What follows belongs to an exercise in optimizing a design on an open flow for small area; a production flow would make more cautious choices.
Only simulation tests tie the RTL to the original design; equivalence was not proved.
Some runs may be left out. An edit can pass the tests and still lose a function that they never use.
Power and IR drop assume default switching activity.

$ cat flow/run.sh
#!/bin/bash
# synth_recipe.tcl (not shown) runs the flow's synth.tcl, then flattens the netlist and writes it again
# the make line also repeats each setting of config.mk as NAME=value (left out here)
make -C /OpenROAD-flow-scripts/flow DESIGN_CONFIG=/design/flow/config.mk WORK_HOME=/design/flow/orfs CLKGATE_MAP_FILE= SYNTH_SCRIPT=/design/flow/synth_recipe.tcl finish
$ cat flow/constraint.sdc
create_clock -name core_clock -period 12.0 [get_ports {clk}]
set_input_delay 2.4000 -clock core_clock [delete_from_list [all_inputs] [get_ports {clk}]]
set_output_delay 2.4000 -clock core_clock [all_outputs]
set_load 0.01 [all_outputs]
$ cat flow/design.v
module FSM
    #(parameter WIDTH = 1024,
      parameter INDEX = 10)
    (input clk,
    input reset,
    input stall,
    input [INDEX - 1:0] pred_sel,
    input [INDEX - 1:0] update_sel,
    input update,
    input up_down,
    output reg pred);
    integer i;
    reg                 A [WIDTH - 1:0];
    reg                 B [WIDTH - 1:0];
    always @(posedge clk or negedge reset) begin
        if(!reset) begin
            for(i = 0; i < WIDTH; i = i + 1) begin
                A[i] <= 0;
                B[i] <= 0;
            end
        end
        else if(!stall) begin
            if (update) begin
                A[update_sel] <= (A[update_sel] & B[update_sel]) | (A[update_sel] & up_down) | (B[update_sel] & up_down);
                B[update_sel] <= (A[update_sel] & ~B[update_sel]) | (A[update_sel] & up_down) | (~B[update_sel] & up_down);
            end
        end
    end
    always @ * begin
        pred = A[pred_sel];
    end
endmodule
module GBP
    #(parameter DELAY = 7,
      parameter HBITS = 8)
    (input clk,
    input reset,
    input stall,
    input [31:0] if_pc,
    input [31:0] id_pc,
    input is_branch,
    input is_taken,
    output reg pred);
    integer i;
    reg   [HBITS - 1:0]  history;
    reg   [HBITS - 1:0]  past_histories [DELAY - 1:0];
    wire          fsm_pred;
    FSM #(.WIDTH(1 << HBITS), .INDEX(HBITS)) GBP_FSM (
        .clk(clk),
        .reset(reset),
        .stall(stall),
        .pred_sel(history),
        .update_sel(past_histories[0]),
        .update(is_branch),
        .up_down(is_taken),
        .pred(fsm_pred));
    always @(posedge clk or negedge reset) begin
        if(!reset) begin
            history <= 0;
            for(i = 0; i < DELAY; i = i + 1) begin
                past_histories[i]   <= 0;
            end
        end
        else if(!stall) begin
            history <= is_branch ? {is_taken, history[HBITS - 1:1]} : history;
            past_histories[DELAY - 1]     <= history;
            for(i = 0; i < DELAY - 1; i = i + 1) past_histories[i]   <= past_histories[i + 1];
        end
    end
    always @ * begin
        pred = fsm_pred;
    end
endmodule
module LBP
    #(parameter DELAY = 7,
      parameter ENTRIES = 64,
      parameter IBITS = 6,
      parameter HBITS = 8)
    (input clk,
    input reset,
    input stall,
    input [31:0] if_pc,
    input [31:0] id_pc,
    input is_branch,
    input is_taken,
    output reg pred);
    integer i;
        wire fsm_pred;
        wire  [IBITS - 1:0] pred_idx;
        wire  [IBITS - 1:0] update_idx;
        reg   [HBITS - 1:0] branch_history [ENTRIES - 1:0];
        wire  [HBITS - 1:0] history;
        reg   [HBITS - 1:0] past_histories [DELAY - 1:0];
        wire  [HBITS - 1:0] past_history;
        reg   [31:0] instr_histories [DELAY - 1:0];
    FSM #(.WIDTH(1 << HBITS), .INDEX(HBITS)) LBP_FSM(
        .clk(clk),
        .reset(reset),
        .stall(stall),
        .pred_sel(history),
        .update_sel(past_history),
        .update(is_branch),
        .up_down(is_taken),
        .pred(fsm_pred));
        assign pred_idx = if_pc[IBITS + 1:2];
        assign update_idx = instr_histories[0][IBITS + 1:2];
        assign history = branch_history[pred_idx];
        assign past_history = past_histories[0];
    always @(posedge clk or negedge reset) begin
        if(!reset) begin
            for(i = 0; i < ENTRIES; i = i + 1) begin
                branch_history[i] <= 0;
            end
            for(i = 0; i < DELAY; i = i + 1) begin
                past_histories[i]   <= 0;
                instr_histories[i]  <= 0;
            end
        end
        else if(!stall)begin
            instr_histories[DELAY - 1]    <= if_pc;
            for(i = 0; i < DELAY - 1; i = i + 1) instr_histories[i]  <= instr_histories[i + 1];
            past_histories[DELAY - 1]     <= history;
            for(i = 0; i < DELAY - 1; i = i + 1) past_histories[i]   <= past_histories[i + 1];
            branch_history[update_idx]    <= is_branch ? {is_taken, past_history[HBITS - 1:1]} : branch_history[update_idx];
        end
    end
    always @ * begin
        pred = fsm_pred;
    end
endmodule
module META
    #(parameter DELAY = 7,
      parameter IBITS = 6)
    (input clk,
    input reset,
    input stall,
    input [31:0] if_pc,
    input [31:0] id_pc,
    input is_branch,
    input is_taken,
    input gbp_pred,
    input lbp_pred,
    output reg take);
    integer i;
    wire fsm_pred;
    wire up_down;
    wire update;
    reg [31:0] instr_histories[DELAY - 1:0];
    wire [31:0] past_instr;
    reg gbp_histories[DELAY - 1:0];
    reg lbp_histories[DELAY - 1:0];
    wire past_gbp;
    wire past_lbp;
    FSM #(.WIDTH(1 << IBITS), .INDEX(IBITS)) META_FSM(
        .clk(clk),
        .reset(reset),
        .stall(stall),
        .pred_sel(if_pc[IBITS + 1:2]),
        .update_sel(past_instr[IBITS + 1:2]),
        .update(is_branch & update),
        .up_down(up_down),
        .pred(fsm_pred));
    assign past_instr = instr_histories[0];
    assign past_gbp   = gbp_histories[0];
    assign past_lbp   = lbp_histories[0];
    assign update     = past_gbp ^ past_lbp;
    assign up_down    = is_taken ? past_gbp : past_lbp;
    always @(posedge clk, negedge reset) begin
        if(!reset) begin
            for(i = 0; i < DELAY; i = i + 1) begin
                instr_histories[i]  <= 0;
                gbp_histories[i]    <= 0;
                lbp_histories[i]    <= 0;
            end
        end
        else if(!stall) begin
            instr_histories[DELAY - 1]   <= if_pc;
            for(i = 0; i < DELAY - 1; i = i + 1) instr_histories[i] <= instr_histories[i + 1];
            gbp_histories[DELAY - 1]     <= gbp_pred;
            for(i = 0; i < DELAY - 1; i = i + 1) gbp_histories[i]   <= gbp_histories[i + 1];
            lbp_histories[DELAY - 1]     <= lbp_pred;
            for(i = 0; i < DELAY - 1; i = i + 1) lbp_histories[i]   <= lbp_histories[i + 1];
        end
    end
    always @ * begin
        take = fsm_pred ? gbp_pred : lbp_pred;
    end
endmodule
module BTB
    #(parameter DELAY = 7,
      parameter IBITS = 4,
      parameter TBITS = 30 - IBITS,
      parameter WAY = 1 + TBITS + 32)
    (input clk,
    input reset,
    input stall,
    input [31:0] if_pc,
    input [31:0] id_pc,
    input [31:0] alt_address,
    input is_branch,
    input is_taken,
    output reg hit,
    output reg [31:0] alt_pc);
    integer i;
    reg                 lru_bits [(1 << IBITS) - 1:0];
    reg                 valid_1  [(1 << IBITS) - 1:0];
    reg                 valid_0  [(1 << IBITS) - 1:0];
    reg   [WAY - 2:0]   way_1    [(1 << IBITS) - 1:0];    
    reg   [WAY - 2:0]   way_0    [(1 << IBITS) - 1:0];    
    wire  [IBITS - 1:0] if_idx;                       
    wire  [TBITS - 1:0] if_tag;                       
    reg   [31:0]  instr_histories [DELAY - 1:0];
    wire  [IBITS - 1:0] past_idx;
    wire tag_1_match;
    wire tag_2_match;
    wire update;
    wire lru;
    assign past_idx     = instr_histories[0][IBITS + 1:2];
    assign lru          = lru_bits[past_idx];
    assign if_idx       = if_pc[IBITS + 1:2];
    assign if_tag       = if_pc[31:IBITS + 2];
    assign tag_1_match  = (way_1[if_idx][WAY - 2:32] == if_tag) & valid_1[if_idx];
    assign tag_2_match  = (way_0[if_idx][WAY - 2:32] == if_tag) & valid_0[if_idx];
    assign update       = is_branch & is_taken;
    always @(posedge clk or negedge reset) begin
        if(!reset) begin
            for(i = 0; i < (1 << IBITS); i = i + 1) begin
                lru_bits[i] <= 0;
                valid_1[i]  <= 0;
                valid_0[i]  <= 0;
            end
            for(i = 0; i < DELAY; i = i + 1) begin
                instr_histories[i] <= 0;
            end
        end
        else if(!stall) begin
            instr_histories[DELAY - 1]    <= if_pc;
            for(i = 0; i < DELAY - 1; i = i + 1) instr_histories[i]  <= instr_histories[i + 1];
            valid_1[past_idx] <= update ? (lru ? valid_1[past_idx] : 1'b1) : valid_1[past_idx];
            valid_0[past_idx] <= update ? (lru ? 1'b1 : valid_0[past_idx]) : valid_0[past_idx];
            lru_bits[past_idx] <= ~lru;
            lru_bits[if_idx] <= tag_1_match ? 1 : (tag_2_match ? 0 : lru_bits[if_idx]);
        end
    end
    always @(posedge clk) begin
        if(!stall) begin
            way_1[past_idx] <= update ? (lru ? way_1[past_idx] : {id_pc[31:IBITS + 2], alt_address}) : way_1[past_idx];
            way_0[past_idx] <= update ? (lru ? {id_pc[31:IBITS + 2], alt_address} : way_0[past_idx]) : way_0[past_idx];
        end
    end
    always @ * begin
        hit     = tag_1_match || tag_2_match;
        alt_pc  = tag_1_match ? way_1[if_idx][31:0] : way_0[if_idx][31:0];
    end
endmodule
module STACK
    #(parameter SIZE = 8,
      parameter WIDTH = 32)
    (input clk,
    input reset,
    input stall,
    input pop,
    input push,
    input [WIDTH - 1:0] data,
    output reg [WIDTH - 1:0] top);
    integer i;
    integer pointer;
    wire [31:0] increment;
    reg [WIDTH - 1:0] stack [SIZE - 1:0];
    wire push_val;
    wire pop_val;
    assign push_val   = (pointer < SIZE) ? push : 0;
    assign pop_val    = (pointer > 0) ? (0 - pop) : 0;
    assign increment  = 0 + {31'b0, push_val} - {31'b0, pop_val};
    always @(posedge clk or negedge reset) begin
        if(!reset) begin
            for(i = 0; i < SIZE; i = i + 1) begin
                stack[i]  <= 0;
            end
            pointer <= 0;
        end
        else if(!stall) begin
            pointer <= pointer + increment;
            if(push) begin
                if(pointer < SIZE) begin
                    stack[pointer] <= data;
                end
                else begin
                    stack[SIZE - 1]   <= data;
                    for(i = 0; i < SIZE - 1; i = i + 1) stack[i] <= stack[i + 1];
                end
            end
        end
    end
    always @ * begin
        top = (pointer > 0) ? stack[pointer - 1] : 0;
    end
endmodule
module RAS
    #(parameter SIZE = 8)
    (input clk,
    input reset,
    input stall,
    input [31:0] if_pc,
    input [31:0] if_instr,
    input [31:0] id_pc,
    input is_link,
    output reg hit,
    output reg [31:0] alt_pc);
       	wire [5:0] opcode;
    wire [5:0] funct;
    wire [4:0] rs;
    wire [31:0] top;
    wire push;
    wire pop;
    wire special;
    wire available;
    STACK #(.SIZE(SIZE)) RAS_STACK(
        .clk(clk),
        .reset(reset),
        .stall(stall),
        .push(push),
        .pop(pop),
        .data(id_pc + 32'd8),
        .top(top));
    assign opcode   = if_instr[31:26];
	  assign funct    = if_instr[5:0];
    assign rs       = if_instr[25:21];
    assign special  = is_link & hit;           
    assign push     = special ? 0 : is_link;
    assign pop      = special ? 0 : hit;
    assign available = top != 32'b0;
    always @(posedge clk or negedge reset) begin
        if(!reset) begin
        end
        else begin
        end
    end
    always @ * begin
        hit     = (opcode == 6'b000000) & (funct == 6'b001000) & (rs == 5'b11111) & available;
        alt_pc  = special ? id_pc + 32'd8 : top;
    end
endmodule
module BRANCH_PREDICTOR
    #(parameter DELAY = 7)
    (input clk,
    input reset,
    input stall,
    input [31:0] if_pc,
    input [31:0] if_instr,
    input [31:0] id_pc,
    input [31:0] alt_address,
    input is_link,
    input is_branch,
    input is_taken,
    output reg take,
    output reg flush,
    output reg [31:0] alt_pc);
    integer i;
    wire gbp_pred;
    wire lbp_pred;
    wire meta_pred;
    wire btb_hit;
    wire ras_hit;
    wire [31:0] btb_alt_pc;
    wire [31:0] ras_alt_pc;
    wire req_alt;
    wire [31:0] req_alt_pc;
    reg past_decisions [DELAY - 1:0];
    reg [31:0] past_pcs [DELAY - 1:0];
    wire mispred;
    assign req_alt      = (btb_hit & meta_pred) | ras_hit;
    assign req_alt_pc   = ras_hit ? ras_alt_pc : btb_alt_pc;
    assign mispred      = is_branch ? (is_taken ? ~(past_pcs[0] == alt_address) : ~(past_pcs[0] == id_pc + 32'd4)) : 0;
    always @(posedge clk or negedge reset) begin
        if(!reset) begin
            for(i = 0; i < DELAY; i = i + 1) begin
                past_decisions[i] <= 0;
                past_pcs[i]       <= 0;
            end
            take    <= 0;
            flush   <= 0;
            alt_pc  <= 0;
        end
        else if(!stall) begin
            if(!flush) begin
                past_decisions[DELAY - 1]   <= req_alt | mispred;
                for(i = 0; i < DELAY - 1; i = i + 1) past_decisions[i] <= past_decisions[i + 1];
                past_pcs[DELAY - 1]         <= mispred ? (is_taken ? alt_address : id_pc + 32'd8) : (req_alt ? req_alt_pc : if_pc + 32'd4);
                for(i = 0; i < DELAY - 1; i = i + 1) past_pcs[i]       <= past_pcs[i + 1];
                take    <= req_alt | mispred;
                flush   <= mispred;
                alt_pc  <= mispred ? (is_taken ? alt_address : id_pc + 32'd8) : (req_alt ? req_alt_pc : if_pc + 32'd4);
            end
            else begin
                take    <= 0;
                flush   <= mispred;
                alt_pc  <= 0;
            end
        end
    end
    META META(
        .clk(clk),
        .reset(reset),
        .stall(stall),
        .if_pc(if_pc),
        .id_pc(id_pc),
        .is_branch(is_branch),
        .is_taken(is_taken),
        .gbp_pred(gbp_pred),
        .lbp_pred(lbp_pred),
        .take(meta_pred));
    GBP GBP(
        .clk(clk),
        .reset(reset),
        .stall(stall),
        .if_pc(if_pc),
        .id_pc(id_pc),
        .is_branch(is_branch),
        .is_taken(is_taken),
        .pred(gbp_pred));
    LBP LBP(
        .clk(clk),
        .reset(reset),
        .stall(stall),
        .if_pc(if_pc),
        .id_pc(id_pc),
        .is_branch(is_branch),
        .is_taken(is_taken),
        .pred(lbp_pred));
    BTB BTB(
        .clk(clk),
        .reset(reset),
        .stall(stall),
        .if_pc(if_pc),
        .id_pc(id_pc),
        .alt_address(alt_address),
        .is_branch(is_branch),
        .is_taken(is_taken),
        .hit(btb_hit),
        .alt_pc(btb_alt_pc));
    RAS RAS(
        .clk(clk),
        .reset(reset),
        .stall(stall),
        .if_pc(if_pc),
        .if_instr(if_instr),
        .id_pc(id_pc),
        .is_link(is_link),
        .hit(ras_hit),
        .alt_pc(ras_alt_pc));
endmodule
$ cat flow/config.mk
export PLATFORM = sky130hd
export DESIGN_NAME = BRANCH_PREDICTOR
export DESIGN_NICKNAME = BRANCH_PREDICTOR
export VERILOG_FILES = /design/flow/design.v
export SDC_FILE = /design/flow/constraint.sdc
export NUM_CORES = 4
export LEC_CHECK = 0
export CAP_MARGIN = 30
export CORE_MARGIN = 2
export CORE_UTILIZATION = 35
export PLACE_DENSITY = 0.45
export SLEW_MARGIN = 45
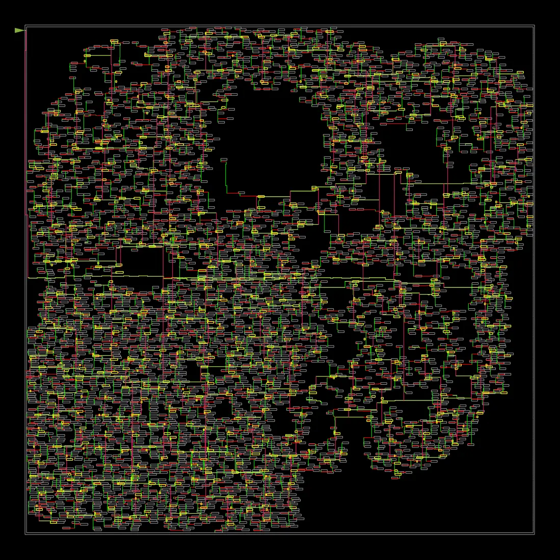
Figure 1: run 1, clock wiring as the flow saved it.
total CTS buffers: 477
clk sinks: 4290
clock group power: 14.9 mW

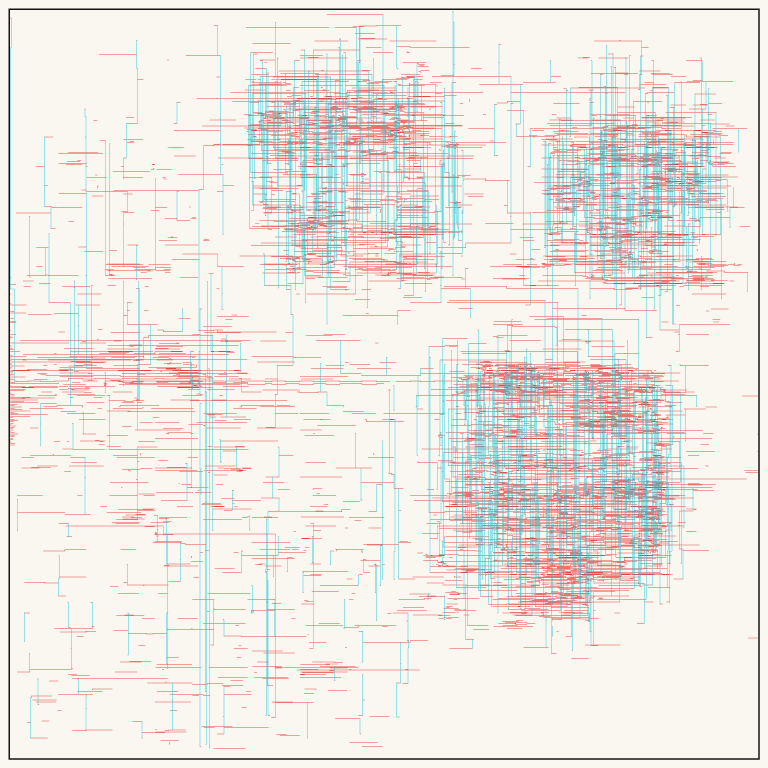
Figure 2: run 1, wiring by layer.
Scale: 1 px per um. Two of the layers only.
met4: drawn in cyan, wire length 58.1 mm. met3: drawn in red, wire length 84.1 mm.
DR vias: 148k
gr usage total: 31.0%
routed wire length: 888000 um

==> flow_metrics.py, run 1 <==
metrics = {
    "status": {
        "status": "complete, no violations",
    },
    "pwr": {
        "p_comb_mw": 11.7,
        "clkPwrFrac_pct": 32.8,
        "pg_seq_mw": 18.8,
        "maxPowerGroup": "sequential cells",
        "combPwrFrac_pct": 25.8,
        "total_power_mw": 45.3,
        "powerDensity_nw_per_um2": 202,
        "seq_power_share_pct": 41.4,
        "vdd_drop_max_mv": 0.414,
        "p_sw_mw": 16.8,
        "p_int_mw": 28.6,
        "p_leak_nw": 85.8,
        "switching_share_pct": 36.9,
    },
    "synth": {
        "ys_top_cells_by_count": "nand2_1 (2612), dfrtp_1 (2434), edfxtp_1 (1856)",
        "async_flop_share_pct": 56.7,
        "ys_warn_count": 28,
        "synthesis.nets": 16300,
        "synth.most_common_cell": "nand2_1",
        "yosys-top-cells-area": "dfrtp_1 (31%), edfxtp_1 (29%), mux4_2 (7.0%)",
        "netlist_instances": 16200,
        "synth_area_per_cell_sq_um": 12.0,
        "netlist.area_leader.share_pct": 31.4,
        "synth_seq_cells": 4290,
        "synth_top_area_cell": "dfrtp_1",
        "seq_area_frac_synth_pct": 60.2,
        "synthFlopType": "dfrtp_1",
        "netlist-cell-type-count": 95,
        "synth-edff-count": 1856,
        "netlist_area_sq_um": 194000,
    },
    "die": {
        "initial_utilization_pct": 35.1,
        "chipWidth_um": 748,
        "die_y_um": 748,
        "ioPinCount": 168,
        "coreArea_sq_um": 552000,
        "num_rows": 273,
        "tap_cells": 7287,
    },
    "sta": {
        "relSlewSlack_pct": 39.0,
        "fin_crit_ns": 9.66,
        "tightestPinTransition_ns": 0.911,
        "fin_ws_ns": 2.34,
        "min_period_over_period_pct": 80.5,
        "whs_ns": 0.437,
        "rsz0062_at_grt": "false",
        "final_hold_viol_count": 0,
        "drv_slew": 0,
        "setup_viol": 0,
        "max_freq_mhz": 104,
        "skew_ns": 0.105,
        "fin_setup_tns_ns": 0,
    },
    "setup_path": {
        "startpoint": "if_pc[3]",
        "cp_top_family": "simple AND/OR/NAND/NOR gates",
        "critPathCapture": "alt_pc[4]$_DFFE_PN0N_",
        "rrSetupSlack_ns": 2.52,
        "cp.arrival_ns": 10.55,
        "cpMostUsedCell": "buf_4",
        "path_buf_inv": 9,
        "slowest_delay_ns": 0.71,
        "reg2reg_depth": 29,
        "worstPathMaxFanout": 48,
        "regToRegEndpoint": "RAS.RAS_STACK.pointer[30]$_DFFE_PN0N_",
        "worstSetupPathType": "primary input to flip-flop",
        "crit_cells": 26,
        "worstPathRequired_ns": 12.89,
        "crit_path_top_delay_cell": "or4_1",
        "r2r_start": "RAS.RAS_STACK.pointer[0]$_DFFE_PN0N_",
        "worst_setup_path_start_kind": "primary input",
        "cp-end-kind": "flip-flop",
    },
    "placed_design": {
        "place_ws_ns": 1.73,
        "portBuffers": 152,
        "dp_hpwl_um": 583000,
        "post_dp_cell_area_sq_um": 208000,
        "dp.cells": 23100,
        "finalWeightedCongestion": 1.04,
    },
    "finish": {
        "nets": 16500,
        "synthToLayoutAreaGrowth_pct": 15.6,
        "fill_cells": 52300,
        "nFlopsAndLatches": 4290,
        "multi_input_area_share_pct": 33.0,
        "inv_count": 34,
        "multi_input_area_sq_um": 74000,
        "buffers": 887,
        "ff_latch_area_sq_um": 117000,
        "nMultiInputCombCells": 10600,
        "seq_share_pct": 52.1,
        "buffer_area_share_pct": 3.71,
        "clock_buffers": 659,
        "diodes": 35,
        "final_common_cell": "nand2_1",
        "layout_common_cells": "nand2_1 (2570), dfrtp_1 (2428), edfxtp_1 (1856), o21ai_0 (1457), mux2_2 (871)",
        "largestClassByArea": "flip-flops and latches",
        "post-route-util_pct": 40.5,
        "layout-drive-gt1-share_pct": 20.0,
        "clockNetworkAreaShare_pct": 6.99,
        "final_area_sq_um": 224000,
    },
    "detailed_routing": {
        "remaining_drc_errors": 0,
        "vias_per_cell": 6.14,
        "first_iter_violations": 20100,
        "ant_nets": 0,
        "post_drt_wl_per_cell_um": 36.9,
        "drt_first_pass_iters": 11,
    },
    "run": {
        "cap_violations": 0,
    },
    "clock_network": {
        "tritoncts": "built",
        "insertion_delay_ns": 1.10,
        "cts-resized-gates": 0,
        "cts.path.max_buffers": 4,
        "root_buffer": "clkbuf_16",
        "clk_pin_slew_worst_paths_ns": 0.06,
        "post_cts_buffers": 0,
        "holdBufCountCts": 0,
        "h-tree-depth": 5,
    },
    "global_routing": {
        "grt_pass1_vias": 143000,
        "overflow": 0,
        "grt_max_degree": 136,
        "grt_pass1_wl_um": 1220000,
        "antenna_found_initial": 57,
    },
    "worst_hold_path": {
        "min_from": "past_pcs[5][18]$_DFFE_PN0P_",
        "hold_class": "flip-flop to flip-flop",
        "hold_depth": 2,
        "hold_end": "past_pcs[4][18]$_DFFE_PN0P_",
    },
}
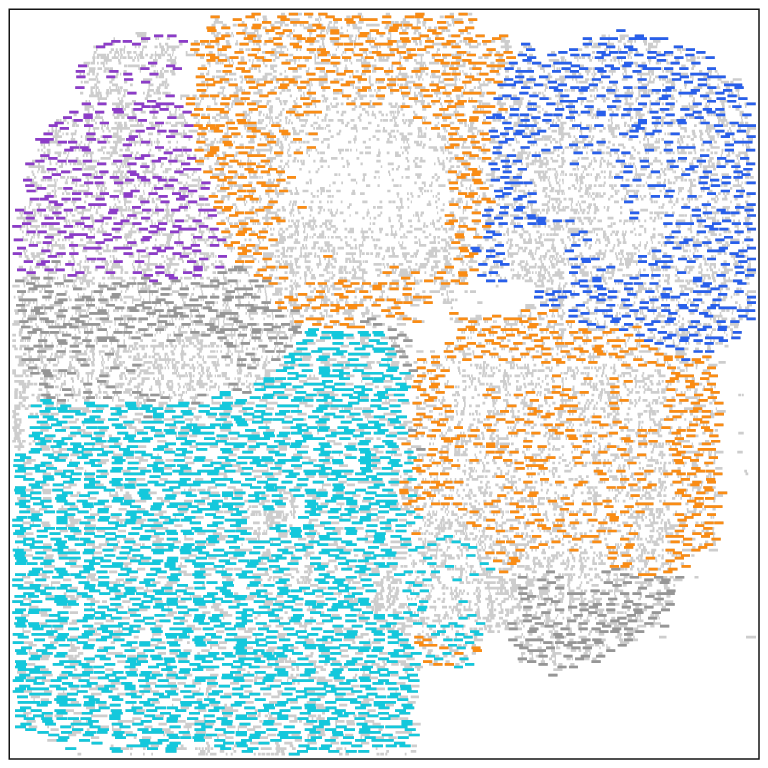
Figure 3: run 1, sequential cells colored by instance or generate block.
Scale: 1 px per um. Other sequential cells in the stronger gray, the rest of the logic in the fainter gray.
`LBP`: drawn in orange, placed flops 1104. `BTB`: drawn in cyan, placed flops 1922. `GBP`: drawn in blue, placed flops 576, where north-east. `RAS`: drawn in purple, placed flops 288, where north-west.
Another 400 sequential cells are not colored.
Layout Cells excl Fill: 24.1k
area of the die: 560000 sq um

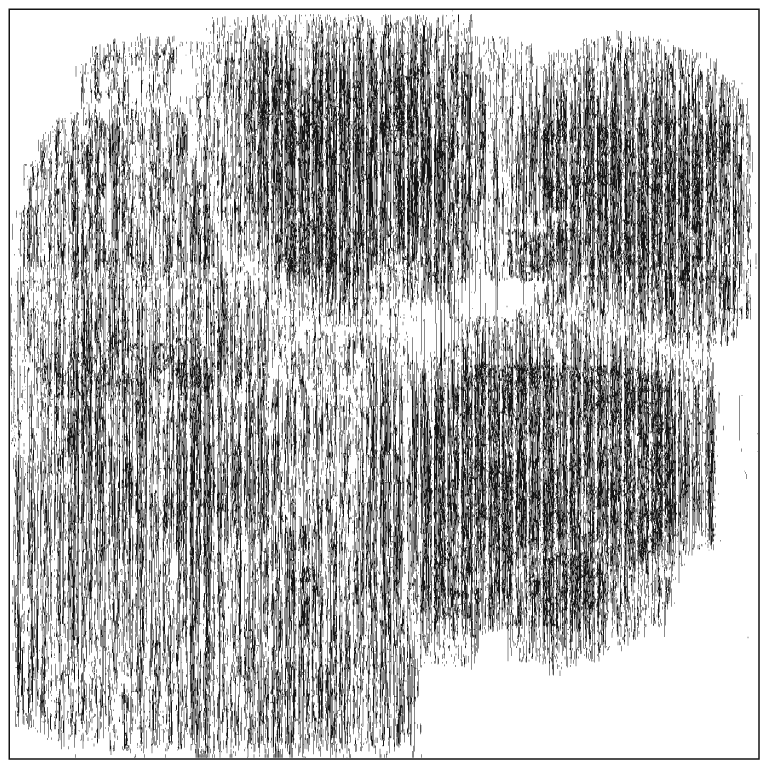
Figure 4: run 1, met2 routing.
Scale: 1 px per um.
13413 nets have wire on it. The layer carries 383 mm of wire. The wires run mostly vertical. The layer holds 43% of the routed length.
GR met2 Demand/Resource: 45.9%

[run 1: kinds of logic (layout without fill, tap and decap cells)]
family	after synthesis	after routing	share of synthesized area [%]
AOI/OAI and AO/OA	3628	3628	11.7
xor gates and xnor gates	200	200	0.904
adders and majority gates	44	44	0.281
buffers and inverters	1229	1803	2.55
DFF	4290	4290	60.2
muxes	1586	1586	12.6
other	0	35	0
and+or+nand+nor	5184	5184	11.7
[run 1: flip-flops by register name (all words and copies together) (netlist names), 24 cells and up]
signal,flops
RAS.RAS_STACK.pointer,32
BTB.way_0,928
GBP.past_histories,56
past_pcs,224
LBP.LBP_FSM.B,256
LBP.branch_history,512
LBP.LBP_FSM.A,256
LBP.instr_histories,24
META.META_FSM.A,64
META.META_FSM.B,64
GBP.GBP_FSM.B,256
RAS.RAS_STACK.stack,256
LBP.past_histories,56
BTB.way_1,928
GBP.GBP_FSM.A,256
alt_pc,32
[run 1: per-layer routing]
| metal | GRT usage [%] | vias up | routed length (um) |
|---|---|---|---|
| met1 | 41.7 | 76200 | 363000 |
| met5 | 0 | - | 385 |
| met3 | 8.06 | 2376 | 84100 |
| li1 | - | 61100 | - |
| met2 | 45.9 | 8075 | 383000 |
| met4 | 16.4 | 46 | 58100 |
## Run 2: files that changed since run 1, shown whole
==> flow/design.v <==
module BRANCH_PREDICTOR
    #(parameter DELAY = 7)
    (input clk,
    input reset,
    input stall,
    input [31:0] if_pc,
    input [31:0] if_instr,
    input [31:0] id_pc,
    input [31:0] alt_address,
    input is_link,
    input is_branch,
    input is_taken,
    output reg take,
    output reg flush,
    output reg [31:0] alt_pc);
    integer i;
    wire adv = ~stall;
    reg clr;
    always @(posedge clk or negedge reset)
        if (!reset) clr <= 1'b1;
        else        clr <= 1'b0;
    wire nclr  = ~clr;
    wire s_mv  = adv & nclr;       
    wire s_hld = stall & nclr;     
    reg  [41:0] ipc;
    always @(posedge clk)
        ipc <= ({{6{adv}}, {36{s_mv}}} & {if_pc[7:2], ipc[41:6]}) | ({42{s_hld}} & ipc);
    wire [5:0] u_idx = ipc[5:0] & {6{nclr}};
    reg  [14:0] ghr;
    reg  [6:0]  gbr;
    always @(posedge clk or negedge reset) begin
        if (!reset) begin
            ghr <= 15'd0;
            gbr <= 7'd0;
        end
        else if (adv) begin
            if (is_branch) ghr <= {is_taken, ghr[14:1]};
            gbr <= {is_branch, gbr[6:1]};
        end
    end
    wire [2:0] gnb = gbr[0] + gbr[1] + gbr[2] + gbr[3] + gbr[4] + gbr[5] + gbr[6];
    wire [14:0] gsh = ghr >> (3'd7 - gnb);
    wire [7:0] ghist = ghr[14:7];
    wire [7:0] gu    = gsh[7:0];
    reg  [255:0] GA, GB;
    wire g_pred = GA[ghist] & nclr;
    wire ga_u   = GA[gu] & nclr;
    wire gb_u   = GB[gu] & nclr;
    wire gna    = (ga_u & gb_u) | (ga_u & is_taken) | (gb_u & is_taken);
    wire gnb_   = (ga_u & ~gb_u) | (ga_u & is_taken) | (~gb_u & is_taken);
    wire [255:0] gdec = (adv & is_branch) ? (256'd1 << gu) : 256'd0;
    wire [255:0] gkeep = ~gdec & {256{nclr}};
    always @(posedge clk) begin
        GA <= (gdec & {256{gna}})  | (gkeep & GA);
        GB <= (gdec & {256{gnb_}}) | (gkeep & GB);
    end
    reg  [511:0] LH;                       
    wire [7:0] lh_rd = LH[if_pc[7:2] * 8 +: 8] & {8{nclr}};
    reg  [55:0] lpp;                       
    always @(posedge clk)
        lpp <= ({{8{adv}}, {48{s_mv}}} & {lh_rd, lpp[55:8]}) | ({56{s_hld}} & lpp);
    wire [7:0] lu = lpp[7:0] & {8{nclr}};
    wire [7:0] lh_new = {is_taken, lu[7:1]};
    wire [63:0] ldec = (adv & is_branch) ? (64'd1 << u_idx) : 64'd0;
    reg  [511:0] lh_d;
    always @* begin
        for (i = 0; i < 64; i = i + 1)
            lh_d[i*8 +: 8] = ({8{ldec[i]}} & lh_new) | ({8{~ldec[i] & nclr}} & LH[i*8 +: 8]);
    end
    always @(posedge clk) LH <= lh_d;
    reg  [255:0] LA, LB;
    wire l_pred = LA[lh_rd] & nclr;
    wire la_u   = LA[lu] & nclr;
    wire lb_u   = LB[lu] & nclr;
    wire lna    = (la_u & lb_u) | (la_u & is_taken) | (lb_u & is_taken);
    wire lnb    = (la_u & ~lb_u) | (la_u & is_taken) | (~lb_u & is_taken);
    wire [255:0] ltdec = (adv & is_branch) ? (256'd1 << lu) : 256'd0;
    wire [255:0] ltkeep = ~ltdec & {256{nclr}};
    always @(posedge clk) begin
        LA <= (ltdec & {256{lna}}) | (ltkeep & LA);
        LB <= (ltdec & {256{lnb}}) | (ltkeep & LB);
    end
    reg  [6:0] pg, pl;
    always @(posedge clk) begin
        pg <= ({adv, {6{s_mv}}} & {g_pred, pg[6:1]}) | ({7{s_hld}} & pg);
        pl <= ({adv, {6{s_mv}}} & {l_pred, pl[6:1]}) | ({7{s_hld}} & pl);
    end
    wire pg0 = pg[0] & nclr;
    wire pl0 = pl[0] & nclr;
    reg  [63:0] MA, MB;
    wire m_sel  = MA[if_pc[7:2]] & nclr;
    wire meta_pred = m_sel ? g_pred : l_pred;
    wire m_up   = is_taken ? pg0 : pl0;
    wire ma_u   = MA[u_idx] & nclr;
    wire mb_u   = MB[u_idx] & nclr;
    wire mna    = (ma_u & mb_u) | (ma_u & m_up) | (mb_u & m_up);
    wire mnb    = (ma_u & ~mb_u) | (ma_u & m_up) | (~mb_u & m_up);
    wire [63:0] mdec = (adv & is_branch & (pg0 ^ pl0)) ? (64'd1 << u_idx) : 64'd0;
    wire [63:0] mkeep = ~mdec & {64{nclr}};
    always @(posedge clk) begin
        MA <= (mdec & {64{mna}}) | (mkeep & MA);
        MB <= (mdec & {64{mnb}}) | (mkeep & MB);
    end
    reg  [15:0] lru;
    reg  [15:0] v1, v0;
    reg  [57:0] W1 [0:15];
    reg  [57:0] W0 [0:15];
    wire [3:0]  b_if = if_pc[5:2];
    wire [3:0]  b_up = u_idx[3:0];
    wire        lru_u = lru[b_up];
    wire        b_upd = adv & is_branch & is_taken;
    wire [57:0] w1_rd = W1[b_if];
    wire [57:0] w0_rd = W0[b_if];
    wire        t1 = (w1_rd[57:32] == if_pc[31:6]) & v1[b_if] & nclr;
    wire        t2 = (w0_rd[57:32] == if_pc[31:6]) & v0[b_if] & nclr;
    wire        btb_hit = t1 | t2;
    wire [31:0] btb_pc  = t1 ? w1_rd[31:0] : w0_rd[31:0];
    wire [15:0] bdec  = b_upd ? (16'd1 << b_up) : 16'd0;
    wire [15:0] bw1   = bdec & ~lru;
    wire [15:0] bw0   = bdec & lru;
    always @(posedge clk) begin
        v1 <= bw1 | (v1 & {16{nclr}});
        v0 <= bw0 | (v0 & {16{nclr}});
        for (i = 0; i < 16; i = i + 1) begin
            if (bw1[i]) W1[i] <= {id_pc[31:6], alt_address};
            if (bw0[i]) W0[i] <= {id_pc[31:6], alt_address};
        end
    end
    always @(posedge clk or negedge reset) begin
        if (!reset) lru <= 16'd0;
        else if (adv) begin
            for (i = 0; i < 16; i = i + 1) begin
                if (i == b_if) begin
                    if (t1)      lru[i] <= 1'b1;
                    else if (t2) lru[i] <= 1'b0;
                end
                else if (i == b_up) lru[i] <= ~lru[i];
            end
        end
    end
    reg  [31:0] RS [0:7];
    reg  [2:0]  rtp;
    reg  [3:0]  rn;
    wire [31:0] id8   = id_pc + 32'd8;
    wire [31:0] r_top = RS[rtp];
    wire        r_avail = (rn != 4'd0) & (r_top != 32'd0);
    wire        jr31  = (if_instr[31:26] == 6'b000000) & (if_instr[5:0] == 6'b001000) & (if_instr[25:21] == 5'b11111);
    wire        ras_hit = jr31 & r_avail;
    wire        r_push = is_link & ~ras_hit;
    wire        r_pop  = ras_hit & ~is_link;
    wire [31:0] ras_pc = is_link ? id8 : r_top;
    wire [2:0]  r_wp = rtp + 3'd1;
    always @(posedge clk)
        for (i = 0; i < 8; i = i + 1)
            if (adv & r_push & (r_wp == i)) RS[i] <= id8;
    always @(posedge clk or negedge reset) begin
        if (!reset) begin
            rtp <= 3'd0;
            rn  <= 4'd0;
        end
        else if (adv) begin
            if (r_push) begin
                rtp <= r_wp;
                if (rn != 4'd8) rn <= rn + 4'd1;
            end
            else if (r_pop) begin
                rtp <= rtp - 3'd1;
                rn  <= rn - 4'd1;
            end
        end
    end
    reg  [223:0] pp;
    wire padv = adv & ~flush;
    wire p_mv  = padv & nclr;
    wire p_hld = ~padv & nclr;
    wire [31:0] pp0 = pp[31:0] & {32{nclr}};
    wire [31:0] id4 = id_pc + 32'd4;
    wire mispred = is_branch & (is_taken ? (pp0 != alt_address) : (pp0 != id4));
    wire req_alt = (btb_hit & meta_pred) | ras_hit;
    wire [31:0] req_pc = ras_hit ? ras_pc : btb_pc;
    wire [31:0] next_pc = mispred ? (is_taken ? alt_address : id8) :
                          (req_alt ? req_pc : if_pc + 32'd4);
    always @(posedge clk)
        pp <= ({{32{padv}}, {192{p_mv}}} & {next_pc, pp[223:32]}) | ({224{p_hld}} & pp);
    always @(posedge clk or negedge reset) begin
        if (!reset) begin
            take   <= 1'b0;
            flush  <= 1'b0;
            alt_pc <= 32'd0;
        end
        else if (adv) begin
            if (!flush) begin
                take   <= req_alt | mispred;
                flush  <= mispred;
                alt_pc <= next_pc;
            end
            else begin
                take   <= 1'b0;
                flush  <= mispred;
                alt_pc <= 32'd0;
            end
        end
    end
endmodule
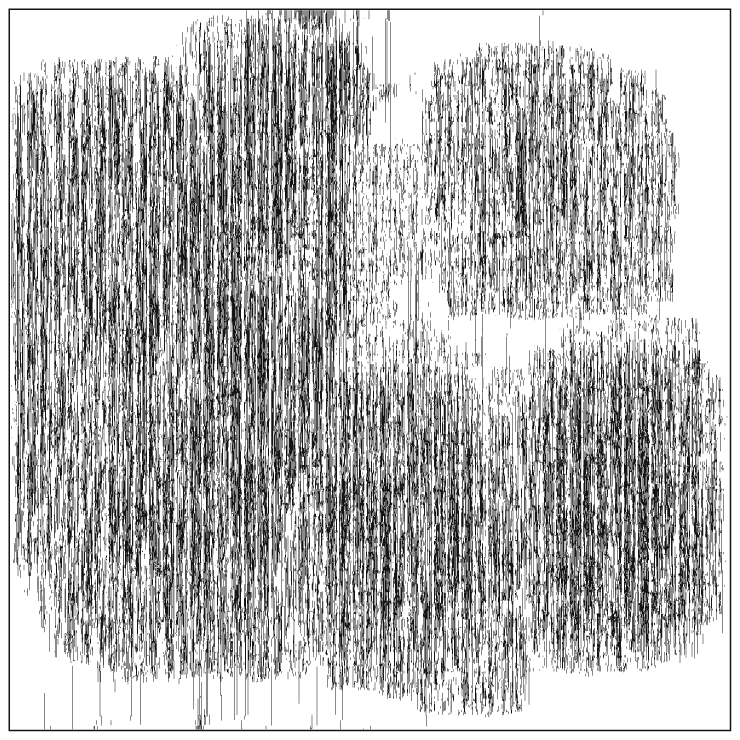
Figure 5: run 2, met2 routing.
Scale: 1 px per um.
12337 nets have wire on it. The wires run mostly vertical. The longest straight run is 205 um. The layer carries 330 mm of wire.
routed wire length: 711000 um
GR met2 Demand/Resource: 43.1%
DR vias: 135k

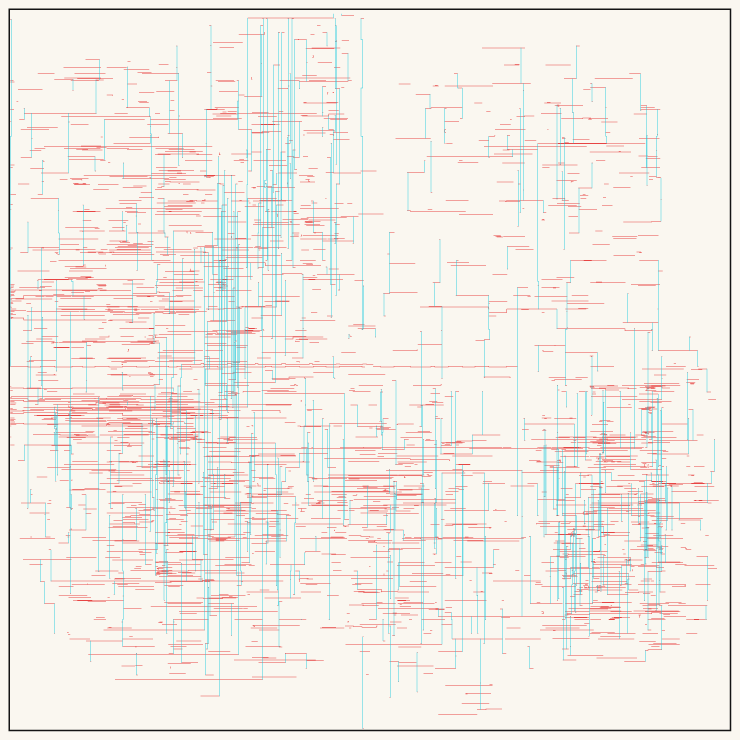
Figure 6: run 2, wiring by layer.
Scale: 1 px per um. Two of the layers only.
met4: drawn in cyan, wire length 31.3 mm. met3: drawn in red, wire length 43.1 mm.
gr usage total: 26.4%
routed len/inst: 30.3 um

==> flow_metrics.py, run 2 <==
metrics = {
    "setup_path": {
        "cp.arrival_ns": 9.36,
        "startpoint": "if_pc[6]",
        "rrSetupSlack_ns": 3.60,
        "slowest_delay_ns": 0.79,
        "worstSetupPathType": "primary input to flip-flop",
        "worstPathMaxFanout": 18,
        "cp-end-kind": "flip-flop",
        "reg2reg_depth": 25,
        "crit_chain": "clkdlybuf4s50_1 > inv_1 > buf_4 > nor3_1 > or3_1 > nand2_2 > buf_4 > mux2i_1 > mux2i_1 > a221oi_1 > nand4_1 > and3_1 > or4b_4 > o21ai_4 > buf_8 > buf_4 > mux2i_1 > nand2_1",
        "worst_setup_path_start_kind": "primary input",
        "crit_cells": 18,
        "r2r_start": "gbr[4]$_DFFE_PN0N_",
        "regToRegEndpoint": "GA[150]$_DFF_P_",
        "cp_top_family": "buffers and inverters",
        "worstPathRequired_ns": 12.91,
        "critPathCapture": "pp[215]$_DFF_P_",
        "crit_path_top_delay_cell": "clkdlybuf4s50_1",
        "path_buf_inv": 6,
    },
    "run": {
        "cap_violations": 0,
    },
    "finish": {
        "layout-drive-gt1-share_pct": 11.3,
        "clock_buffers": 665,
        "largestClassByArea": "flip-flops and latches",
        "layout.cells.non_filler": 23500,
        "nets": 16500,
        "post-route-util_pct": 40.3,
        "multi_input_area_share_pct": 33.5,
        "buffers": 694,
        "ff_latch_area_sq_um": 106000,
        "buffer_area_share_pct": 3.14,
        "fill_cells": 49000,
        "final_area_sq_um": 205000,
        "layout_common_cells": "nand2_1 (2824), edfxtp_1 (2112), dfxtp_1 (2023), mux2i_1 (1326), a21oi_1 (1130)",
        "inv_count": 51,
        "nMultiInputCombCells": 10900,
        "multi_input_area_sq_um": 68800,
        "clockNetworkAreaShare_pct": 7.50,
        "nFlopsAndLatches": 4224,
        "final_common_cell": "nand2_1",
        "reg.largest.list": "W0 x928, W1 x928, LH x512",
        "seq_share_pct": 51.7,
        "synthToLayoutAreaGrowth_pct": 14.6,
        "diodes": 16,
    },
    "worst_hold_path": {
        "hold_class": "flip-flop to flip-flop",
        "hold_end": "pp[39]$_DFF_P_",
        "min_from": "pp[71]$_DFF_P_",
        "hold_depth": 2,
    },
    "synth": {
        "synth_area_per_cell_sq_um": 10.9,
        "ys_warn_count": 4,
        "synth_top_family_by_area": "compound AO/OA/AOI/OAI gates",
        "synthAdderAreaFrac_pct": 0.212,
        "netlist_area_sq_um": 179000,
        "synthFlopType": "edfxtp_1",
        "async_flop_share_pct": 1.89,
        "netlist.area_leader.share_pct": 35.4,
        "synth-edff-count": 2112,
        "synth-simple-area-share_pct": 12.8,
        "netlist_instances": 16500,
        "netlist-cell-type-count": 111,
        "synthesis.nets": 16600,
        "muxShareOfSynthArea_pct": 10.9,
        "synth_xor_area_share_pct": 0.728,
        "seq_area_frac_synth_pct": 59.2,
        "synth_compound_area_share_pct": 13.0,
        "synth_seq_cells": 4224,
        "ys_top_cells_by_count": "nand2_1 (2833), edfxtp_1 (2112), dfxtp_1 (2032)",
        "synth_top_area_cell": "edfxtp_1",
        "yosys-top-cells-area": "edfxtp_1 (35%), dfxtp_1 (23%), mux2i_1 (7.4%)",
        "synth.most_common_cell": "nand2_1",
    },
    "detailed_routing": {
        "drt_first_pass_iters": 8,
        "ant_nets": 0,
        "vias_per_cell": 5.75,
        "first_iter_violations": 13500,
        "remaining_drc_errors": 0,
    },
    "sta": {
        "min_period_over_period_pct": 70.4,
        "rsz0062_at_grt": "false",
        "drv_slew": 0,
        "skew_ns": 0.106,
        "fin_crit_ns": 8.45,
        "max_freq_mhz": 118,
        "fin_setup_tns_ns": 0,
        "final_hold_viol_count": 0,
        "setup_viol": 0,
        "tightestPinTransition_ns": 0.909,
        "relSlewSlack_pct": 39.2,
    },
    "pwr": {
        "seq_power_share_pct": 44.0,
        "p_comb_mw": 5.02,
        "p_clk_mw": 14.6,
        "vdd_drop_max_mv": 0.204,
        "combPwrFrac_pct": 14.3,
        "p_sw_mw": 9.86,
        "p_int_mw": 25.2,
        "clkPwrFrac_pct": 41.7,
        "total_power_mw": 35.1,
        "switching_share_pct": 28.1,
        "maxPowerGroup": "sequential cells",
        "pg_seq_mw": 15.5,
        "p_leak_nw": 68.8,
        "powerDensity_nw_per_um2": 171,
    },
    "die": {
        "chipWidth_um": 720,
        "coreArea_sq_um": 510000,
        "die_y_um": 720,
        "tap_cells": 6732,
        "die-area_sq_um": 518000,
        "initial_utilization_pct": 35.2,
        "ioPinCount": 168,
        "num_rows": 262,
    },
    "status": {
        "status": "complete, no violations",
    },
    "global_routing": {
        "grt_max_degree": 128,
        "grt_pass1_vias": 128000,
        "antenna_found_initial": 38,
        "grt_pass1_wl_um": 996000,
        "overflow": 0,
    },
    "clock_network": {
        "h-tree-depth": 5,
        "cts.path.max_buffers": 4,
        "cts_made_buffers": 469,
        "cts.sinks": 4224,
        "root_buffer": "clkbuf_16",
        "insertion_delay_ns": 1.07,
        "tritoncts": "built",
        "clk_pin_slew_worst_paths_ns": 0.06,
        "post_cts_buffers": 0,
        "cts-resized-gates": 0,
        "holdBufCountCts": 0,
    },
    "placed_design": {
        "post_dp_cell_area_sq_um": 190000,
        "portBuffers": 152,
        "dp_hpwl_um": 428000,
        "dp.cells": 22600,
        "finalWeightedCongestion": 0.862,
    },
}
run 2: cell count changes in the layout (fill, tap and decap cells not counted), moves of 174 or more:
cell / before / now
mux4_2: 599 / 229
mux2_2: 871 / 88
o21ai_0: 1457 / 966
a22oi_1: 620 / 284
nand3_1: 730 / 1062
dfxtp_1: 0 / 2023
a21oi_1: 587 / 1130
buf_4: 599 / 425
edfxtp_1: 1856 / 2112
nand4_1: 285 / 84
dfrtp_1: 2428 / 75
mux2i_1: 107 / 1326
nand2_1: 2570 / 2824
run 2: per-layer routing:
metal  vias to the layer above  part of all wire (%)  GRT usage (%)
li1                      60500                     -              -
met1                     68300                    43           35.6
met2                      4774                    46           43.1
met3                      1147                   6.1           3.39
met4                        12                   4.4           10.1
met5                         -                 0.013              0
run 2: stage by stage:
step / worst slack, ns / hold slack (ns)
final: 3.55 / 0.393
after global routing: 3.20 / 0.434
after CTS: 3.71 / 0.414
after detailed placement: 2.59 / 0.434
after global placement: 1.90 / 0.429
after floorplan: 3.20 / 0.421
## Run 3: files that changed since run 2, shown whole
==> flow/design.v <==
module BRANCH_PREDICTOR
    #(parameter DELAY = 7)
    (input clk,
    input reset,
    input stall,
    input [31:0] if_pc,
    input [31:0] if_instr,
    input [31:0] id_pc,
    input [31:0] alt_address,
    input is_link,
    input is_branch,
    input is_taken,
    output reg take,
    output reg flush,
    output [31:0] alt_pc);
    integer i;
    wire adv = ~stall;
    reg clr;
    always @(posedge clk or negedge reset)
        if (!reset) clr <= 1'b1;
        else        clr <= 1'b0;
    wire nclr  = ~clr;
    reg  [6:0] va;
    always @(posedge clk or negedge reset)
        if (!reset)   va <= 7'd0;
        else if (adv) va <= {1'b1, va[6:1]};
    wire v0 = va[0];
    reg  [41:0] ipc;
    always @(posedge clk)
        if (adv) ipc <= {if_pc[7:2], ipc[41:6]};
    wire [5:0] u_idx = ipc[5:0] & {6{v0}};
    reg  [14:0] ghr;
    reg  [6:0]  gbr;
    always @(posedge clk or negedge reset) begin
        if (!reset) begin
            ghr <= 15'd0;
            gbr <= 7'd0;
        end
        else if (adv) begin
            if (is_branch) ghr <= {is_taken, ghr[14:1]};
            gbr <= {is_branch, gbr[6:1]};
        end
    end
    wire [2:0] gnb = gbr[0] + gbr[1] + gbr[2] + gbr[3] + gbr[4] + gbr[5] + gbr[6];
    wire [14:0] gsh = ghr >> (3'd7 - gnb);
    wire [7:0] ghist = ghr[14:7];
    wire [7:0] gu    = gsh[7:0];
    reg  [255:0] GA, GB;
    wire g_pred = GA[ghist] & nclr;
    wire ga_u   = GA[gu] & nclr;
    wire gb_u   = GB[gu] & nclr;
    wire gna    = (ga_u & gb_u) | (ga_u & is_taken) | (gb_u & is_taken);
    wire gnb_   = (ga_u & ~gb_u) | (ga_u & is_taken) | (~gb_u & is_taken);
    wire [255:0] gdec = (adv & is_branch) ? (256'd1 << gu) : 256'd0;
    wire [255:0] gen  = gdec | {256{clr}};
    always @(posedge clk)
        for (i = 0; i < 256; i = i + 1)
            if (gen[i]) begin
                GA[i] <= gna;
                GB[i] <= gnb_ & (nclr | ((i == 0) & gdec[0]));
            end
    reg  [511:0] LH;                       
    wire [7:0] lh_rd = LH[if_pc[7:2] * 8 +: 8] & {8{nclr}};
    reg  [55:0] lpp;                       
    always @(posedge clk)
        if (adv) lpp <= {lh_rd, lpp[55:8]};
    wire [7:0] lu = lpp[7:0] & {8{v0}};
    wire [7:0] lh_new = {is_taken, lu[7:1]};
    wire [63:0] ldec = (adv & is_branch) ? (64'd1 << u_idx) : 64'd0;
    wire [63:0] lhen = ldec | {64{clr}};
    always @(posedge clk)
        for (i = 0; i < 64; i = i + 1)
            if (lhen[i]) LH[i*8 +: 8] <= {lh_new[7] & (nclr | ((i == 0) & ldec[0])), lh_new[6:0]};
    reg  [255:0] LA, LB;
    wire l_pred = LA[lh_rd] & nclr;
    wire la_u   = LA[lu] & nclr;
    wire lb_u   = LB[lu] & nclr;
    wire lna    = (la_u & lb_u) | (la_u & is_taken) | (lb_u & is_taken);
    wire lnb    = (la_u & ~lb_u) | (la_u & is_taken) | (~lb_u & is_taken);
    wire [255:0] ltdec = (adv & is_branch) ? (256'd1 << lu) : 256'd0;
    wire [255:0] lten  = ltdec | {256{clr}};
    always @(posedge clk)
        for (i = 0; i < 256; i = i + 1)
            if (lten[i]) begin
                LA[i] <= lna;
                LB[i] <= lnb & (nclr | ((i == 0) & ltdec[0]));
            end
    reg  [6:0] pg, pl;
    always @(posedge clk)
        if (adv) begin
            pg <= {g_pred, pg[6:1]};
            pl <= {l_pred, pl[6:1]};
        end
    wire pg0 = pg[0] & v0;
    wire pl0 = pl[0] & v0;
    reg  [63:0] MA, MB;
    wire m_sel  = MA[if_pc[7:2]] & nclr;
    wire meta_pred = m_sel ? g_pred : l_pred;
    wire m_up   = is_taken ? pg0 : pl0;
    wire ma_u   = MA[u_idx] & nclr;
    wire mb_u   = MB[u_idx] & nclr;
    wire mna    = (ma_u & mb_u) | (ma_u & m_up) | (mb_u & m_up);
    wire mnb    = (ma_u & ~mb_u) | (ma_u & m_up) | (~mb_u & m_up);
    wire [63:0] mdec = (adv & is_branch & (pg0 ^ pl0)) ? (64'd1 << u_idx) : 64'd0;
    wire [63:0] men  = mdec | {64{clr}};
    always @(posedge clk)
        for (i = 0; i < 64; i = i + 1)
            if (men[i]) begin
                MA[i] <= mna;
                MB[i] <= mnb;
            end
    reg  [15:0] lru;
    reg  [15:0] bv1, bv0;
    reg  [57:0] W1 [0:15];
    reg  [57:0] W0 [0:15];
    wire [3:0]  b_if = if_pc[5:2];
    wire [3:0]  b_up = u_idx[3:0];
    wire        lru_u = lru[b_up];
    wire        b_upd = adv & is_branch & is_taken;
    wire [57:0] w1_rd = W1[b_if];
    wire [57:0] w0_rd = W0[b_if];
    wire        t1 = (w1_rd[57:32] == if_pc[31:6]) & bv1[b_if];
    wire        t2 = (w0_rd[57:32] == if_pc[31:6]) & bv0[b_if];
    wire        btb_hit = t1 | t2;
    wire [31:0] btb_pc  = t1 ? w1_rd[31:0] : w0_rd[31:0];
    wire [15:0] bdec  = b_upd ? (16'd1 << b_up) : 16'd0;
    wire [15:0] bw1   = bdec & ~lru;
    wire [15:0] bw0   = bdec & lru;
    always @(posedge clk or negedge reset)
        if (!reset) begin
            bv1 <= 16'd0;
            bv0 <= 16'd0;
        end
        else begin
            bv1 <= bv1 | bw1;
            bv0 <= bv0 | bw0;
        end
    always @(posedge clk) begin
        for (i = 0; i < 16; i = i + 1) begin
            if (bw1[i]) W1[i] <= {id_pc[31:6], alt_address};
            if (bw0[i]) W0[i] <= {id_pc[31:6], alt_address};
        end
    end
    always @(posedge clk or negedge reset) begin
        if (!reset) lru <= 16'd0;
        else if (adv) begin
            for (i = 0; i < 16; i = i + 1) begin
                if (i == b_if) begin
                    if (t1)      lru[i] <= 1'b1;
                    else if (t2) lru[i] <= 1'b0;
                end
                else if (i == b_up) lru[i] <= ~lru[i];
            end
        end
    end
    reg  [31:0] RS [0:7];
    reg  [2:0]  rtp;
    reg  [3:0]  rn;
    wire [31:0] id8   = id_pc + 32'd8;
    wire [31:0] r_top = RS[rtp];
    wire        r_avail = (rn != 4'd0) & (r_top != 32'd0);
    wire        jr31  = (if_instr[31:26] == 6'b000000) & (if_instr[5:0] == 6'b001000) & (if_instr[25:21] == 5'b11111);
    wire        ras_hit = jr31 & r_avail;
    wire        r_push = is_link & ~ras_hit;
    wire        r_pop  = ras_hit & ~is_link;
    wire [31:0] ras_pc = is_link ? id8 : r_top;
    wire [2:0]  r_wp = rtp + 3'd1;
    always @(posedge clk)
        for (i = 0; i < 8; i = i + 1)
            if (adv & r_push & (r_wp == i)) RS[i] <= id8;
    always @(posedge clk or negedge reset) begin
        if (!reset) begin
            rtp <= 3'd0;
            rn  <= 4'd0;
        end
        else if (adv) begin
            if (r_push) begin
                rtp <= r_wp;
                if (rn != 4'd8) rn <= rn + 4'd1;
            end
            else if (r_pop) begin
                rtp <= rtp - 3'd1;
                rn  <= rn - 4'd1;
            end
        end
    end
    reg  [223:0] pp;
    reg  [6:0]   vp;
    wire padv = adv & ~flush;
    always @(posedge clk or negedge reset)
        if (!reset)    vp <= 7'd0;
        else if (padv) vp <= {1'b1, vp[6:1]};
    wire [31:0] pp0 = pp[31:0] & {32{vp[0]}};
    wire [31:0] id4 = id_pc + 32'd4;
    wire mispred = is_branch & (is_taken ? (pp0 != alt_address) : (pp0 != id4));
    wire req_alt = (btb_hit & meta_pred) | ras_hit;
    wire [31:0] req_pc = ras_hit ? ras_pc : btb_pc;
    wire [31:0] next_pc = mispred ? (is_taken ? alt_address : id8) :
                          (req_alt ? req_pc : if_pc + 32'd4);
    always @(posedge clk)
        if (padv) pp <= {next_pc, pp[223:32]};
    reg az;
    always @(posedge clk or negedge reset) begin
        if (!reset) begin
            take  <= 1'b0;
            flush <= 1'b0;
            az    <= 1'b1;
        end
        else if (adv) begin
            take  <= ~flush & (req_alt | mispred);
            flush <= mispred;
            az    <= flush;
        end
    end
    assign alt_pc = pp[223:192] & {32{~az}};
endmodule
==> flow/config.mk <==
export PLATFORM = sky130hd
export DESIGN_NAME = BRANCH_PREDICTOR
export DESIGN_NICKNAME = BRANCH_PREDICTOR
export VERILOG_FILES = /design/flow/design.v
export SDC_FILE = /design/flow/constraint.sdc
export NUM_CORES = 4
export LEC_CHECK = 0
export CAP_MARGIN = 30
export CORE_MARGIN = 2
export CORE_UTILIZATION = 50
export CTS_BUF_LIST = sky130_fd_sc_hd__clkbuf_8
export PLACE_DENSITY = 0.6
export SLEW_MARGIN = 45
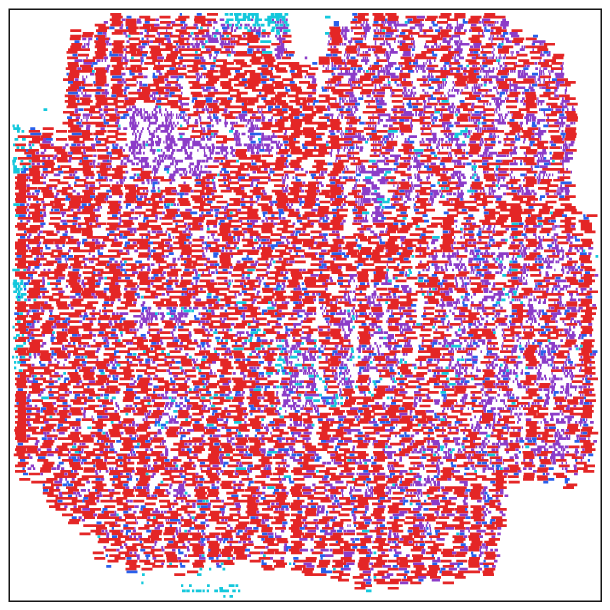
Figure 7: run 3, cells colored by class.
Scale: 1 px per um.
flip-flops: drawn in red, cells 4207. clock drivers and dummy loads: drawn in blue, cells 1205. all other logic: drawn in purple, cells 6426. other buffers and delay cells: drawn in cyan, cells 542.
Final Util: 56.2%
fraction of area in registers: 65.4%

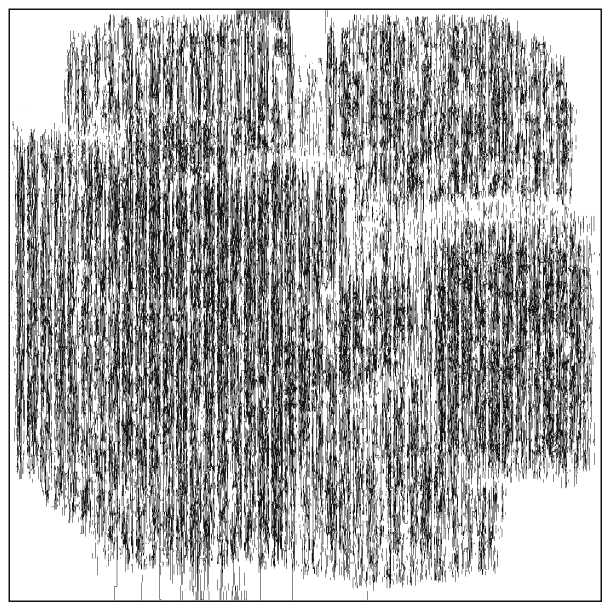
Figure 8: run 3, met2 routing.
Scale: 1 px per um.
10002 nets have wire on it. The layer holds 46% of the routed length. The layer carries 261 mm of wire. The longest straight run is 159 um.
routed wire length: 569000 um
GR met2 Demand/Resource: 50.0%
DR vias: 113k

==> flow_metrics.py, run 3 <==
metrics = {
    "status": {
        "status": "complete, no violations",
    },
    "die": {
        "die_y_um": 590,
        "ioPinCount": 168,
        "tap_cells": 4557,
        "chipWidth_um": 590,
        "initial_utilization_pct": 50.2,
        "die-area_sq_um": 349000,
    },
    "finish": {
        "final_area_sq_um": 192000,
        "diodes": 22,
        "clock_buffers": 701,
        "inv_count": 64,
        "nFlopsAndLatches": 4207,
        "clockNetworkAreaShare_pct": 6.36,
        "multi_input_area_sq_um": 43300,
        "fill_cells": 27300,
        "synthToLayoutAreaGrowth_pct": 11.9,
        "layout_common_cells": "edfxtp_1 (4112), nand2_1 (1614), clkbuf_8 (702), o21ai_0 (448), nor2_1 (418)",
        "layout-drive-gt1-share_pct": 14.9,
        "nets": 12000,
        "multi_input_area_share_pct": 22.5,
        "ff_latch_area_sq_um": 126000,
        "nMultiInputCombCells": 6362,
        "largestClassByArea": "flip-flops and latches",
    },
    "detailed_routing": {
        "remaining_drc_errors": 0,
        "ant_nets": 0,
        "post_drt_wl_per_cell_um": 33.5,
        "drt_first_pass_iters": 8,
        "met2_length_um": 261000,
        "wl_met1_um": 210000,
        "first_iter_violations": 16600,
        "routed.top_layer": "met5",
    },
    "clock_network": {
        "cts.path.max_buffers": 4,
        "cts-resized-gates": 0,
        "insertion_delay_ns": 1.27,
        "cts_made_buffers": 676,
        "root_buffer": "clkbuf_8",
        "holdBufCountCts": 0,
        "post_cts_buffers": 0,
        "cts.sinks": 4207,
        "tritoncts": "built",
        "clk_pin_slew_worst_paths_ns": 0.06,
    },
    "synth": {
        "synth-edff-count": 4112,
        "netlist_area_sq_um": 172000,
        "synthesis.nets": 11600,
        "synth.most_common_cell": "edfxtp_1",
        "netlist_instances": 11500,
        "ys_top_cells_by_count": "edfxtp_1 (4112), nand2_1 (1632), clkbuf_1 (628)",
        "synthFlopType": "edfxtp_1",
        "synth_top_area_cell": "edfxtp_1",
        "netlist-cell-type-count": 103,
        "synth_area_per_cell_sq_um": 15.0,
        "netlist.area_leader.share_pct": 71.8,
        "seq_area_frac_synth_pct": 73.2,
    },
    "global_routing": {
        "top_usage_layer": "met2",
        "grt_pass1_wl_um": 802000,
        "met3_usage_pct": 6.72,
        "grt_use_met1_pct": 42.7,
        "grt_max_degree": 174,
        "overflow": 0,
    },
    "placed_design": {
        "finalWeightedCongestion": 0.922,
        "post_dp_cell_area_sq_um": 180000,
        "portBuffers": 152,
        "dp_hpwl_um": 328000,
    },
    "pwr": {
        "p_sw_mw": 11.8,
        "clkPwrFrac_pct": 29.7,
        "p_comb_mw": 7.74,
        "seq_power_share_pct": 50.1,
        "p_int_mw": 26.6,
        "vdd_drop_max_mv": 0.435,
        "p_clk_mw": 11.4,
        "pg_seq_mw": 19.3,
        "switching_share_pct": 30.8,
        "maxPowerGroup": "sequential cells",
        "total_power_mw": 38.4,
    },
    "worst_hold_path": {
        "min_from": "lpp[35]$_DFFE_PN_",
        "hold_class": "flip-flop to flip-flop",
        "hold_end": "lpp[27]$_DFFE_PN_",
        "hold_depth": 0,
    },
    "setup_path": {
        "r2r_start": "gbr[4]$_DFFE_PN0N_",
        "regToRegEndpoint": "GA[56]$_DFFE_PP_",
        "slowest_delay_ns": 0.84,
        "worstPathMaxFanout": 64,
        "cp-end-kind": "flip-flop",
        "reg2reg_depth": 22,
        "cp.arrival_ns": 9.73,
        "crit_chain": "clkdlybuf4s50_1 > nand4_1 > or3_1 > nor4_1 > xnor2_1 > a21boi_0 > or4b_1 > a21oi_1 > nand4_1 > o41ai_4 > buf_4 > and2_4 > o211ai_1 > mux2i_1 > a21oi_1",
        "worstPathRequired_ns": 12.93,
        "worst_setup_path_start_kind": "primary input",
        "rrSetupSlack_ns": 4.23,
        "worstSetupPathType": "primary input to flip-flop",
        "path_buf_inv": 2,
    },
    "sta": {
        "whs_ns": 0.394,
        "final_hold_viol_count": 0,
        "min_period_over_period_pct": 73.4,
        "drv_slew": 0,
        "fin_setup_tns_ns": 0,
        "tightestPinTransition_ns": 0.929,
        "relSlewSlack_pct": 37.5,
        "max_freq_mhz": 114,
        "skew_ns": 0.0888,
        "rsz0062_at_grt": "false",
        "fin_crit_ns": 8.80,
        "setup_viol": 0,
    },
    "run": {
        "cap_violations": 0,
    },
}
-- run 3: worst max path at each step --
stage                     startpoint           endpoint  slack, ns  cells past startpoint
final                      id_pc[16]  pp[219]$_DFFE_PP_       3.20                     15
after global routing       id_pc[16]  pp[196]$_DFFE_PP_       3.34                     16
after CTS                   if_pc[5]  pp[219]$_DFFE_PP_       3.70                     16
after detailed placement    if_pc[5]  pp[219]$_DFFE_PP_       2.40                     16
after global placement      if_pc[5]  pp[219]$_DFFE_PP_       2.42                     16
after floorplan                stall  vp[1]$_DFFE_PN0P_       2.55                      3
-- run 3: logic make-up (layout without fill, tap and decap cells) --
group / after synthesis / after routing / synth area share, %
AND/OR/NAND/NOR: 3218 / 3218 / 8.39
multiplexers: 569 / 569 / 4.99
XOR/XNOR: 133 / 133 / 0.677
flip-flops: 4207 / 4207 / 73.2
AO/OA/AOI/OAI: 2411 / 2411 / 10.3
other: 1 / 23 / 0.00218
adder cells (fa/ha/maj): 30 / 30 / 0.221
buffers and inverters: 918 / 1811 / 2.23
-- run 3: stage by stage --
step                      setup slack [ns]  std cells
after floorplan                       2.55      11500
after global routing                  3.34      16900
after detailed placement              2.40      15700
final                                 3.20      17000
after CTS                             3.70      16900
after global placement                2.42      15700
==> run 4, diff against run 3 <==
==> flow/config.mk (replaced) <==
export PLATFORM = sky130hd
export DESIGN_NAME = BRANCH_PREDICTOR
export DESIGN_NICKNAME = BRANCH_PREDICTOR
export VERILOG_FILES = /design/flow/design.v
export SDC_FILE = /design/flow/constraint.sdc
export NUM_CORES = 4
export LEC_CHECK = 0
export CAP_MARGIN = 20
export CORE_MARGIN = 2
export CORE_UTILIZATION = 50
export CTS_CLUSTER_DIAMETER = 60
export CTS_CLUSTER_SIZE = 24
export PLACE_DENSITY = 0.6
export SLEW_MARGIN = 20
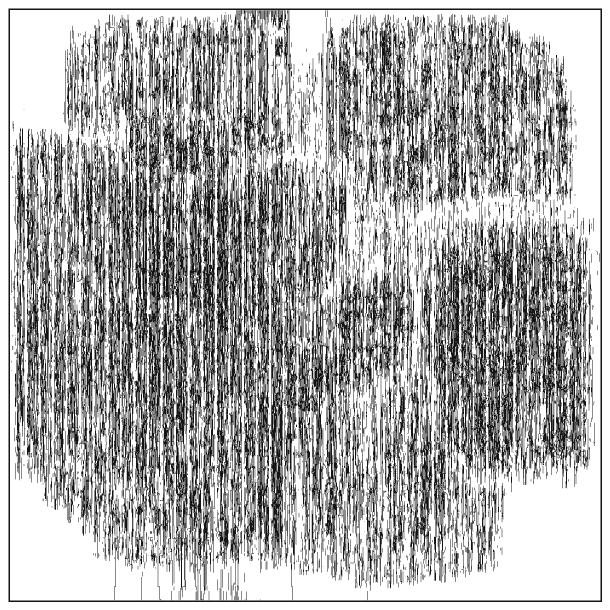
Figure 9: run 4, met2 routing.
Scale: 1 px per um.
The layer carries 257 mm of wire. The layer holds 46% of the routed length. 9589 nets have wire on it. The longest straight run is 169 um.
GR met2 Demand/Resource: 49.5%
routed wire length: 561000 um
DR vias: 111k

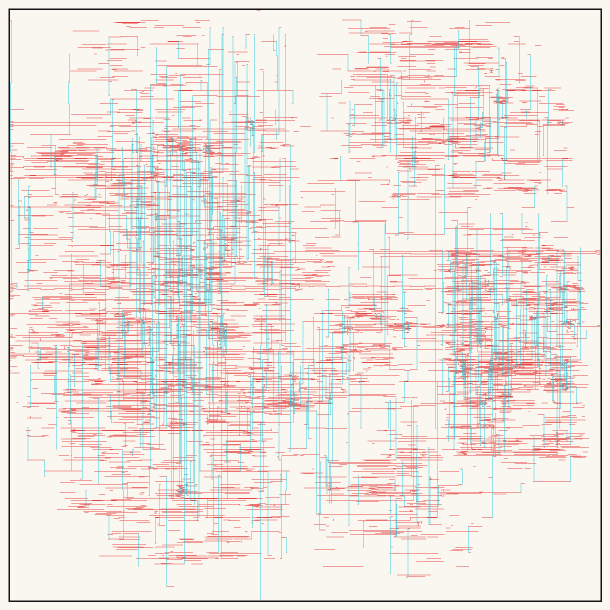
Figure 10: run 4, wiring by layer.
Scale: 1 px per um. Two of the layers only.
met4: drawn in cyan, wire length 33.3 mm. met3: drawn in red, wire length 63.5 mm.
routed len/inst: 34.5 um
gr usage total: 31.6%

==> flow_metrics.py, run 4 <==
metrics = {
    "synth": {
        "netlist-cell-type-count": 103,
        "synth_area_per_cell_sq_um": 15.0,
        "synth_xor_area_share_pct": 0.677,
        "synthFlopType": "edfxtp_1",
        "synth-simple-area-share_pct": 8.39,
        "seq_area_frac_synth_pct": 73.2,
        "async_flop_share_pct": 2.26,
        "muxShareOfSynthArea_pct": 4.99,
        "synth_compound_area_share_pct": 10.3,
        "synth_top_area_cell": "edfxtp_1",
        "synth_top_family_by_area": "compound AO/OA/AOI/OAI gates",
        "ys_warn_count": 4,
        "synthesis.nets": 11600,
        "synth-edff-count": 4112,
        "netlist_area_sq_um": 172000,
        "synthAdderAreaFrac_pct": 0.221,
        "synth.most_common_cell": "edfxtp_1",
        "synth_seq_cells": 4207,
        "netlist_instances": 11500,
        "yosys-top-cells-area": "edfxtp_1 (72%), nand2_1 (3.6%), mux4_2 (2.9%)",
        "netlist.area_leader.share_pct": 71.8,
    },
    "detailed_routing": {
        "drt_first_pass_iters": 9,
        "first_iter_violations": 17300,
        "vias_per_cell": 6.82,
        "remaining_drc_errors": 0,
        "ant_nets": 0,
    },
    "global_routing": {
        "top_usage_layer": "met2",
        "grt_use_met1_pct": 42.6,
        "overflow": 0,
        "grt_pass1_wl_um": 789000,
        "antenna_found_initial": 37,
        "grt_pass1_vias": 106000,
        "met3_usage_pct": 5.83,
    },
    "die": {
        "chipWidth_um": 590,
        "num_rows": 215,
        "die_y_um": 590,
        "ioPinCount": 168,
        "die-area_sq_um": 349000,
    },
    "finish": {
        "reg.largest.list": "W0 x928, W1 x928, LH x512",
        "synthToLayoutAreaGrowth_pct": 10.2,
        "final_area_sq_um": 189000,
        "layout.cells.non_filler": 16300,
        "post-route-util_pct": 55.3,
        "layout_common_cells": "edfxtp_1 (4112), nand2_1 (1624), o21ai_0 (457), nor2_1 (425), a22oi_1 (392)",
        "final_common_cell": "edfxtp_1",
        "fill_cells": 27200,
        "multi_input_area_sq_um": 42900,
        "nets": 11600,
    },
    "clock_network": {
        "cts.path.max_buffers": 4,
        "clk_pin_slew_worst_paths_ns": 0.08,
        "tritoncts": "built",
        "cts_made_buffers": 295,
        "cts.sinks": 4207,
        "holdBufCountCts": 0,
        "post_cts_buffers": 0,
        "cts-resized-gates": 0,
        "h-tree-depth": 5,
        "insertion_delay_ns": 0.97,
    },
    "placed_design": {
        "finalWeightedCongestion": 0.922,
        "post_dp_cell_area_sq_um": 179000,
        "place_ws_ns": 2.36,
        "dp_hpwl_um": 325000,
    },
    "sta": {
        "setup_viol": 0,
        "drv_slew": 0,
        "relSlewSlack_pct": 15.0,
        "min_period_over_period_pct": 76.3,
        "tightestPinTransition_ns": 1.28,
        "rsz0062_at_grt": "false",
        "max_freq_mhz": 109,
        "final_hold_viol_count": 0,
        "fin_ws_ns": 2.85,
        "fin_setup_tns_ns": 0,
        "skew_ns": 0.0635,
        "fin_crit_ns": 9.15,
    },
    "worst_hold_path": {
        "min_from": "pp[82]$_DFFE_PP_",
        "hold_depth": 0,
        "hold_end": "pp[50]$_DFFE_PP_",
    },
    "pwr": {
        "powerDensity_nw_per_um2": 199,
        "clkPwrFrac_pct": 28.9,
        "vdd_drop_max_mv": 0.417,
        "combPwrFrac_pct": 20.1,
        "total_power_mw": 37.8,
        "p_sw_mw": 11.7,
        "p_leak_nw": 61.9,
        "p_int_mw": 26.1,
        "switching_share_pct": 31.0,
    },
    "setup_path": {
        "rrSetupSlack_ns": 3.96,
        "worstPathMaxFanout": 64,
        "worstPathRequired_ns": 12.62,
        "slowest_delay_ns": 1.21,
        "startpoint": "id_pc[10]",
        "regToRegEndpoint": "GB[234]$_DFFE_PP_",
        "cp.arrival_ns": 9.78,
        "r2r_start": "gbr[4]$_DFFE_PN0N_",
        "cpMostUsedCell": "a21oi_1",
        "reg2reg_depth": 21,
        "crit_path_top_delay_cell": "clkdlybuf4s50_1",
        "worstSetupPathType": "primary input to flip-flop",
        "worst_setup_path_start_kind": "primary input",
        "crit_chain": "clkdlybuf4s50_1 > nand4_1 > nor4_1 > and4bb_2 > a21oi_1 > o21ai_0 > a41oi_1 > o41ai_4 > buf_4 > and2_4 > o211ai_1 > mux2i_1 > a21oi_1",
    },
    "status": {
        "status": "complete, no violations",
    },
    "run": {
        "cap_violations": 0,
    },
}
-- run 4: power by group through the flow --
stage	clock [mW]	sequential, mW	combinational, mW
after CTS	11.0	19.2	7.50
after floorplan	0	19.5	4.47
final	10.9	19.2	7.61
after detailed placement	0	19.6	7.48
after global routing	11.5	19.4	8.05
after global placement	0	19.5	7.28
-- run 4: final cells by class --
type,count,share of cell area (%)
Sequential cell,4207,66.4
Multi-Input combinational cell,6362,22.6
Clock buffer,317,4.02
Tap cell,4557,3.01
Timing Repair Buffer,517,2.30
Clock inverter,214,1.42
Inverter,64,0.137
Antenna cell,29,0.0383
-- run 4: worst max path at each step --
stage,end,slack [ns],cells after the start
finish,pp[219]$_DFFE_PP_,2.85,13
CTS,pp[219]$_DFFE_PP_,3.34,16
global route,pp[196]$_DFFE_PP_,2.88,16
detailed placement,pp[219]$_DFFE_PP_,2.36,16
global placement,pp[219]$_DFFE_PP_,2.42,16
floorplan,vp[1]$_DFFE_PN0P_,2.55,3
-- run 4: per-layer routing --
metal | part of all wire (%) | routed length (um) | vias up
met3 | 11 | 63500 | 1465
li1 | - | - | 45500
met5 | 0.019 | 108 | -
met1 | 37 | 208000 | 56400
met4 | 5.9 | 33300 | 16
met2 | 46 | 257000 | 7587
==> run 5, diff against run 4 <==
--- a/flow/config.mk
+++ b/flow/config.mk
@@ -8,7 +8,8 @@
 export CAP_MARGIN = 20
 export CORE_MARGIN = 2
 export CORE_UTILIZATION = 50
-export CTS_CLUSTER_DIAMETER = 60
-export CTS_CLUSTER_SIZE = 24
+export CTS_BUF_LIST = sky130_fd_sc_hd__clkbuf_8
+export CTS_CLUSTER_DIAMETER = 50
+export CTS_CLUSTER_SIZE = 20
 export PLACE_DENSITY = 0.6
 export SLEW_MARGIN = 20
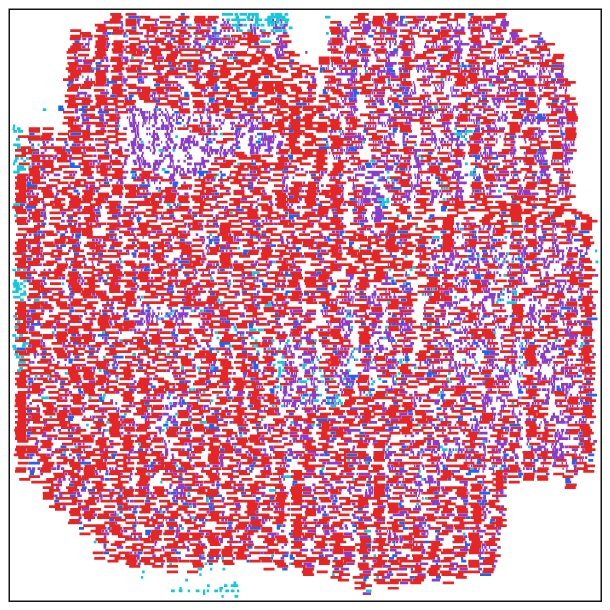
Figure 11: run 5, cells colored by class.
Scale: 1 px per um.
other buffers and delay cells: drawn in cyan, cells 518. clock drivers and dummy loads: drawn in blue, cells 807. flip-flops: drawn in red, cells 4207. all other logic: drawn in purple, cells 6426.
row cnt: 215
Final Util: 55.2%

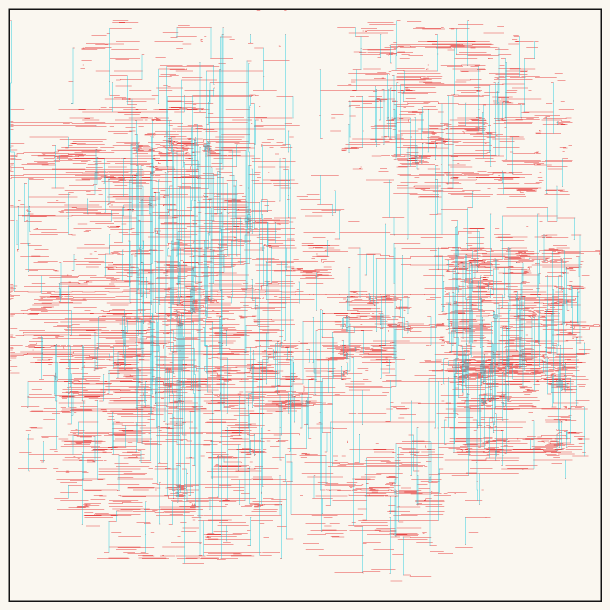
Figure 12: run 5, wiring by layer.
Scale: 1 px per um. Two of the layers only.
met4: drawn in cyan, wire length 33.5 mm. met3: drawn in red, wire length 63.4 mm.
DR vias: 111k
routed wire length: 564000 um

==> flow_metrics.py, run 5 <==
metrics = {
    "clock_network": {
        "root_buffer": "clkbuf_8",
        "h-tree-depth": 5,
        "post_cts_buffers": 0,
        "holdBufCountCts": 0,
        "tritoncts": "built",
        "cts-resized-gates": 0,
        "insertion_delay_ns": 1.20,
        "clk_pin_slew_worst_paths_ns": 0.10,
        "cts.path.max_buffers": 4,
        "cts_made_buffers": 427,
        "cts.sinks": 4207,
    },
    "status": {
        "status": "complete, no violations",
    },
    "pwr": {
        "switching_share_pct": 31.9,
        "vdd_drop_max_mv": 0.400,
        "p_comb_mw": 7.62,
        "p_sw_mw": 11.9,
        "combPwrFrac_pct": 20.4,
        "p_int_mw": 25.5,
        "seq_power_share_pct": 51.4,
        "maxPowerGroup": "sequential cells",
        "powerDensity_nw_per_um2": 198,
        "p_leak_nw": 62.1,
        "pg_seq_mw": 19.2,
        "p_clk_mw": 10.6,
        "total_power_mw": 37.4,
        "clkPwrFrac_pct": 28.2,
    },
    "synth": {
        "netlist.area_leader.share_pct": 71.8,
        "netlist-cell-type-count": 103,
        "ys_warn_count": 4,
        "async_flop_share_pct": 2.26,
        "synth_top_area_cell": "edfxtp_1",
        "synth.most_common_cell": "edfxtp_1",
        "netlist_area_sq_um": 172000,
        "synth_area_per_cell_sq_um": 15.0,
        "synthFlopType": "edfxtp_1",
        "netlist_instances": 11500,
        "synth_seq_cells": 4207,
        "seq_area_frac_synth_pct": 73.2,
        "synthesis.nets": 11600,
        "synth-edff-count": 4112,
    },
    "sta": {
        "rsz0062_at_grt": "false",
        "drv_slew": 0,
        "min_period_over_period_pct": 74.2,
        "fin_setup_tns_ns": 0,
        "fin_ws_ns": 3.09,
        "skew_ns": 0.0864,
        "final_hold_viol_count": 0,
        "whs_ns": 0.402,
        "tightestPinTransition_ns": 1.33,
        "relSlewSlack_pct": 11.1,
        "max_freq_mhz": 112,
        "setup_viol": 0,
        "fin_crit_ns": 8.91,
    },
    "detailed_routing": {
        "routed.top_layer": "met5",
        "post_drt_wl_per_cell_um": 34.1,
        "wl_met1_um": 210000,
        "first_iter_violations": 17100,
        "drt_first_pass_iters": 7,
        "vias_per_cell": 6.74,
        "met2_length_um": 258000,
        "ant_nets": 0,
        "remaining_drc_errors": 0,
        "dr_wl_met3_um": 63400,
    },
    "run": {
        "cap_violations": 0,
    },
    "placed_design": {
        "dp_hpwl_um": 325000,
        "portBuffers": 152,
        "post_dp_cell_area_sq_um": 179000,
        "dp.cells": 15700,
        "place_ws_ns": 2.36,
        "finalWeightedCongestion": 0.922,
    },
    "finish": {
        "clock_buffers": 438,
        "nMultiInputCombCells": 6362,
        "final_area_sq_um": 189000,
        "reg.largest.list": "W0 x928, W1 x928, LH x512",
        "diodes": 22,
        "layout_common_cells": "edfxtp_1 (4112), nand2_1 (1625), o21ai_0 (456), clkbuf_8 (438), nor2_1 (425)",
        "layout.cells.non_filler": 16500,
        "ff_latch_area_sq_um": 126000,
        "layout-drive-gt1-share_pct": 14.1,
        "buffers": 518,
        "clockNetworkAreaShare_pct": 5.40,
        "nFlopsAndLatches": 4207,
        "fill_cells": 27300,
        "largestClassByArea": "flip-flops and latches",
        "nets": 11700,
        "synthToLayoutAreaGrowth_pct": 10.1,
        "final_common_cell": "edfxtp_1",
        "inv_count": 64,
        "multi_input_area_share_pct": 22.6,
        "multi_input_area_sq_um": 42900,
        "buffer_area_share_pct": 2.30,
    },
    "global_routing": {
        "grt_max_degree": 179,
        "use_met2_pct": 49.6,
        "grt_use_met1_pct": 42.9,
        "met3_usage_pct": 5.99,
        "top_usage_layer": "met2",
        "grt_pass1_wl_um": 795000,
        "grt_usage_pct": 31.8,
        "antenna_found_initial": 36,
        "grt_pass1_vias": 107000,
        "overflow": 0,
    },
    "setup_path": {
        "slowest_delay_ns": 1.17,
        "cp-end-kind": "flip-flop",
        "worst_setup_path_start_kind": "primary input",
        "worstPathRequired_ns": 12.86,
        "worstSetupPathType": "primary input to flip-flop",
        "cpMostUsedCell": "a21oi_1",
        "crit_path_top_delay_cell": "clkdlybuf4s50_1",
        "worstPathMaxFanout": 64,
        "cp.arrival_ns": 9.76,
        "crit_chain": "clkdlybuf4s50_1 > nand4_1 > nor4_1 > and4bb_2 > a21oi_1 > o21ai_0 > a41oi_1 > o41ai_4 > buf_4 > and2_4 > o211ai_1 > mux2i_1 > a21oi_1",
        "rrSetupSlack_ns": 3.91,
    },
    "die": {
        "initial_utilization_pct": 50.2,
        "chipWidth_um": 590,
        "die-area_sq_um": 349000,
        "ioPinCount": 168,
        "die_y_um": 590,
    },
    "worst_hold_path": {
        "hold_class": "flip-flop to flip-flop",
    },
}
==> run 5: cell counts after synthesis <==
No cell type changed its count.
==> run 5: cell families (layout without fill, tap and decap cells) <==
group	Yosys count	count (layout)	synth area share, %
adder cells (fa/ha/maj)	30	30	0.221
flip-flops	4207	4207	73.2
other	1	23	0.00218
XOR/XNOR	133	133	0.677
AO/OA/AOI/OAI	2411	2411	10.3
multiplexers	569	569	4.99
buffers and inverters	918	1389	2.23
AND/OR/NAND/NOR	3218	3218	8.39
==> run 5: worst paths after layout <==
kind / startpoint / endpoint / cells past startpoint
setup / recovery: id_pc[10] / pp[219]$_DFFE_PP_ / 13
hold reg to reg: pp[145]$_DFFE_PP_ / pp[113]$_DFFE_PP_ / 0
min in group asynchronous: reset / bv1[3]$_DFF_PN0_ / 1
setup reg to reg: gbr[4]$_DFFE_PN0N_ / GB[92]$_DFFE_PP_ / 20
max in group asynchronous: reset / ghr[8]$_DFFE_PN0P_ / 2
hold / removal: pp[145]$_DFFE_PP_ / pp[113]$_DFFE_PP_ / 0
==> run 5: worst max-delay path: cells and delay by family <==
family,cells,cell delay [ns]
simple gates,4,2.68
compound gates,6,2.10
buf+inv,2,1.70
mux,1,0.76
==> run 6, diff against run 5 <==
==> flow/flow/run.sh (new file) <==
#!/bin/bash
# The standard layout (standard.sh, unchanged synthesis and steps), with one
# change in clock tree synthesis: no dummy loads, and larger sink clusters.
# make's full output goes to standard.log in this folder; ORFS keeps each
# step's own log under orfs/logs.
set -euo pipefail
export CTS_ARGS="-sink_clustering_enable -repair_clock_nets -dont_use_dummy_load -buf_list sky130_fd_sc_hd__clkbuf_16 -sink_clustering_size 28 -sink_clustering_max_diameter 60"
bash standard.sh > standard.log 2>&1
==> flow/standard.sh (new file) <==
#!/bin/bash
# synth_recipe.tcl (not shown) runs the flow's synth.tcl, then flattens the netlist and writes it again
# the make line also repeats each setting of config.mk as NAME=value (left out here)
make -C /OpenROAD-flow-scripts/flow DESIGN_CONFIG=/design/flow/config.mk WORK_HOME=/design/flow/orfs CLKGATE_MAP_FILE= SYNTH_SCRIPT=/design/flow/synth_recipe.tcl "${@:-finish}"
--- a/flow/config.mk
+++ b/flow/config.mk
@@ -8,8 +8,5 @@
 export CAP_MARGIN = 20
 export CORE_MARGIN = 2
 export CORE_UTILIZATION = 50
-export CTS_BUF_LIST = sky130_fd_sc_hd__clkbuf_8
-export CTS_CLUSTER_DIAMETER = 50
-export CTS_CLUSTER_SIZE = 20
 export PLACE_DENSITY = 0.6
 export SLEW_MARGIN = 20
removed: flow/run.sh
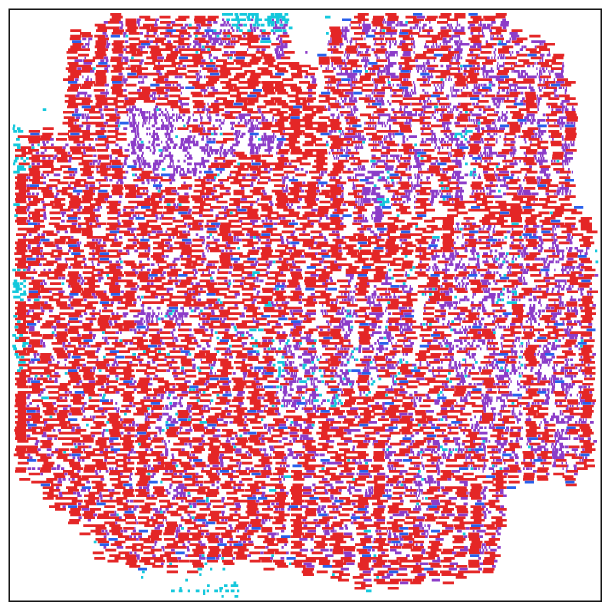
Figure 13: run 6, cells colored by class.
Scale: 1 px per um.
flip-flops: drawn in red, cells 4207. all other logic: drawn in purple, cells 6426. other buffers and delay cells: drawn in cyan, cells 517. cells driving clock nets: drawn in blue, cells 292.
fraction of area in registers: 67.5%
Finished Cell Area: 186000 sq um
Final Util: 54.4%

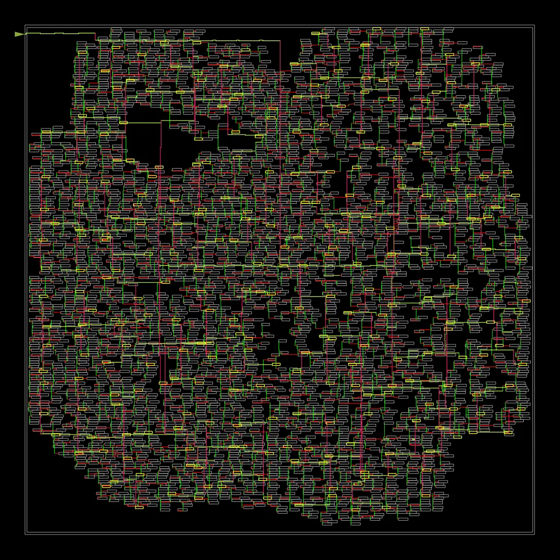
Figure 14: run 6, clock wiring as the flow saved it.
clock latency (worst-skew pair): 0.96 ns
clock group power: 8.98 mW

==> flow_metrics.py, run 6 <==
metrics = {
    "synth": {
        "seq_area_frac_synth_pct": 73.2,
        "synth_compound_area_share_pct": 10.3,
        "synth_top_area_cell": "edfxtp_1",
        "synth_top_family_by_area": "compound AO/OA/AOI/OAI gates",
        "ys_top_cells_by_count": "edfxtp_1 (4112), nand2_1 (1632), clkbuf_1 (628)",
        "synth_xor_area_share_pct": 0.677,
        "async_flop_share_pct": 2.26,
        "muxShareOfSynthArea_pct": 4.99,
        "synthAdderAreaFrac_pct": 0.221,
        "synthesis.nets": 11600,
        "synth_seq_cells": 4207,
    },
    "die": {
        "coreArea_sq_um": 343000,
        "initial_utilization_pct": 50.2,
        "chipWidth_um": 590,
        "tap_cells": 4557,
    },
    "global_routing": {
        "grt_pass1_wl_um": 787000,
        "grt_pass1_vias": 106000,
        "overflow": 0,
        "grt_usage_pct": 31.5,
    },
    "clock_network": {
        "cts.sinks": 4207,
        "tritoncts": "built",
        "holdBufCountCts": 0,
        "clk_pin_slew_worst_paths_ns": 0.09,
        "cts_made_buffers": 292,
        "post_cts_buffers": 0,
    },
    "pwr": {
        "total_power_mw": 35.8,
        "maxPowerGroup": "sequential cells",
        "p_int_mw": 25.1,
        "seq_power_share_pct": 53.7,
        "clkPwrFrac_pct": 25.1,
        "p_leak_nw": 60.5,
        "powerDensity_nw_per_um2": 192,
    },
    "setup_path": {
        "r2r_start": "gbr[4]$_DFFE_PN0N_",
        "cp.arrival_ns": 9.79,
        "worstPathRequired_ns": 12.65,
        "cp_top_family": "simple AND/OR/NAND/NOR gates",
        "crit_chain": "clkdlybuf4s50_1 > nand4_1 > nor4_1 > and4bb_2 > nand3_1 > xor2_1 > a21boi_0 > xnor2_1 > a41oi_1 > o41ai_4 > buf_4 > and2_4 > buf_4 > o211ai_1 > mux2i_1 > a211oi_2",
        "slowest_delay_ns": 1.22,
        "cpMostUsedCell": "buf_4",
        "regToRegEndpoint": "GB[74]$_DFFE_PP_",
        "path_buf_inv": 3,
        "worstSetupPathType": "primary input to flip-flop",
    },
    "finish": {
        "clock_buffers": 292,
        "diodes": 24,
        "final_common_cell": "edfxtp_1",
        "largestClassByArea": "flip-flops and latches",
        "ff_latch_area_sq_um": 126000,
        "clockNetworkAreaShare_pct": 3.92,
        "layout.cells.non_filler": 16000,
        "reg.largest.list": "W0 x928, W1 x928, LH x512",
        "multi_input_area_share_pct": 23.0,
        "synthToLayoutAreaGrowth_pct": 8.39,
        "buffer_area_share_pct": 2.33,
    },
    "detailed_routing": {
        "ant_nets": 0,
        "remaining_drc_errors": 0,
        "vias_per_cell": 6.88,
        "post_drt_wl_per_cell_um": 35.0,
        "drt_wl_total_um": 560000,
    },
    "sta": {
        "fin_crit_ns": 9.14,
        "fin_setup_tns_ns": 0,
        "tightestPinTransition_ns": 1.29,
        "min_period_over_period_pct": 76.1,
        "whs_ns": 0.367,
        "fin_ws_ns": 2.86,
        "rsz0062_at_grt": "false",
        "skew_ns": 0.119,
    },
    "placed_design": {
        "dp_hpwl_um": 325000,
        "portBuffers": 152,
        "finalWeightedCongestion": 0.922,
    },
    "status": {
        "status": "complete, no violations",
    },
    "worst_hold_path": {
        "hold_class": "flip-flop to flip-flop",
        "hold_end": "lpp[0]$_DFFE_PN_",
    },
    "run": {
        "cap_violations": 0,
    },
}
[run 6: cells by family after synthesis]
logic type	Yosys count
xor gates and xnor gates	133
and+or+nand+nor	3218
other	1
DFF	4207
buffers and inverters	918
adders and majority gates	30
AOI/OAI and AO/OA	2411
muxes	569
[run 6: worst max-delay path by stage]
| stage | endpoint | from | depth (start not counted) | slack (ns) |
|---|---|---|---|---|
| global placement | pp[219]$_DFFE_PP_ | if_pc[5] | 16 | 2.42 |
| CTS | pp[219]$_DFFE_PP_ | if_pc[5] | 16 | 3.30 |
| detailed placement | pp[219]$_DFFE_PP_ | if_pc[5] | 16 | 2.36 |
| floorplan | vp[1]$_DFFE_PN0P_ | stall | 3 | 2.55 |
| finish | pp[196]$_DFFE_PP_ | id_pc[10] | 16 | 2.86 |
| global route | pp[219]$_DFFE_PP_ | id_pc[10] | 15 | 2.87 |
[run 6: per-layer routing]
layer / up-vias / global-route usage [%] / routed length [um]
li1: 45200 / - / -
met1: 56200 / 42.5 / 208000
met2: 7394 / 49.5 / 257000
met3: 1410 / 5.80 / 62400
met4: 12 / 15.6 / 32500
met5: - / 0 / 87
==> run 7, diff against run 6 <==
--- a/flow/design.v
+++ b/flow/design.v
@@ -51,13 +51,14 @@
     wire gb_u   = GB[gu] & nclr;
     wire gna    = (ga_u & gb_u) | (ga_u & is_taken) | (gb_u & is_taken);
     wire gnb_   = (ga_u & ~gb_u) | (ga_u & is_taken) | (~gb_u & is_taken);
-    wire [255:0] gdec = (adv & is_branch) ? (256'd1 << gu) : 256'd0;
-    wire [255:0] gen  = gdec | {256{clr}};
+    wire [15:0] ghi = ((adv & is_branch) ? (16'd1 << gu[7:4]) : 16'd0) | {16{clr}};
+    wire [15:0] glo = (16'd1 << gu[3:0]) | {16{clr}};
+    wire        gw0 = adv & is_branch & (gu == 8'd0);
     always @(posedge clk)
         for (i = 0; i < 256; i = i + 1)
-            if (gen[i]) begin
+            if (ghi[i / 16] & glo[i % 16]) begin
                 GA[i] <= gna;
-                GB[i] <= gnb_ & (nclr | ((i == 0) & gdec[0]));
+                GB[i] <= gnb_ & (nclr | ((i == 0) & gw0));
             end
     reg  [511:0] LH;                       
     wire [7:0] lh_rd = LH[if_pc[7:2] * 8 +: 8] & {8{nclr}};
@@ -66,24 +67,26 @@
         if (adv) lpp <= {lh_rd, lpp[55:8]};
     wire [7:0] lu = lpp[7:0] & {8{v0}};
     wire [7:0] lh_new = {is_taken, lu[7:1]};
-    wire [63:0] ldec = (adv & is_branch) ? (64'd1 << u_idx) : 64'd0;
-    wire [63:0] lhen = ldec | {64{clr}};
+    wire [7:0] ulo = (8'd1 << u_idx[2:0]) | {8{clr}};
+    wire [7:0] lhi = ((adv & is_branch) ? (8'd1 << u_idx[5:3]) : 8'd0) | {8{clr}};
+    wire       lw0 = adv & is_branch & (u_idx == 6'd0);
     always @(posedge clk)
         for (i = 0; i < 64; i = i + 1)
-            if (lhen[i]) LH[i*8 +: 8] <= {lh_new[7] & (nclr | ((i == 0) & ldec[0])), lh_new[6:0]};
+            if (lhi[i / 8] & ulo[i % 8]) LH[i*8 +: 8] <= {lh_new[7] & (nclr | ((i == 0) & lw0)), lh_new[6:0]};
     reg  [255:0] LA, LB;
     wire l_pred = LA[lh_rd] & nclr;
     wire la_u   = LA[lu] & nclr;
     wire lb_u   = LB[lu] & nclr;
     wire lna    = (la_u & lb_u) | (la_u & is_taken) | (lb_u & is_taken);
     wire lnb    = (la_u & ~lb_u) | (la_u & is_taken) | (~lb_u & is_taken);
-    wire [255:0] ltdec = (adv & is_branch) ? (256'd1 << lu) : 256'd0;
-    wire [255:0] lten  = ltdec | {256{clr}};
+    wire [15:0] lthi = ((adv & is_branch) ? (16'd1 << lu[7:4]) : 16'd0) | {16{clr}};
+    wire [15:0] ltlo = (16'd1 << lu[3:0]) | {16{clr}};
+    wire        ltw0 = adv & is_branch & (lu == 8'd0);
     always @(posedge clk)
         for (i = 0; i < 256; i = i + 1)
-            if (lten[i]) begin
+            if (lthi[i / 16] & ltlo[i % 16]) begin
                 LA[i] <= lna;
-                LB[i] <= lnb & (nclr | ((i == 0) & ltdec[0]));
+                LB[i] <= lnb & (nclr | ((i == 0) & ltw0));
             end
     reg  [6:0] pg, pl;
     always @(posedge clk)
@@ -101,11 +104,10 @@
     wire mb_u   = MB[u_idx] & nclr;
     wire mna    = (ma_u & mb_u) | (ma_u & m_up) | (mb_u & m_up);
     wire mnb    = (ma_u & ~mb_u) | (ma_u & m_up) | (~mb_u & m_up);
-    wire [63:0] mdec = (adv & is_branch & (pg0 ^ pl0)) ? (64'd1 << u_idx) : 64'd0;
-    wire [63:0] men  = mdec | {64{clr}};
+    wire [7:0] mhi = ((adv & is_branch & (pg0 ^ pl0)) ? (8'd1 << u_idx[5:3]) : 8'd0) | {8{clr}};
     always @(posedge clk)
         for (i = 0; i < 64; i = i + 1)
-            if (men[i]) begin
+            if (mhi[i / 8] & ulo[i % 8]) begin
                 MA[i] <= mna;
                 MB[i] <= mnb;
             end
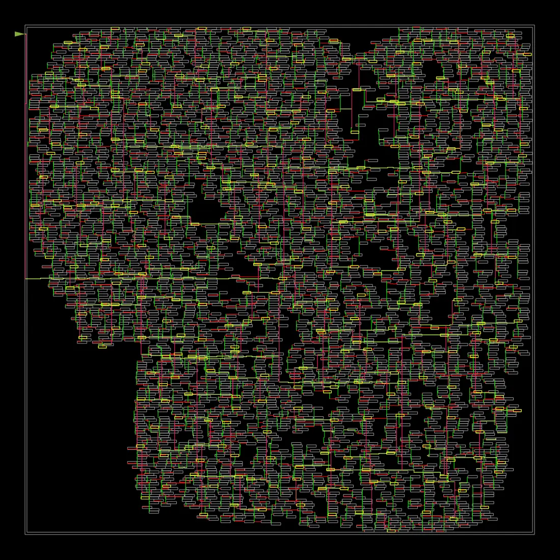
Figure 15: run 7, clock wiring as the flow saved it.
clk sinks: 4207
clock group power: 9.25 mW
skew final: 0.149 ns
FF+latch count: 4207

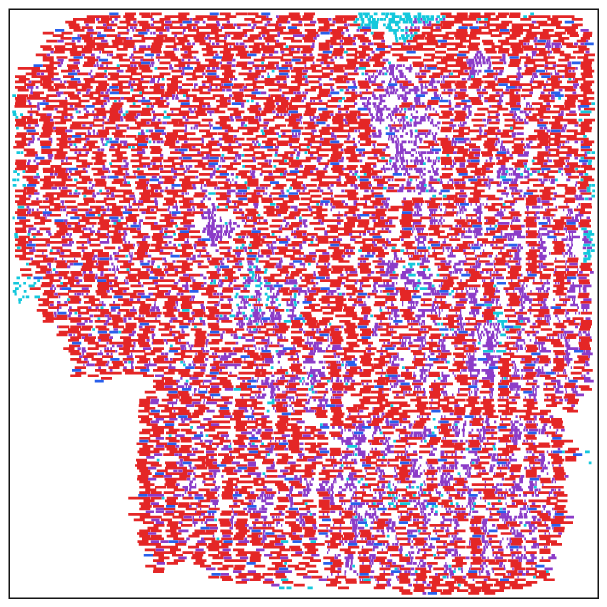
Figure 16: run 7, cells colored by class.
Scale: 1 px per um.
cells driving clock nets: drawn in blue, cells 307. flip-flops: drawn in red, cells 4207. all other logic: drawn in purple, cells 5959. other buffers and delay cells: drawn in cyan, cells 557.
row cnt: 214
fraction of area in registers: 67.7%
Final Util: 54.8%
Finished Cell Area: 186000 sq um
core area: 339000 sq um

==> flow_metrics.py, run 7 <==
metrics = {
    "run": {
        "cap_violations": 0,
    },
    "detailed_routing": {
        "dr_wl_met3_um": 72500,
        "post_drt_wl_per_cell_um": 35.7,
        "met2_length_um": 247000,
        "vias_per_cell": 6.89,
        "first_iter_violations": 18000,
        "wl_met1_um": 213000,
        "drt_first_pass_iters": 8,
        "ant_nets": 0,
        "remaining_drc_errors": 0,
        "routed.top_layer": "met5",
        "drt_wl_total_um": 556000,
        "route.vias.total": 107000,
    },
    "setup_path": {
        "cp-end-kind": "flip-flop",
        "rrSetupSlack_ns": 3.82,
        "worstPathRequired_ns": 12.62,
        "cp.arrival_ns": 10.07,
        "worstSetupPathType": "primary input to flip-flop",
        "critPathCapture": "pp[206]$_DFFE_PP_",
        "worstPathMaxFanout": 57,
        "reg2reg_depth": 20,
        "r2r_start": "gbr[4]$_DFFE_PN0N_",
        "worst_setup_path_start_kind": "primary input",
        "startpoint": "if_pc[2]",
        "regToRegEndpoint": "GA[126]$_DFFE_PP_",
    },
    "clock_network": {
        "holdBufCountCts": 0,
        "post_cts_buffers": 0,
        "root_buffer": "clkbuf_16",
        "h-tree-depth": 5,
        "cts-resized-gates": 0,
        "tritoncts": "built",
        "cts.path.max_buffers": 4,
        "insertion_delay_ns": 1.01,
        "cts_made_buffers": 307,
        "clk_pin_slew_worst_paths_ns": 0.10,
    },
    "global_routing": {
        "grt_pass1_vias": 102000,
        "grt_pass1_wl_um": 774000,
        "overflow": 0,
        "antenna_found_initial": 49,
        "grt_usage_pct": 31.4,
        "grt_max_degree": 195,
    },
    "synth": {
        "seq_area_frac_synth_pct": 74.0,
        "synth-simple-area-share_pct": 7.31,
        "synth_top_family_by_area": "compound AO/OA/AOI/OAI gates",
        "async_flop_share_pct": 2.26,
        "yosys-top-cells-area": "edfxtp_1 (73%), mux4_2 (3.3%), nor2_1 (2.0%)",
        "muxShareOfSynthArea_pct": 5.93,
        "synth_xor_area_share_pct": 0.772,
        "netlist.area_leader.share_pct": 72.6,
        "synth_top_area_cell": "edfxtp_1",
        "ys_warn_count": 4,
        "synthFlopType": "edfxtp_1",
        "synth.most_common_cell": "edfxtp_1",
        "netlist_area_sq_um": 170000,
        "synthesis.nets": 11100,
        "synth_area_per_cell_sq_um": 15.6,
        "synth_compound_area_share_pct": 9.71,
        "ys_top_cells_by_count": "edfxtp_1 (4112), nor2_1 (916), nand2_1 (913)",
        "netlist-cell-type-count": 101,
        "synth-edff-count": 4112,
        "synthAdderAreaFrac_pct": 0.218,
        "synth_seq_cells": 4207,
        "netlist_instances": 10900,
    },
    "pwr": {
        "vdd_drop_max_mv": 0.255,
        "seq_power_share_pct": 53.2,
        "p_int_mw": 24.9,
        "switching_share_pct": 29.2,
        "clkPwrFrac_pct": 26.4,
        "p_comb_mw": 7.18,
        "combPwrFrac_pct": 20.4,
        "maxPowerGroup": "sequential cells",
        "p_sw_mw": 10.2,
        "powerDensity_nw_per_um2": 189,
        "p_leak_nw": 60.1,
        "pg_seq_mw": 18.7,
    },
    "die": {
        "die-area_sq_um": 345000,
        "initial_utilization_pct": 50.2,
        "ioPinCount": 168,
        "die_y_um": 587,
        "chipWidth_um": 587,
    },
    "placed_design": {
        "portBuffers": 152,
        "place_ws_ns": 1.93,
        "finalWeightedCongestion": 0.908,
        "post_dp_cell_area_sq_um": 178000,
        "dp_hpwl_um": 323000,
    },
    "sta": {
        "relSlewSlack_pct": 15.3,
        "tightestPinTransition_ns": 1.26,
        "whs_ns": 0.328,
        "fin_ws_ns": 2.55,
        "drv_slew": 0,
        "fin_crit_ns": 9.45,
        "fin_setup_tns_ns": 0,
        "max_freq_mhz": 106,
        "rsz0062_at_grt": "false",
        "setup_viol": 0,
        "min_period_over_period_pct": 78.8,
        "final_hold_viol_count": 0,
    },
    "finish": {
        "ff_latch_area_sq_um": 126000,
        "final_common_cell": "edfxtp_1",
        "layout_common_cells": "edfxtp_1 (4112), nand2_1 (912), nor2_1 (906), buf_4 (383), mux2i_1 (317)",
        "nets": 11200,
        "layout-drive-gt1-share_pct": 11.8,
        "fill_cells": 26800,
        "multi_input_area_sq_um": 41800,
        "reg.largest.list": "W0 x928, W1 x928, LH x512",
        "synthToLayoutAreaGrowth_pct": 9.32,
    },
    "status": {
        "status": "complete, no violations",
    },
    "worst_hold_path": {
        "min_from": "ipc[32]$_DFFE_PN_",
        "hold_end": "ipc[26]$_DFFE_PN_",
        "hold_class": "flip-flop to flip-flop",
        "hold_depth": 0,
    },
}
==> run 7: worst max-delay path, stage by stage <==
cell	delay, ns
buf_8	0.39
buf_4	0.55
mux4_2	0.59
a32oi_1	0.25
nand4_1	0.32
a21oi_1	0.41
a311o_2	0.60
clkinv_2	0.76
mux2i_1	0.42
o22ai_1	0.11
a32o_1	0.21
or4_1	0.49
a311oi_1	0.57
o22a_1	0.50
o31a_4	0.71
mux2i_1	0.43
a211oi_1	0.13
==> run 7: stage by stage <==
step,power [mW],instances
after floorplan,23.2,10900
after global placement,25.8,15200
after detailed placement,26.0,15300
after CTS,35.0,15600
after global routing,36.2,15600
final,35.1,15600
==> run 7: layer usage <==
layer  GRT usage, %  vias to the layer above
met1           45.2                    55200
met5              0                        -
li1               -                    43500
met3           7.13                     1144
met4           10.9                       22
met2           47.4                     7415
==> run 7: area by class of cell <==
type                    instances  area share (%)
clock buffers                 307            4.13
well taps                    4536            3.05
inverters                      60           0.126
flip-flops and latches       4207            67.7
repair buffers                557            2.58
diodes                         13          0.0175
multi-input cells            5899            22.4
==> run 8, diff against run 7 <==
--- a/flow/design.v
+++ b/flow/design.v
@@ -194,7 +194,8 @@
         else if (padv) vp <= {1'b1, vp[6:1]};
     wire [31:0] pp0 = pp[31:0] & {32{vp[0]}};
     wire [31:0] id4 = id_pc + 32'd4;
-    wire mispred = is_branch & (is_taken ? (pp0 != alt_address) : (pp0 != id4));
+    wire [31:0] rpc = is_taken ? alt_address : id4;    
+    wire mispred = is_branch & (pp0 != rpc);
     wire req_alt = (btb_hit & meta_pred) | ras_hit;
     wire [31:0] req_pc = ras_hit ? ras_pc : btb_pc;
     wire [31:0] next_pc = mispred ? (is_taken ? alt_address : id8) :
--- a/flow/config.mk
+++ b/flow/config.mk
@@ -7,6 +7,6 @@
 export LEC_CHECK = 0
 export CAP_MARGIN = 20
 export CORE_MARGIN = 2
-export CORE_UTILIZATION = 50
-export PLACE_DENSITY = 0.6
+export CORE_UTILIZATION = 60
+export PLACE_DENSITY = 0.7
 export SLEW_MARGIN = 20
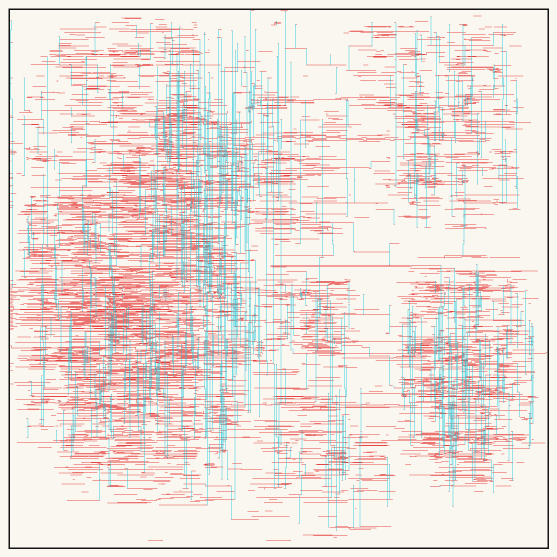
Figure 17: run 8, wiring by layer.
Scale: 1 px per um. Two of the layers only.
met4: drawn in cyan, wire length 32.1 mm. met3: drawn in red, wire length 70.4 mm.
routed wire length: 516000 um
gr usage total: 35.3%
DR vias: 107k

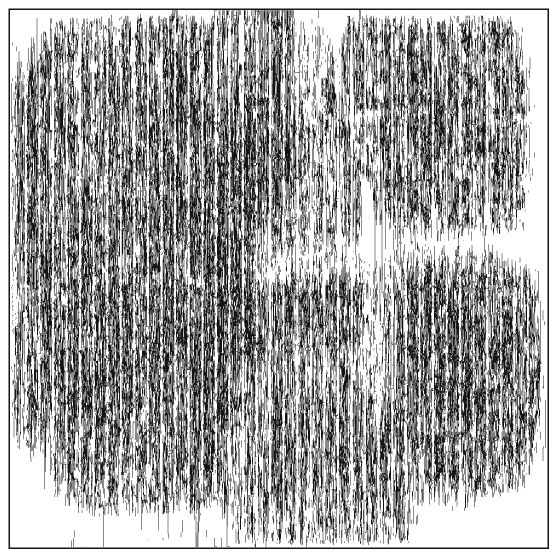
Figure 18: run 8, met2 routing.
Scale: 1 px per um.
The wires run mostly vertical. The longest straight run is 125 um.
GR met2 Demand/Resource: 54.8%

==> flow_metrics.py, run 8 <==
metrics = {
    "status": {
        "status": "complete, no violations",
    },
    "setup_path": {
        "reg2reg_depth": 21,
        "slowest_delay_ns": 0.94,
        "r2r_start": "gbr[4]$_DFFE_PN0N_",
        "crit_chain": "clkbuf_8 > clkinv_1 > and2_0 > a2111oi_0 > nor3_1 > a21oi_4 > and2_1 > nand3_1 > o21a_1 > o21ai_0 > a21oi_1 > o22ai_2 > a31oi_2 > a2111oi_0 > o31ai_1",
        "cp_top_family": "compound AO/OA/AOI/OAI gates",
        "cp-end-kind": "flip-flop",
        "regToRegEndpoint": "GB[244]$_DFFE_PP_",
        "worstSetupPathType": "primary input to flip-flop",
        "path_buf_inv": 2,
        "worst_setup_path_start_kind": "primary input",
        "rrSetupSlack_ns": 3.94,
        "startpoint": "if_pc[2]",
        "cpMostUsedCell": "a2111oi_0",
        "crit_path_top_delay_cell": "clkinv_1",
        "worstPathMaxFanout": 47,
        "worstPathRequired_ns": 12.63,
        "cp.arrival_ns": 9.98,
    },
    "die": {
        "coreArea_sq_um": 283000,
        "ioPinCount": 168,
        "initial_utilization_pct": 60.4,
        "die_y_um": 537,
        "die-area_sq_um": 289000,
        "chipWidth_um": 537,
        "num_rows": 195,
    },
    "synth": {
        "synth_top_family_by_area": "compound AO/OA/AOI/OAI gates",
        "netlist.area_leader.share_pct": 72.3,
        "ys_top_cells_by_count": "edfxtp_1 (4112), nor2_1 (943), nand2_1 (845)",
        "seq_area_frac_synth_pct": 73.7,
        "synthesis.nets": 11100,
        "async_flop_share_pct": 2.26,
        "netlist_area_sq_um": 171000,
        "synth_area_per_cell_sq_um": 15.6,
        "synthAdderAreaFrac_pct": 0.205,
        "synth_top_area_cell": "edfxtp_1",
        "netlist_instances": 10900,
        "synthFlopType": "edfxtp_1",
        "muxShareOfSynthArea_pct": 5.98,
        "synth-simple-area-share_pct": 7.32,
        "synth-edff-count": 4112,
        "synth_compound_area_share_pct": 9.93,
        "synth_xor_area_share_pct": 0.733,
        "synth_seq_cells": 4207,
        "synth.most_common_cell": "edfxtp_1",
        "ys_warn_count": 4,
        "netlist-cell-type-count": 115,
    },
    "detailed_routing": {
        "post_drt_wl_per_cell_um": 35.2,
        "ant_nets": 0,
        "remaining_drc_errors": 0,
        "dr_wl_met3_um": 70400,
        "drt_first_pass_iters": 9,
        "met2_length_um": 236000,
        "vias_per_cell": 7.28,
        "routed.top_layer": "met5",
        "first_iter_violations": 17700,
        "wl_met1_um": 178000,
    },
    "sta": {
        "relSlewSlack_pct": 15.3,
        "whs_ns": 0.378,
        "rsz0062_at_grt": "false",
        "max_freq_mhz": 107,
        "setup_viol": 0,
        "drv_slew": 0,
        "fin_setup_tns_ns": 0,
        "tightestPinTransition_ns": 1.27,
        "skew_ns": 0.112,
        "fin_crit_ns": 9.35,
        "final_hold_viol_count": 0,
        "min_period_over_period_pct": 77.9,
    },
    "clock_network": {
        "cts.path.max_buffers": 4,
        "tritoncts": "built",
        "h-tree-depth": 5,
        "cts_made_buffers": 270,
        "insertion_delay_ns": 0.96,
        "root_buffer": "clkbuf_16",
        "cts-resized-gates": 0,
        "post_cts_buffers": 0,
        "clk_pin_slew_worst_paths_ns": 0.09,
        "holdBufCountCts": 0,
        "cts.sinks": 4207,
    },
    "global_routing": {
        "grt_pass1_vias": 103000,
        "grt_max_degree": 257,
        "antenna_found_initial": 28,
        "grt_pass1_wl_um": 730000,
        "overflow": 0,
        "grt_use_met1_pct": 47.5,
        "met3_usage_pct": 7.92,
        "top_usage_layer": "met2",
    },
    "worst_hold_path": {
        "hold_end": "pp[140]$_DFFE_PP_",
        "hold_class": "flip-flop to flip-flop",
        "hold_depth": 0,
        "min_from": "pp[172]$_DFFE_PP_",
    },
    "pwr": {
        "p_leak_nw": 59.6,
        "powerDensity_nw_per_um2": 192,
        "total_power_mw": 35.4,
        "vdd_drop_max_mv": 0.765,
    },
    "placed_design": {
        "dp_hpwl_um": 296000,
        "finalWeightedCongestion": 0.948,
        "portBuffers": 152,
    },
    "finish": {
        "layout-drive-gt1-share_pct": 11.2,
        "final_common_cell": "edfxtp_1",
        "nets": 11100,
        "layout_common_cells": "edfxtp_1 (4112), nor2_1 (939), nand2_1 (842), a22oi_1 (363), mux2i_1 (333)",
        "reg.largest.list": "W0 x928, W1 x928, LH x512",
        "synthToLayoutAreaGrowth_pct": 7.88,
    },
    "run": {
        "cap_violations": 0,
    },
}
[run 8: metrics by stage]
stage                     setup slack [ns]  area [sq um]  cells  util [%]
after floorplan                       1.57        171000  10900         -
after global placement                2.08        177000  14400      62.7
after detailed placement              2.05        177000  14400      62.7
after CTS                             2.93        184000  14700      65.1
after global routing                  2.65        184000  14700      65.1
final                                 2.65        184000  14700      65.2
[run 8: worst max-delay path by stage]
stage	cells after the start	endpoint
2_1_floorplan	8	bv1[2]$_DFF_PN0_
3_3_place_gp	18	pp[201]$_DFFE_PP_
3_5_place_dp	15	pp[210]$_DFFE_PP_
4_1_cts	15	pp[210]$_DFFE_PP_
5_1_grt	15	pp[220]$_DFFE_PP_
6_report	15	pp[220]$_DFFE_PP_
[run 8: cell type report]
class	count	area [sq um]
inverter	66	258
multi-input combinational	5885	42200
antenna	15	37.5
sequential	4207	126000
timing repair buffer	500	4390
clock buffer	270	6760
tap	3743	4680
fill	19300	98500
[run 8: power by group]
part | switching (mW) | internal (mW) | leakage, nW
sequential | 0.605 | 18.7 | 39.3
clock | 4.53 | 4.00 | 3.33
combinational | 5.26 | 2.28 | 17.0
total | 10.4 | 25.0 | 59.6
==> run 9, diff against run 8 <==
--- a/flow/config.mk
+++ b/flow/config.mk
@@ -7,6 +7,6 @@
 export LEC_CHECK = 0
 export CAP_MARGIN = 20
 export CORE_MARGIN = 2
-export CORE_UTILIZATION = 60
-export PLACE_DENSITY = 0.7
+export CORE_UTILIZATION = 55
+export PLACE_DENSITY = 0.65
 export SLEW_MARGIN = 20
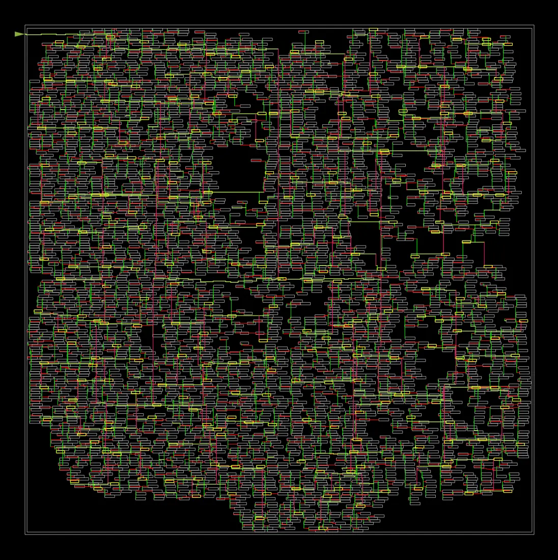
Figure 19: run 9, clock wiring as the flow saved it.
total CTS buffers: 288
clock buf count: 288
clock latency (worst-skew pair): 0.94 ns
clock group power: 8.83 mW
skew final: 0.107 ns

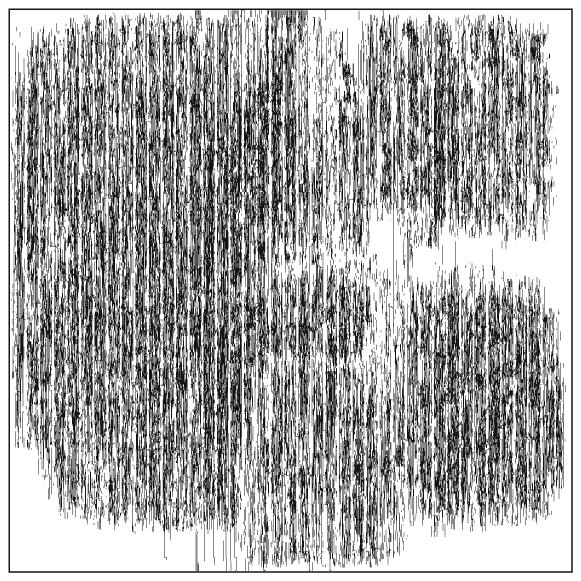
Figure 20: run 9, met2 routing.
Scale: 1 px per um.
The layer carries 242 mm of wire. The longest straight run is 131 um. The layer holds 46% of the routed length. 9315 nets have wire on it.
GR met2 Demand/Resource: 51.9%
DR vias: 106k
routed wire length: 522000 um

==> flow_metrics.py, run 9 <==
metrics = {
    "setup_path": {
        "reg2reg_depth": 21,
        "rrSetupSlack_ns": 3.60,
        "worstSetupPathType": "primary input to flip-flop",
        "regToRegEndpoint": "GA[109]$_DFFE_PP_",
        "r2r_start": "gbr[4]$_DFFE_PN0N_",
        "crit_chain": "clkbuf_8 > clkinv_1 > ha_4 > buf_4 > a2111oi_2 > buf_4 > buf_4 > or2b_1 > o31ai_1 > xor2_1 > nand4_1 > nor3_1 > nand4bb_1 > o41ai_4 > buf_4 > and2_1 > a41oi_2 > or4_1 > and3_1",
        "worstPathMaxFanout": 44,
        "worstPathRequired_ns": 12.66,
        "cp_top_family": "buffers and inverters",
        "cp.arrival_ns": 9.82,
        "worst_setup_path_start_kind": "primary input",
        "slowest_delay_ns": 0.94,
        "crit_path_top_delay_cell": "clkinv_1",
        "cpMostUsedCell": "buf_4",
        "cp-end-kind": "flip-flop",
        "path_buf_inv": 6,
    },
    "pwr": {
        "maxPowerGroup": "sequential cells",
        "p_comb_mw": 7.46,
        "p_int_mw": 25.3,
        "p_leak_nw": 59.8,
        "switching_share_pct": 29.1,
        "powerDensity_nw_per_um2": 192,
        "pg_seq_mw": 19.3,
        "clkPwrFrac_pct": 24.8,
        "seq_power_share_pct": 54.3,
        "vdd_drop_max_mv": 0.330,
        "combPwrFrac_pct": 20.9,
        "total_power_mw": 35.6,
        "p_sw_mw": 10.4,
    },
    "synth": {
        "synth_seq_cells": 4207,
        "yosys-top-cells-area": "edfxtp_1 (72%), mux4_2 (3.4%), nor2_1 (2.1%)",
        "netlist_instances": 10900,
        "synthesis.nets": 11100,
        "muxShareOfSynthArea_pct": 5.98,
        "synth-simple-area-share_pct": 7.32,
        "synth.most_common_cell": "edfxtp_1",
        "netlist-cell-type-count": 115,
        "synthAdderAreaFrac_pct": 0.205,
        "synthFlopType": "edfxtp_1",
        "synth_top_family_by_area": "compound AO/OA/AOI/OAI gates",
        "synth_top_area_cell": "edfxtp_1",
        "synth_compound_area_share_pct": 9.93,
        "synth-edff-count": 4112,
        "ys_top_cells_by_count": "edfxtp_1 (4112), nor2_1 (943), nand2_1 (845)",
        "async_flop_share_pct": 2.26,
        "netlist.area_leader.share_pct": 72.3,
        "synth_area_per_cell_sq_um": 15.6,
        "netlist_area_sq_um": 171000,
        "seq_area_frac_synth_pct": 73.7,
        "ys_warn_count": 4,
        "synth_xor_area_share_pct": 0.733,
    },
    "finish": {
        "layout-drive-gt1-share_pct": 11.4,
        "largestClassByArea": "flip-flops and latches",
        "fill_cells": 23100,
        "inv_count": 66,
        "multi_input_area_sq_um": 42200,
        "multi_input_area_share_pct": 22.8,
        "final_area_sq_um": 185000,
        "buffer_area_share_pct": 2.36,
        "layout.cells.non_filler": 15100,
        "reg.largest.list": "W0 x928, W1 x928, LH x512",
        "seq_share_pct": 68.0,
        "synthToLayoutAreaGrowth_pct": 8.39,
        "layout_common_cells": "edfxtp_1 (4112), nor2_1 (938), nand2_1 (842), a22oi_1 (363), mux2i_1 (333)",
        "nMultiInputCombCells": 5885,
        "post-route-util_pct": 59.9,
        "clockNetworkAreaShare_pct": 3.89,
        "nFlopsAndLatches": 4207,
        "nets": 11100,
        "ff_latch_area_sq_um": 126000,
        "final_common_cell": "edfxtp_1",
        "diodes": 11,
        "buffers": 504,
    },
    "sta": {
        "fin_ws_ns": 2.83,
        "tightestPinTransition_ns": 1.27,
        "min_period_over_period_pct": 76.4,
        "relSlewSlack_pct": 15.0,
        "rsz0062_at_grt": "false",
        "fin_crit_ns": 9.17,
        "setup_viol": 0,
        "drv_slew": 0,
        "max_freq_mhz": 109,
        "final_hold_viol_count": 0,
        "fin_setup_tns_ns": 0,
        "whs_ns": 0.380,
    },
    "global_routing": {
        "grt_pass1_wl_um": 738000,
        "overflow": 0,
        "antenna_found_initial": 25,
        "grt_max_degree": 210,
        "grt_usage_pct": 32.6,
        "grt_pass1_vias": 102000,
    },
    "worst_hold_path": {
        "min_from": "pp[55]$_DFFE_PP_",
        "hold_class": "flip-flop to flip-flop",
        "hold_depth": 0,
        "hold_end": "pp[23]$_DFFE_PP_",
    },
    "die": {
        "die-area_sq_um": 315000,
        "coreArea_sq_um": 309000,
        "initial_utilization_pct": 55.3,
        "chipWidth_um": 561,
        "num_rows": 204,
        "ioPinCount": 168,
        "tap_cells": 4120,
        "die_y_um": 561,
    },
    "detailed_routing": {
        "post_drt_wl_per_cell_um": 34.6,
        "first_iter_violations": 16100,
        "met2_length_um": 242000,
        "routed.top_layer": "met5",
        "drt_first_pass_iters": 10,
        "wl_met1_um": 188000,
        "dr_wl_met3_um": 64000,
        "remaining_drc_errors": 0,
        "vias_per_cell": 7.04,
        "ant_nets": 0,
    },
    "clock_network": {
        "cts.sinks": 4207,
        "h-tree-depth": 5,
        "root_buffer": "clkbuf_16",
        "clk_pin_slew_worst_paths_ns": 0.07,
        "cts.path.max_buffers": 4,
        "cts-resized-gates": 0,
        "tritoncts": "built",
        "post_cts_buffers": 0,
        "holdBufCountCts": 0,
    },
    "placed_design": {
        "place_ws_ns": 2.20,
        "dp.cells": 14800,
        "portBuffers": 152,
        "finalWeightedCongestion": 0.925,
        "post_dp_cell_area_sq_um": 178000,
        "dp_hpwl_um": 297000,
    },
    "status": {
        "status": "complete, no violations",
    },
    "run": {
        "cap_violations": 0,
    },
}
-- run 9: cell counts after synthesis --
No cell type changed its count.
-- run 9: kinds of logic (layout without fill, tap and decap cells) --
family / Yosys count / count (layout)
compound gates: 2273 / 2273
other cells: 1 / 12
flops: 4207 / 4207
fa+ha+maj: 27 / 27
buf+inv: 855 / 858
mux: 683 / 683
xor+xnor: 143 / 143
simple gates: 2758 / 2758
-- run 9: worst max path at each step --
stage                                   end  cells after the start  slack (ns)  startpoint
after floorplan            bv1[2]$_DFF_PN0_                      8        1.57    is_taken
after global placement    pp[204]$_DFFE_PP_                     19        2.26    if_pc[2]
after detailed placement  pp[204]$_DFFE_PP_                     19        2.20    if_pc[2]
after CTS                 pp[204]$_DFFE_PP_                     19        3.07    if_pc[2]
after global routing      pp[204]$_DFFE_PP_                     19        2.80    if_pc[2]
final                     pp[204]$_DFFE_PP_                     19        2.83    if_pc[2]
-- run 9: routing by layer --
| metal | global-route usage [%] | vias up |
|---|---|---|
| met4 | 14.3 | 12 |
| met5 | 0 | - |
| li1 | - | 43400 |
| met2 | 51.9 | 7381 |
| met1 | 43.7 | 53900 |
| met3 | 6.84 | 1447 |
==> run 10, diff against run 9 <==
==> flow/flow/run.sh (replaced) <==
#!/bin/bash
# The standard layout (standard.sh, unchanged synthesis and steps), with one
# change in clock tree synthesis: no dummy loads, and larger sink clusters.
# make's full output goes to standard.log in this folder; ORFS keeps each
# step's own log under orfs/logs.
set -euo pipefail
export CTS_ARGS="-sink_clustering_enable -repair_clock_nets -dont_use_dummy_load -buf_list sky130_fd_sc_hd__clkbuf_16 -sink_clustering_size 32 -sink_clustering_max_diameter 55"
bash standard.sh > standard.log 2>&1
--- a/flow/config.mk
+++ b/flow/config.mk
@@ -7,6 +7,6 @@
 export LEC_CHECK = 0
 export CAP_MARGIN = 20
 export CORE_MARGIN = 2
-export CORE_UTILIZATION = 55
-export PLACE_DENSITY = 0.65
+export CORE_UTILIZATION = 60
+export PLACE_DENSITY = 0.7
 export SLEW_MARGIN = 20
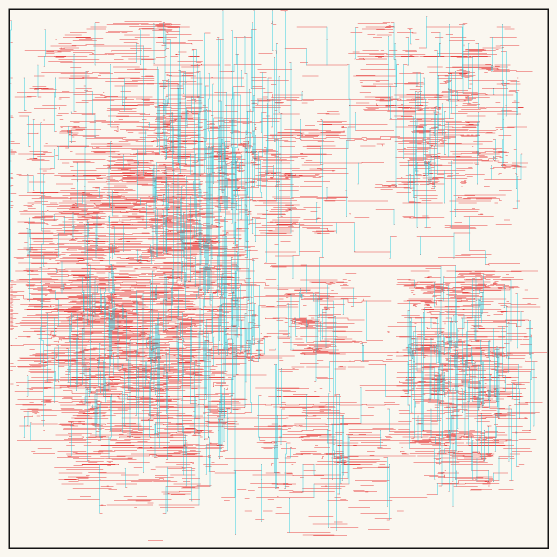
Figure 21: run 10, wiring by layer.
Scale: 1 px per um. Two of the layers only.
met3: drawn in red, wire length 71.7 mm. met4: drawn in cyan, wire length 32.4 mm.
gr usage total: 35.4%
routed wire length: 517000 um
DR vias: 107k
routed len/inst: 35.1 um

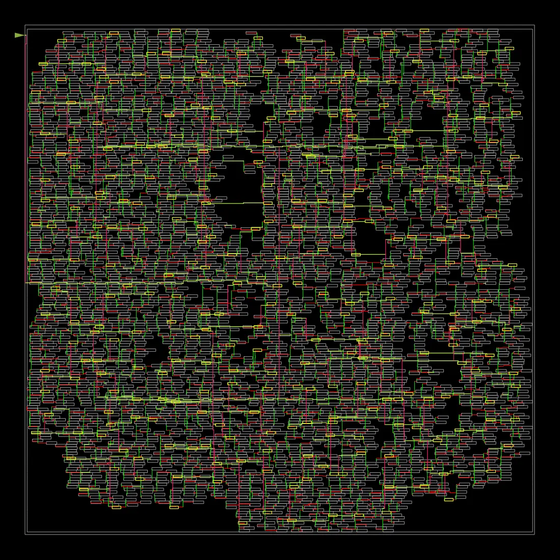
Figure 22: run 10, clock wiring as the flow saved it.
skew final: 0.108 ns
total CTS buffers: 312

==> flow_metrics.py, run 10 <==
metrics = {
    "setup_path": {
        "cp-end-kind": "flip-flop",
        "worstPathMaxFanout": 47,
        "cp.arrival_ns": 10.08,
        "worstPathRequired_ns": 12.60,
        "regToRegEndpoint": "GB[171]$_DFFE_PP_",
        "worst_setup_path_start_kind": "primary input",
        "startpoint": "if_pc[2]",
        "r2r_start": "gbr[4]$_DFFE_PN0N_",
    },
    "clock_network": {
        "cts-resized-gates": 0,
        "tritoncts": "built",
        "cts.sinks": 4207,
        "post_cts_buffers": 0,
        "clk_pin_slew_worst_paths_ns": 0.09,
        "h-tree-depth": 5,
    },
    "finish": {
        "fill_cells": 19200,
        "synthToLayoutAreaGrowth_pct": 8.46,
        "layout_common_cells": "edfxtp_1 (4112), nor2_1 (939), nand2_1 (842), a22oi_1 (363), mux2i_1 (333)",
        "nets": 11100,
        "ff_latch_area_sq_um": 126000,
        "multi_input_area_sq_um": 42200,
        "final_common_cell": "edfxtp_1",
    },
    "pwr": {
        "switching_share_pct": 29.2,
        "clkPwrFrac_pct": 25.6,
        "p_int_mw": 25.6,
        "p_leak_nw": 60.1,
        "pg_seq_mw": 19.4,
        "p_clk_mw": 9.25,
        "powerDensity_nw_per_um2": 195,
        "vdd_drop_max_mv": 0.754,
        "total_power_mw": 36.1,
    },
    "sta": {
        "max_freq_mhz": 106,
        "fin_crit_ns": 9.47,
        "min_period_over_period_pct": 79.0,
        "rsz0062_at_grt": "false",
        "drv_slew": 0,
        "relSlewSlack_pct": 12.8,
        "tightestPinTransition_ns": 1.30,
        "setup_viol": 0,
        "fin_setup_tns_ns": 0,
        "whs_ns": 0.356,
    },
    "detailed_routing": {
        "ant_nets": 0,
        "first_iter_violations": 16900,
        "drt_first_pass_iters": 9,
        "vias_per_cell": 7.27,
        "remaining_drc_errors": 0,
    },
    "synth": {
        "ys_warn_count": 4,
        "muxShareOfSynthArea_pct": 5.98,
        "synthesis.nets": 11100,
        "synth-simple-area-share_pct": 7.32,
        "netlist-cell-type-count": 115,
        "ys_top_cells_by_count": "edfxtp_1 (4112), nor2_1 (943), nand2_1 (845)",
        "seq_area_frac_synth_pct": 73.7,
        "synth_top_family_by_area": "compound AO/OA/AOI/OAI gates",
        "synthAdderAreaFrac_pct": 0.205,
        "synth_xor_area_share_pct": 0.733,
        "synth.most_common_cell": "edfxtp_1",
        "netlist.area_leader.share_pct": 72.3,
        "synth_area_per_cell_sq_um": 15.6,
        "synth_compound_area_share_pct": 9.93,
        "synth_top_area_cell": "edfxtp_1",
        "netlist_instances": 10900,
        "synthFlopType": "edfxtp_1",
    },
    "worst_hold_path": {
        "min_from": "lpp[28]$_DFFE_PN_",
        "hold_depth": 0,
        "hold_end": "lpp[20]$_DFFE_PN_",
    },
    "status": {
        "status": "complete, no violations",
    },
    "global_routing": {
        "grt_max_degree": 257,
        "grt_pass1_vias": 104000,
        "antenna_found_initial": 31,
        "grt_pass1_wl_um": 732000,
    },
    "die": {
        "initial_utilization_pct": 60.4,
        "num_rows": 195,
        "coreArea_sq_um": 283000,
        "die-area_sq_um": 289000,
        "ioPinCount": 168,
    },
    "run": {
        "cap_violations": 0,
    },
    "placed_design": {
        "finalWeightedCongestion": 0.948,
    },
}
run 10: cell counts after synthesis:
No cell type changed its count.
run 10: worst max-delay path, stage by stage:
cell and delay (ns):
clkbuf_8 0.45, clkinv_1 0.90, and2_0 0.39, a2111oi_0 0.96
nor3_1 0.35, a21oi_4 0.87, and2_1 0.57, nand3_1 0.14
o21a_1 0.21, o21ai_0 0.07, a21oi_1 0.10, o22ai_2 0.94
a31oi_2 0.56, a2111oi_0 0.90, o31ai_1 0.13
run 10: routing by layer:
layer / share of wire [%] / track usage, %
met2: 46 / 54.9
met3: 14 / 8.53
met5: 0.016 / 0
met4: 6.3 / 17.8
met1: 34 / 47.2
run 10: metrics by stage:
stage	cell area [sq um]	std cells	worst slack (ns)
detailed placement	177000	14400	2.05
finish	185000	14700	2.53
CTS	185000	14700	2.89
global placement	177000	14400	2.08
floorplan	171000	10900	1.57
global route	185000	14700	2.64
run 10: final cells by class:
type	count	share of cell area (%)
clock buffer	312	4.22
inverter	66	0.139
timing repair buffer	497	2.33
antenna	16	0.0216
multi-input combinational	5885	22.8
sequential	4207	68.0
tap	3743	2.53

==> port drivers added, routing unchanged <==
No port has a modelled driver above. Below, the same layouts with a new extraction and two added sets of constraints. Step 1 sets driving cells, clkbuf_16 on the clock port and buf_2 on the other inputs (assumed; they add their load-dependent delay and slew). Step 2 moves the port delays by t, midway between the first and last clock arrival at a register: inputs arrive t later, outputs are due t later. That takes back most of the time a late clock gives input paths. Slacks: ideal / step 1 / step 2; pairs: ideal / step 1.
run | shift t [ns] | setup WS [ns] | worst setup path after step 2
run 1 | 1.179 | 2.341 / 2.416 / 1.237 | input to register
run 2 | 1.131 | 3.554 / 3.600 / 2.523 | input to register
run 3 | 1.334 | 3.197 / 3.273 / 1.938 | input to register
run 4 | 1.051 | 2.848 / 2.926 / 1.875 | input to register
run 5 | 1.263 | 3.092 / 3.173 / 1.910 | input to register
run 6 | 1.018 | 2.865 / 2.947 / 1.929 | input to register
run 7 | 1.038 | 2.549 / 2.597 / 1.558 | input to register
run 8 | 1.015 | 2.651 / 2.729 / 1.714 | input to register
run 9 | 1.015 | 2.835 / 2.900 / 1.885 | input to register
run 10 | 1.026 | 2.525 / 2.596 / 1.570 | input to register
After both steps setup and hold are still met in every run listed. For run 3, which loses most, drivers alone change the setup slack by +0.076 ns; drivers and shift together by -1.259 ns.
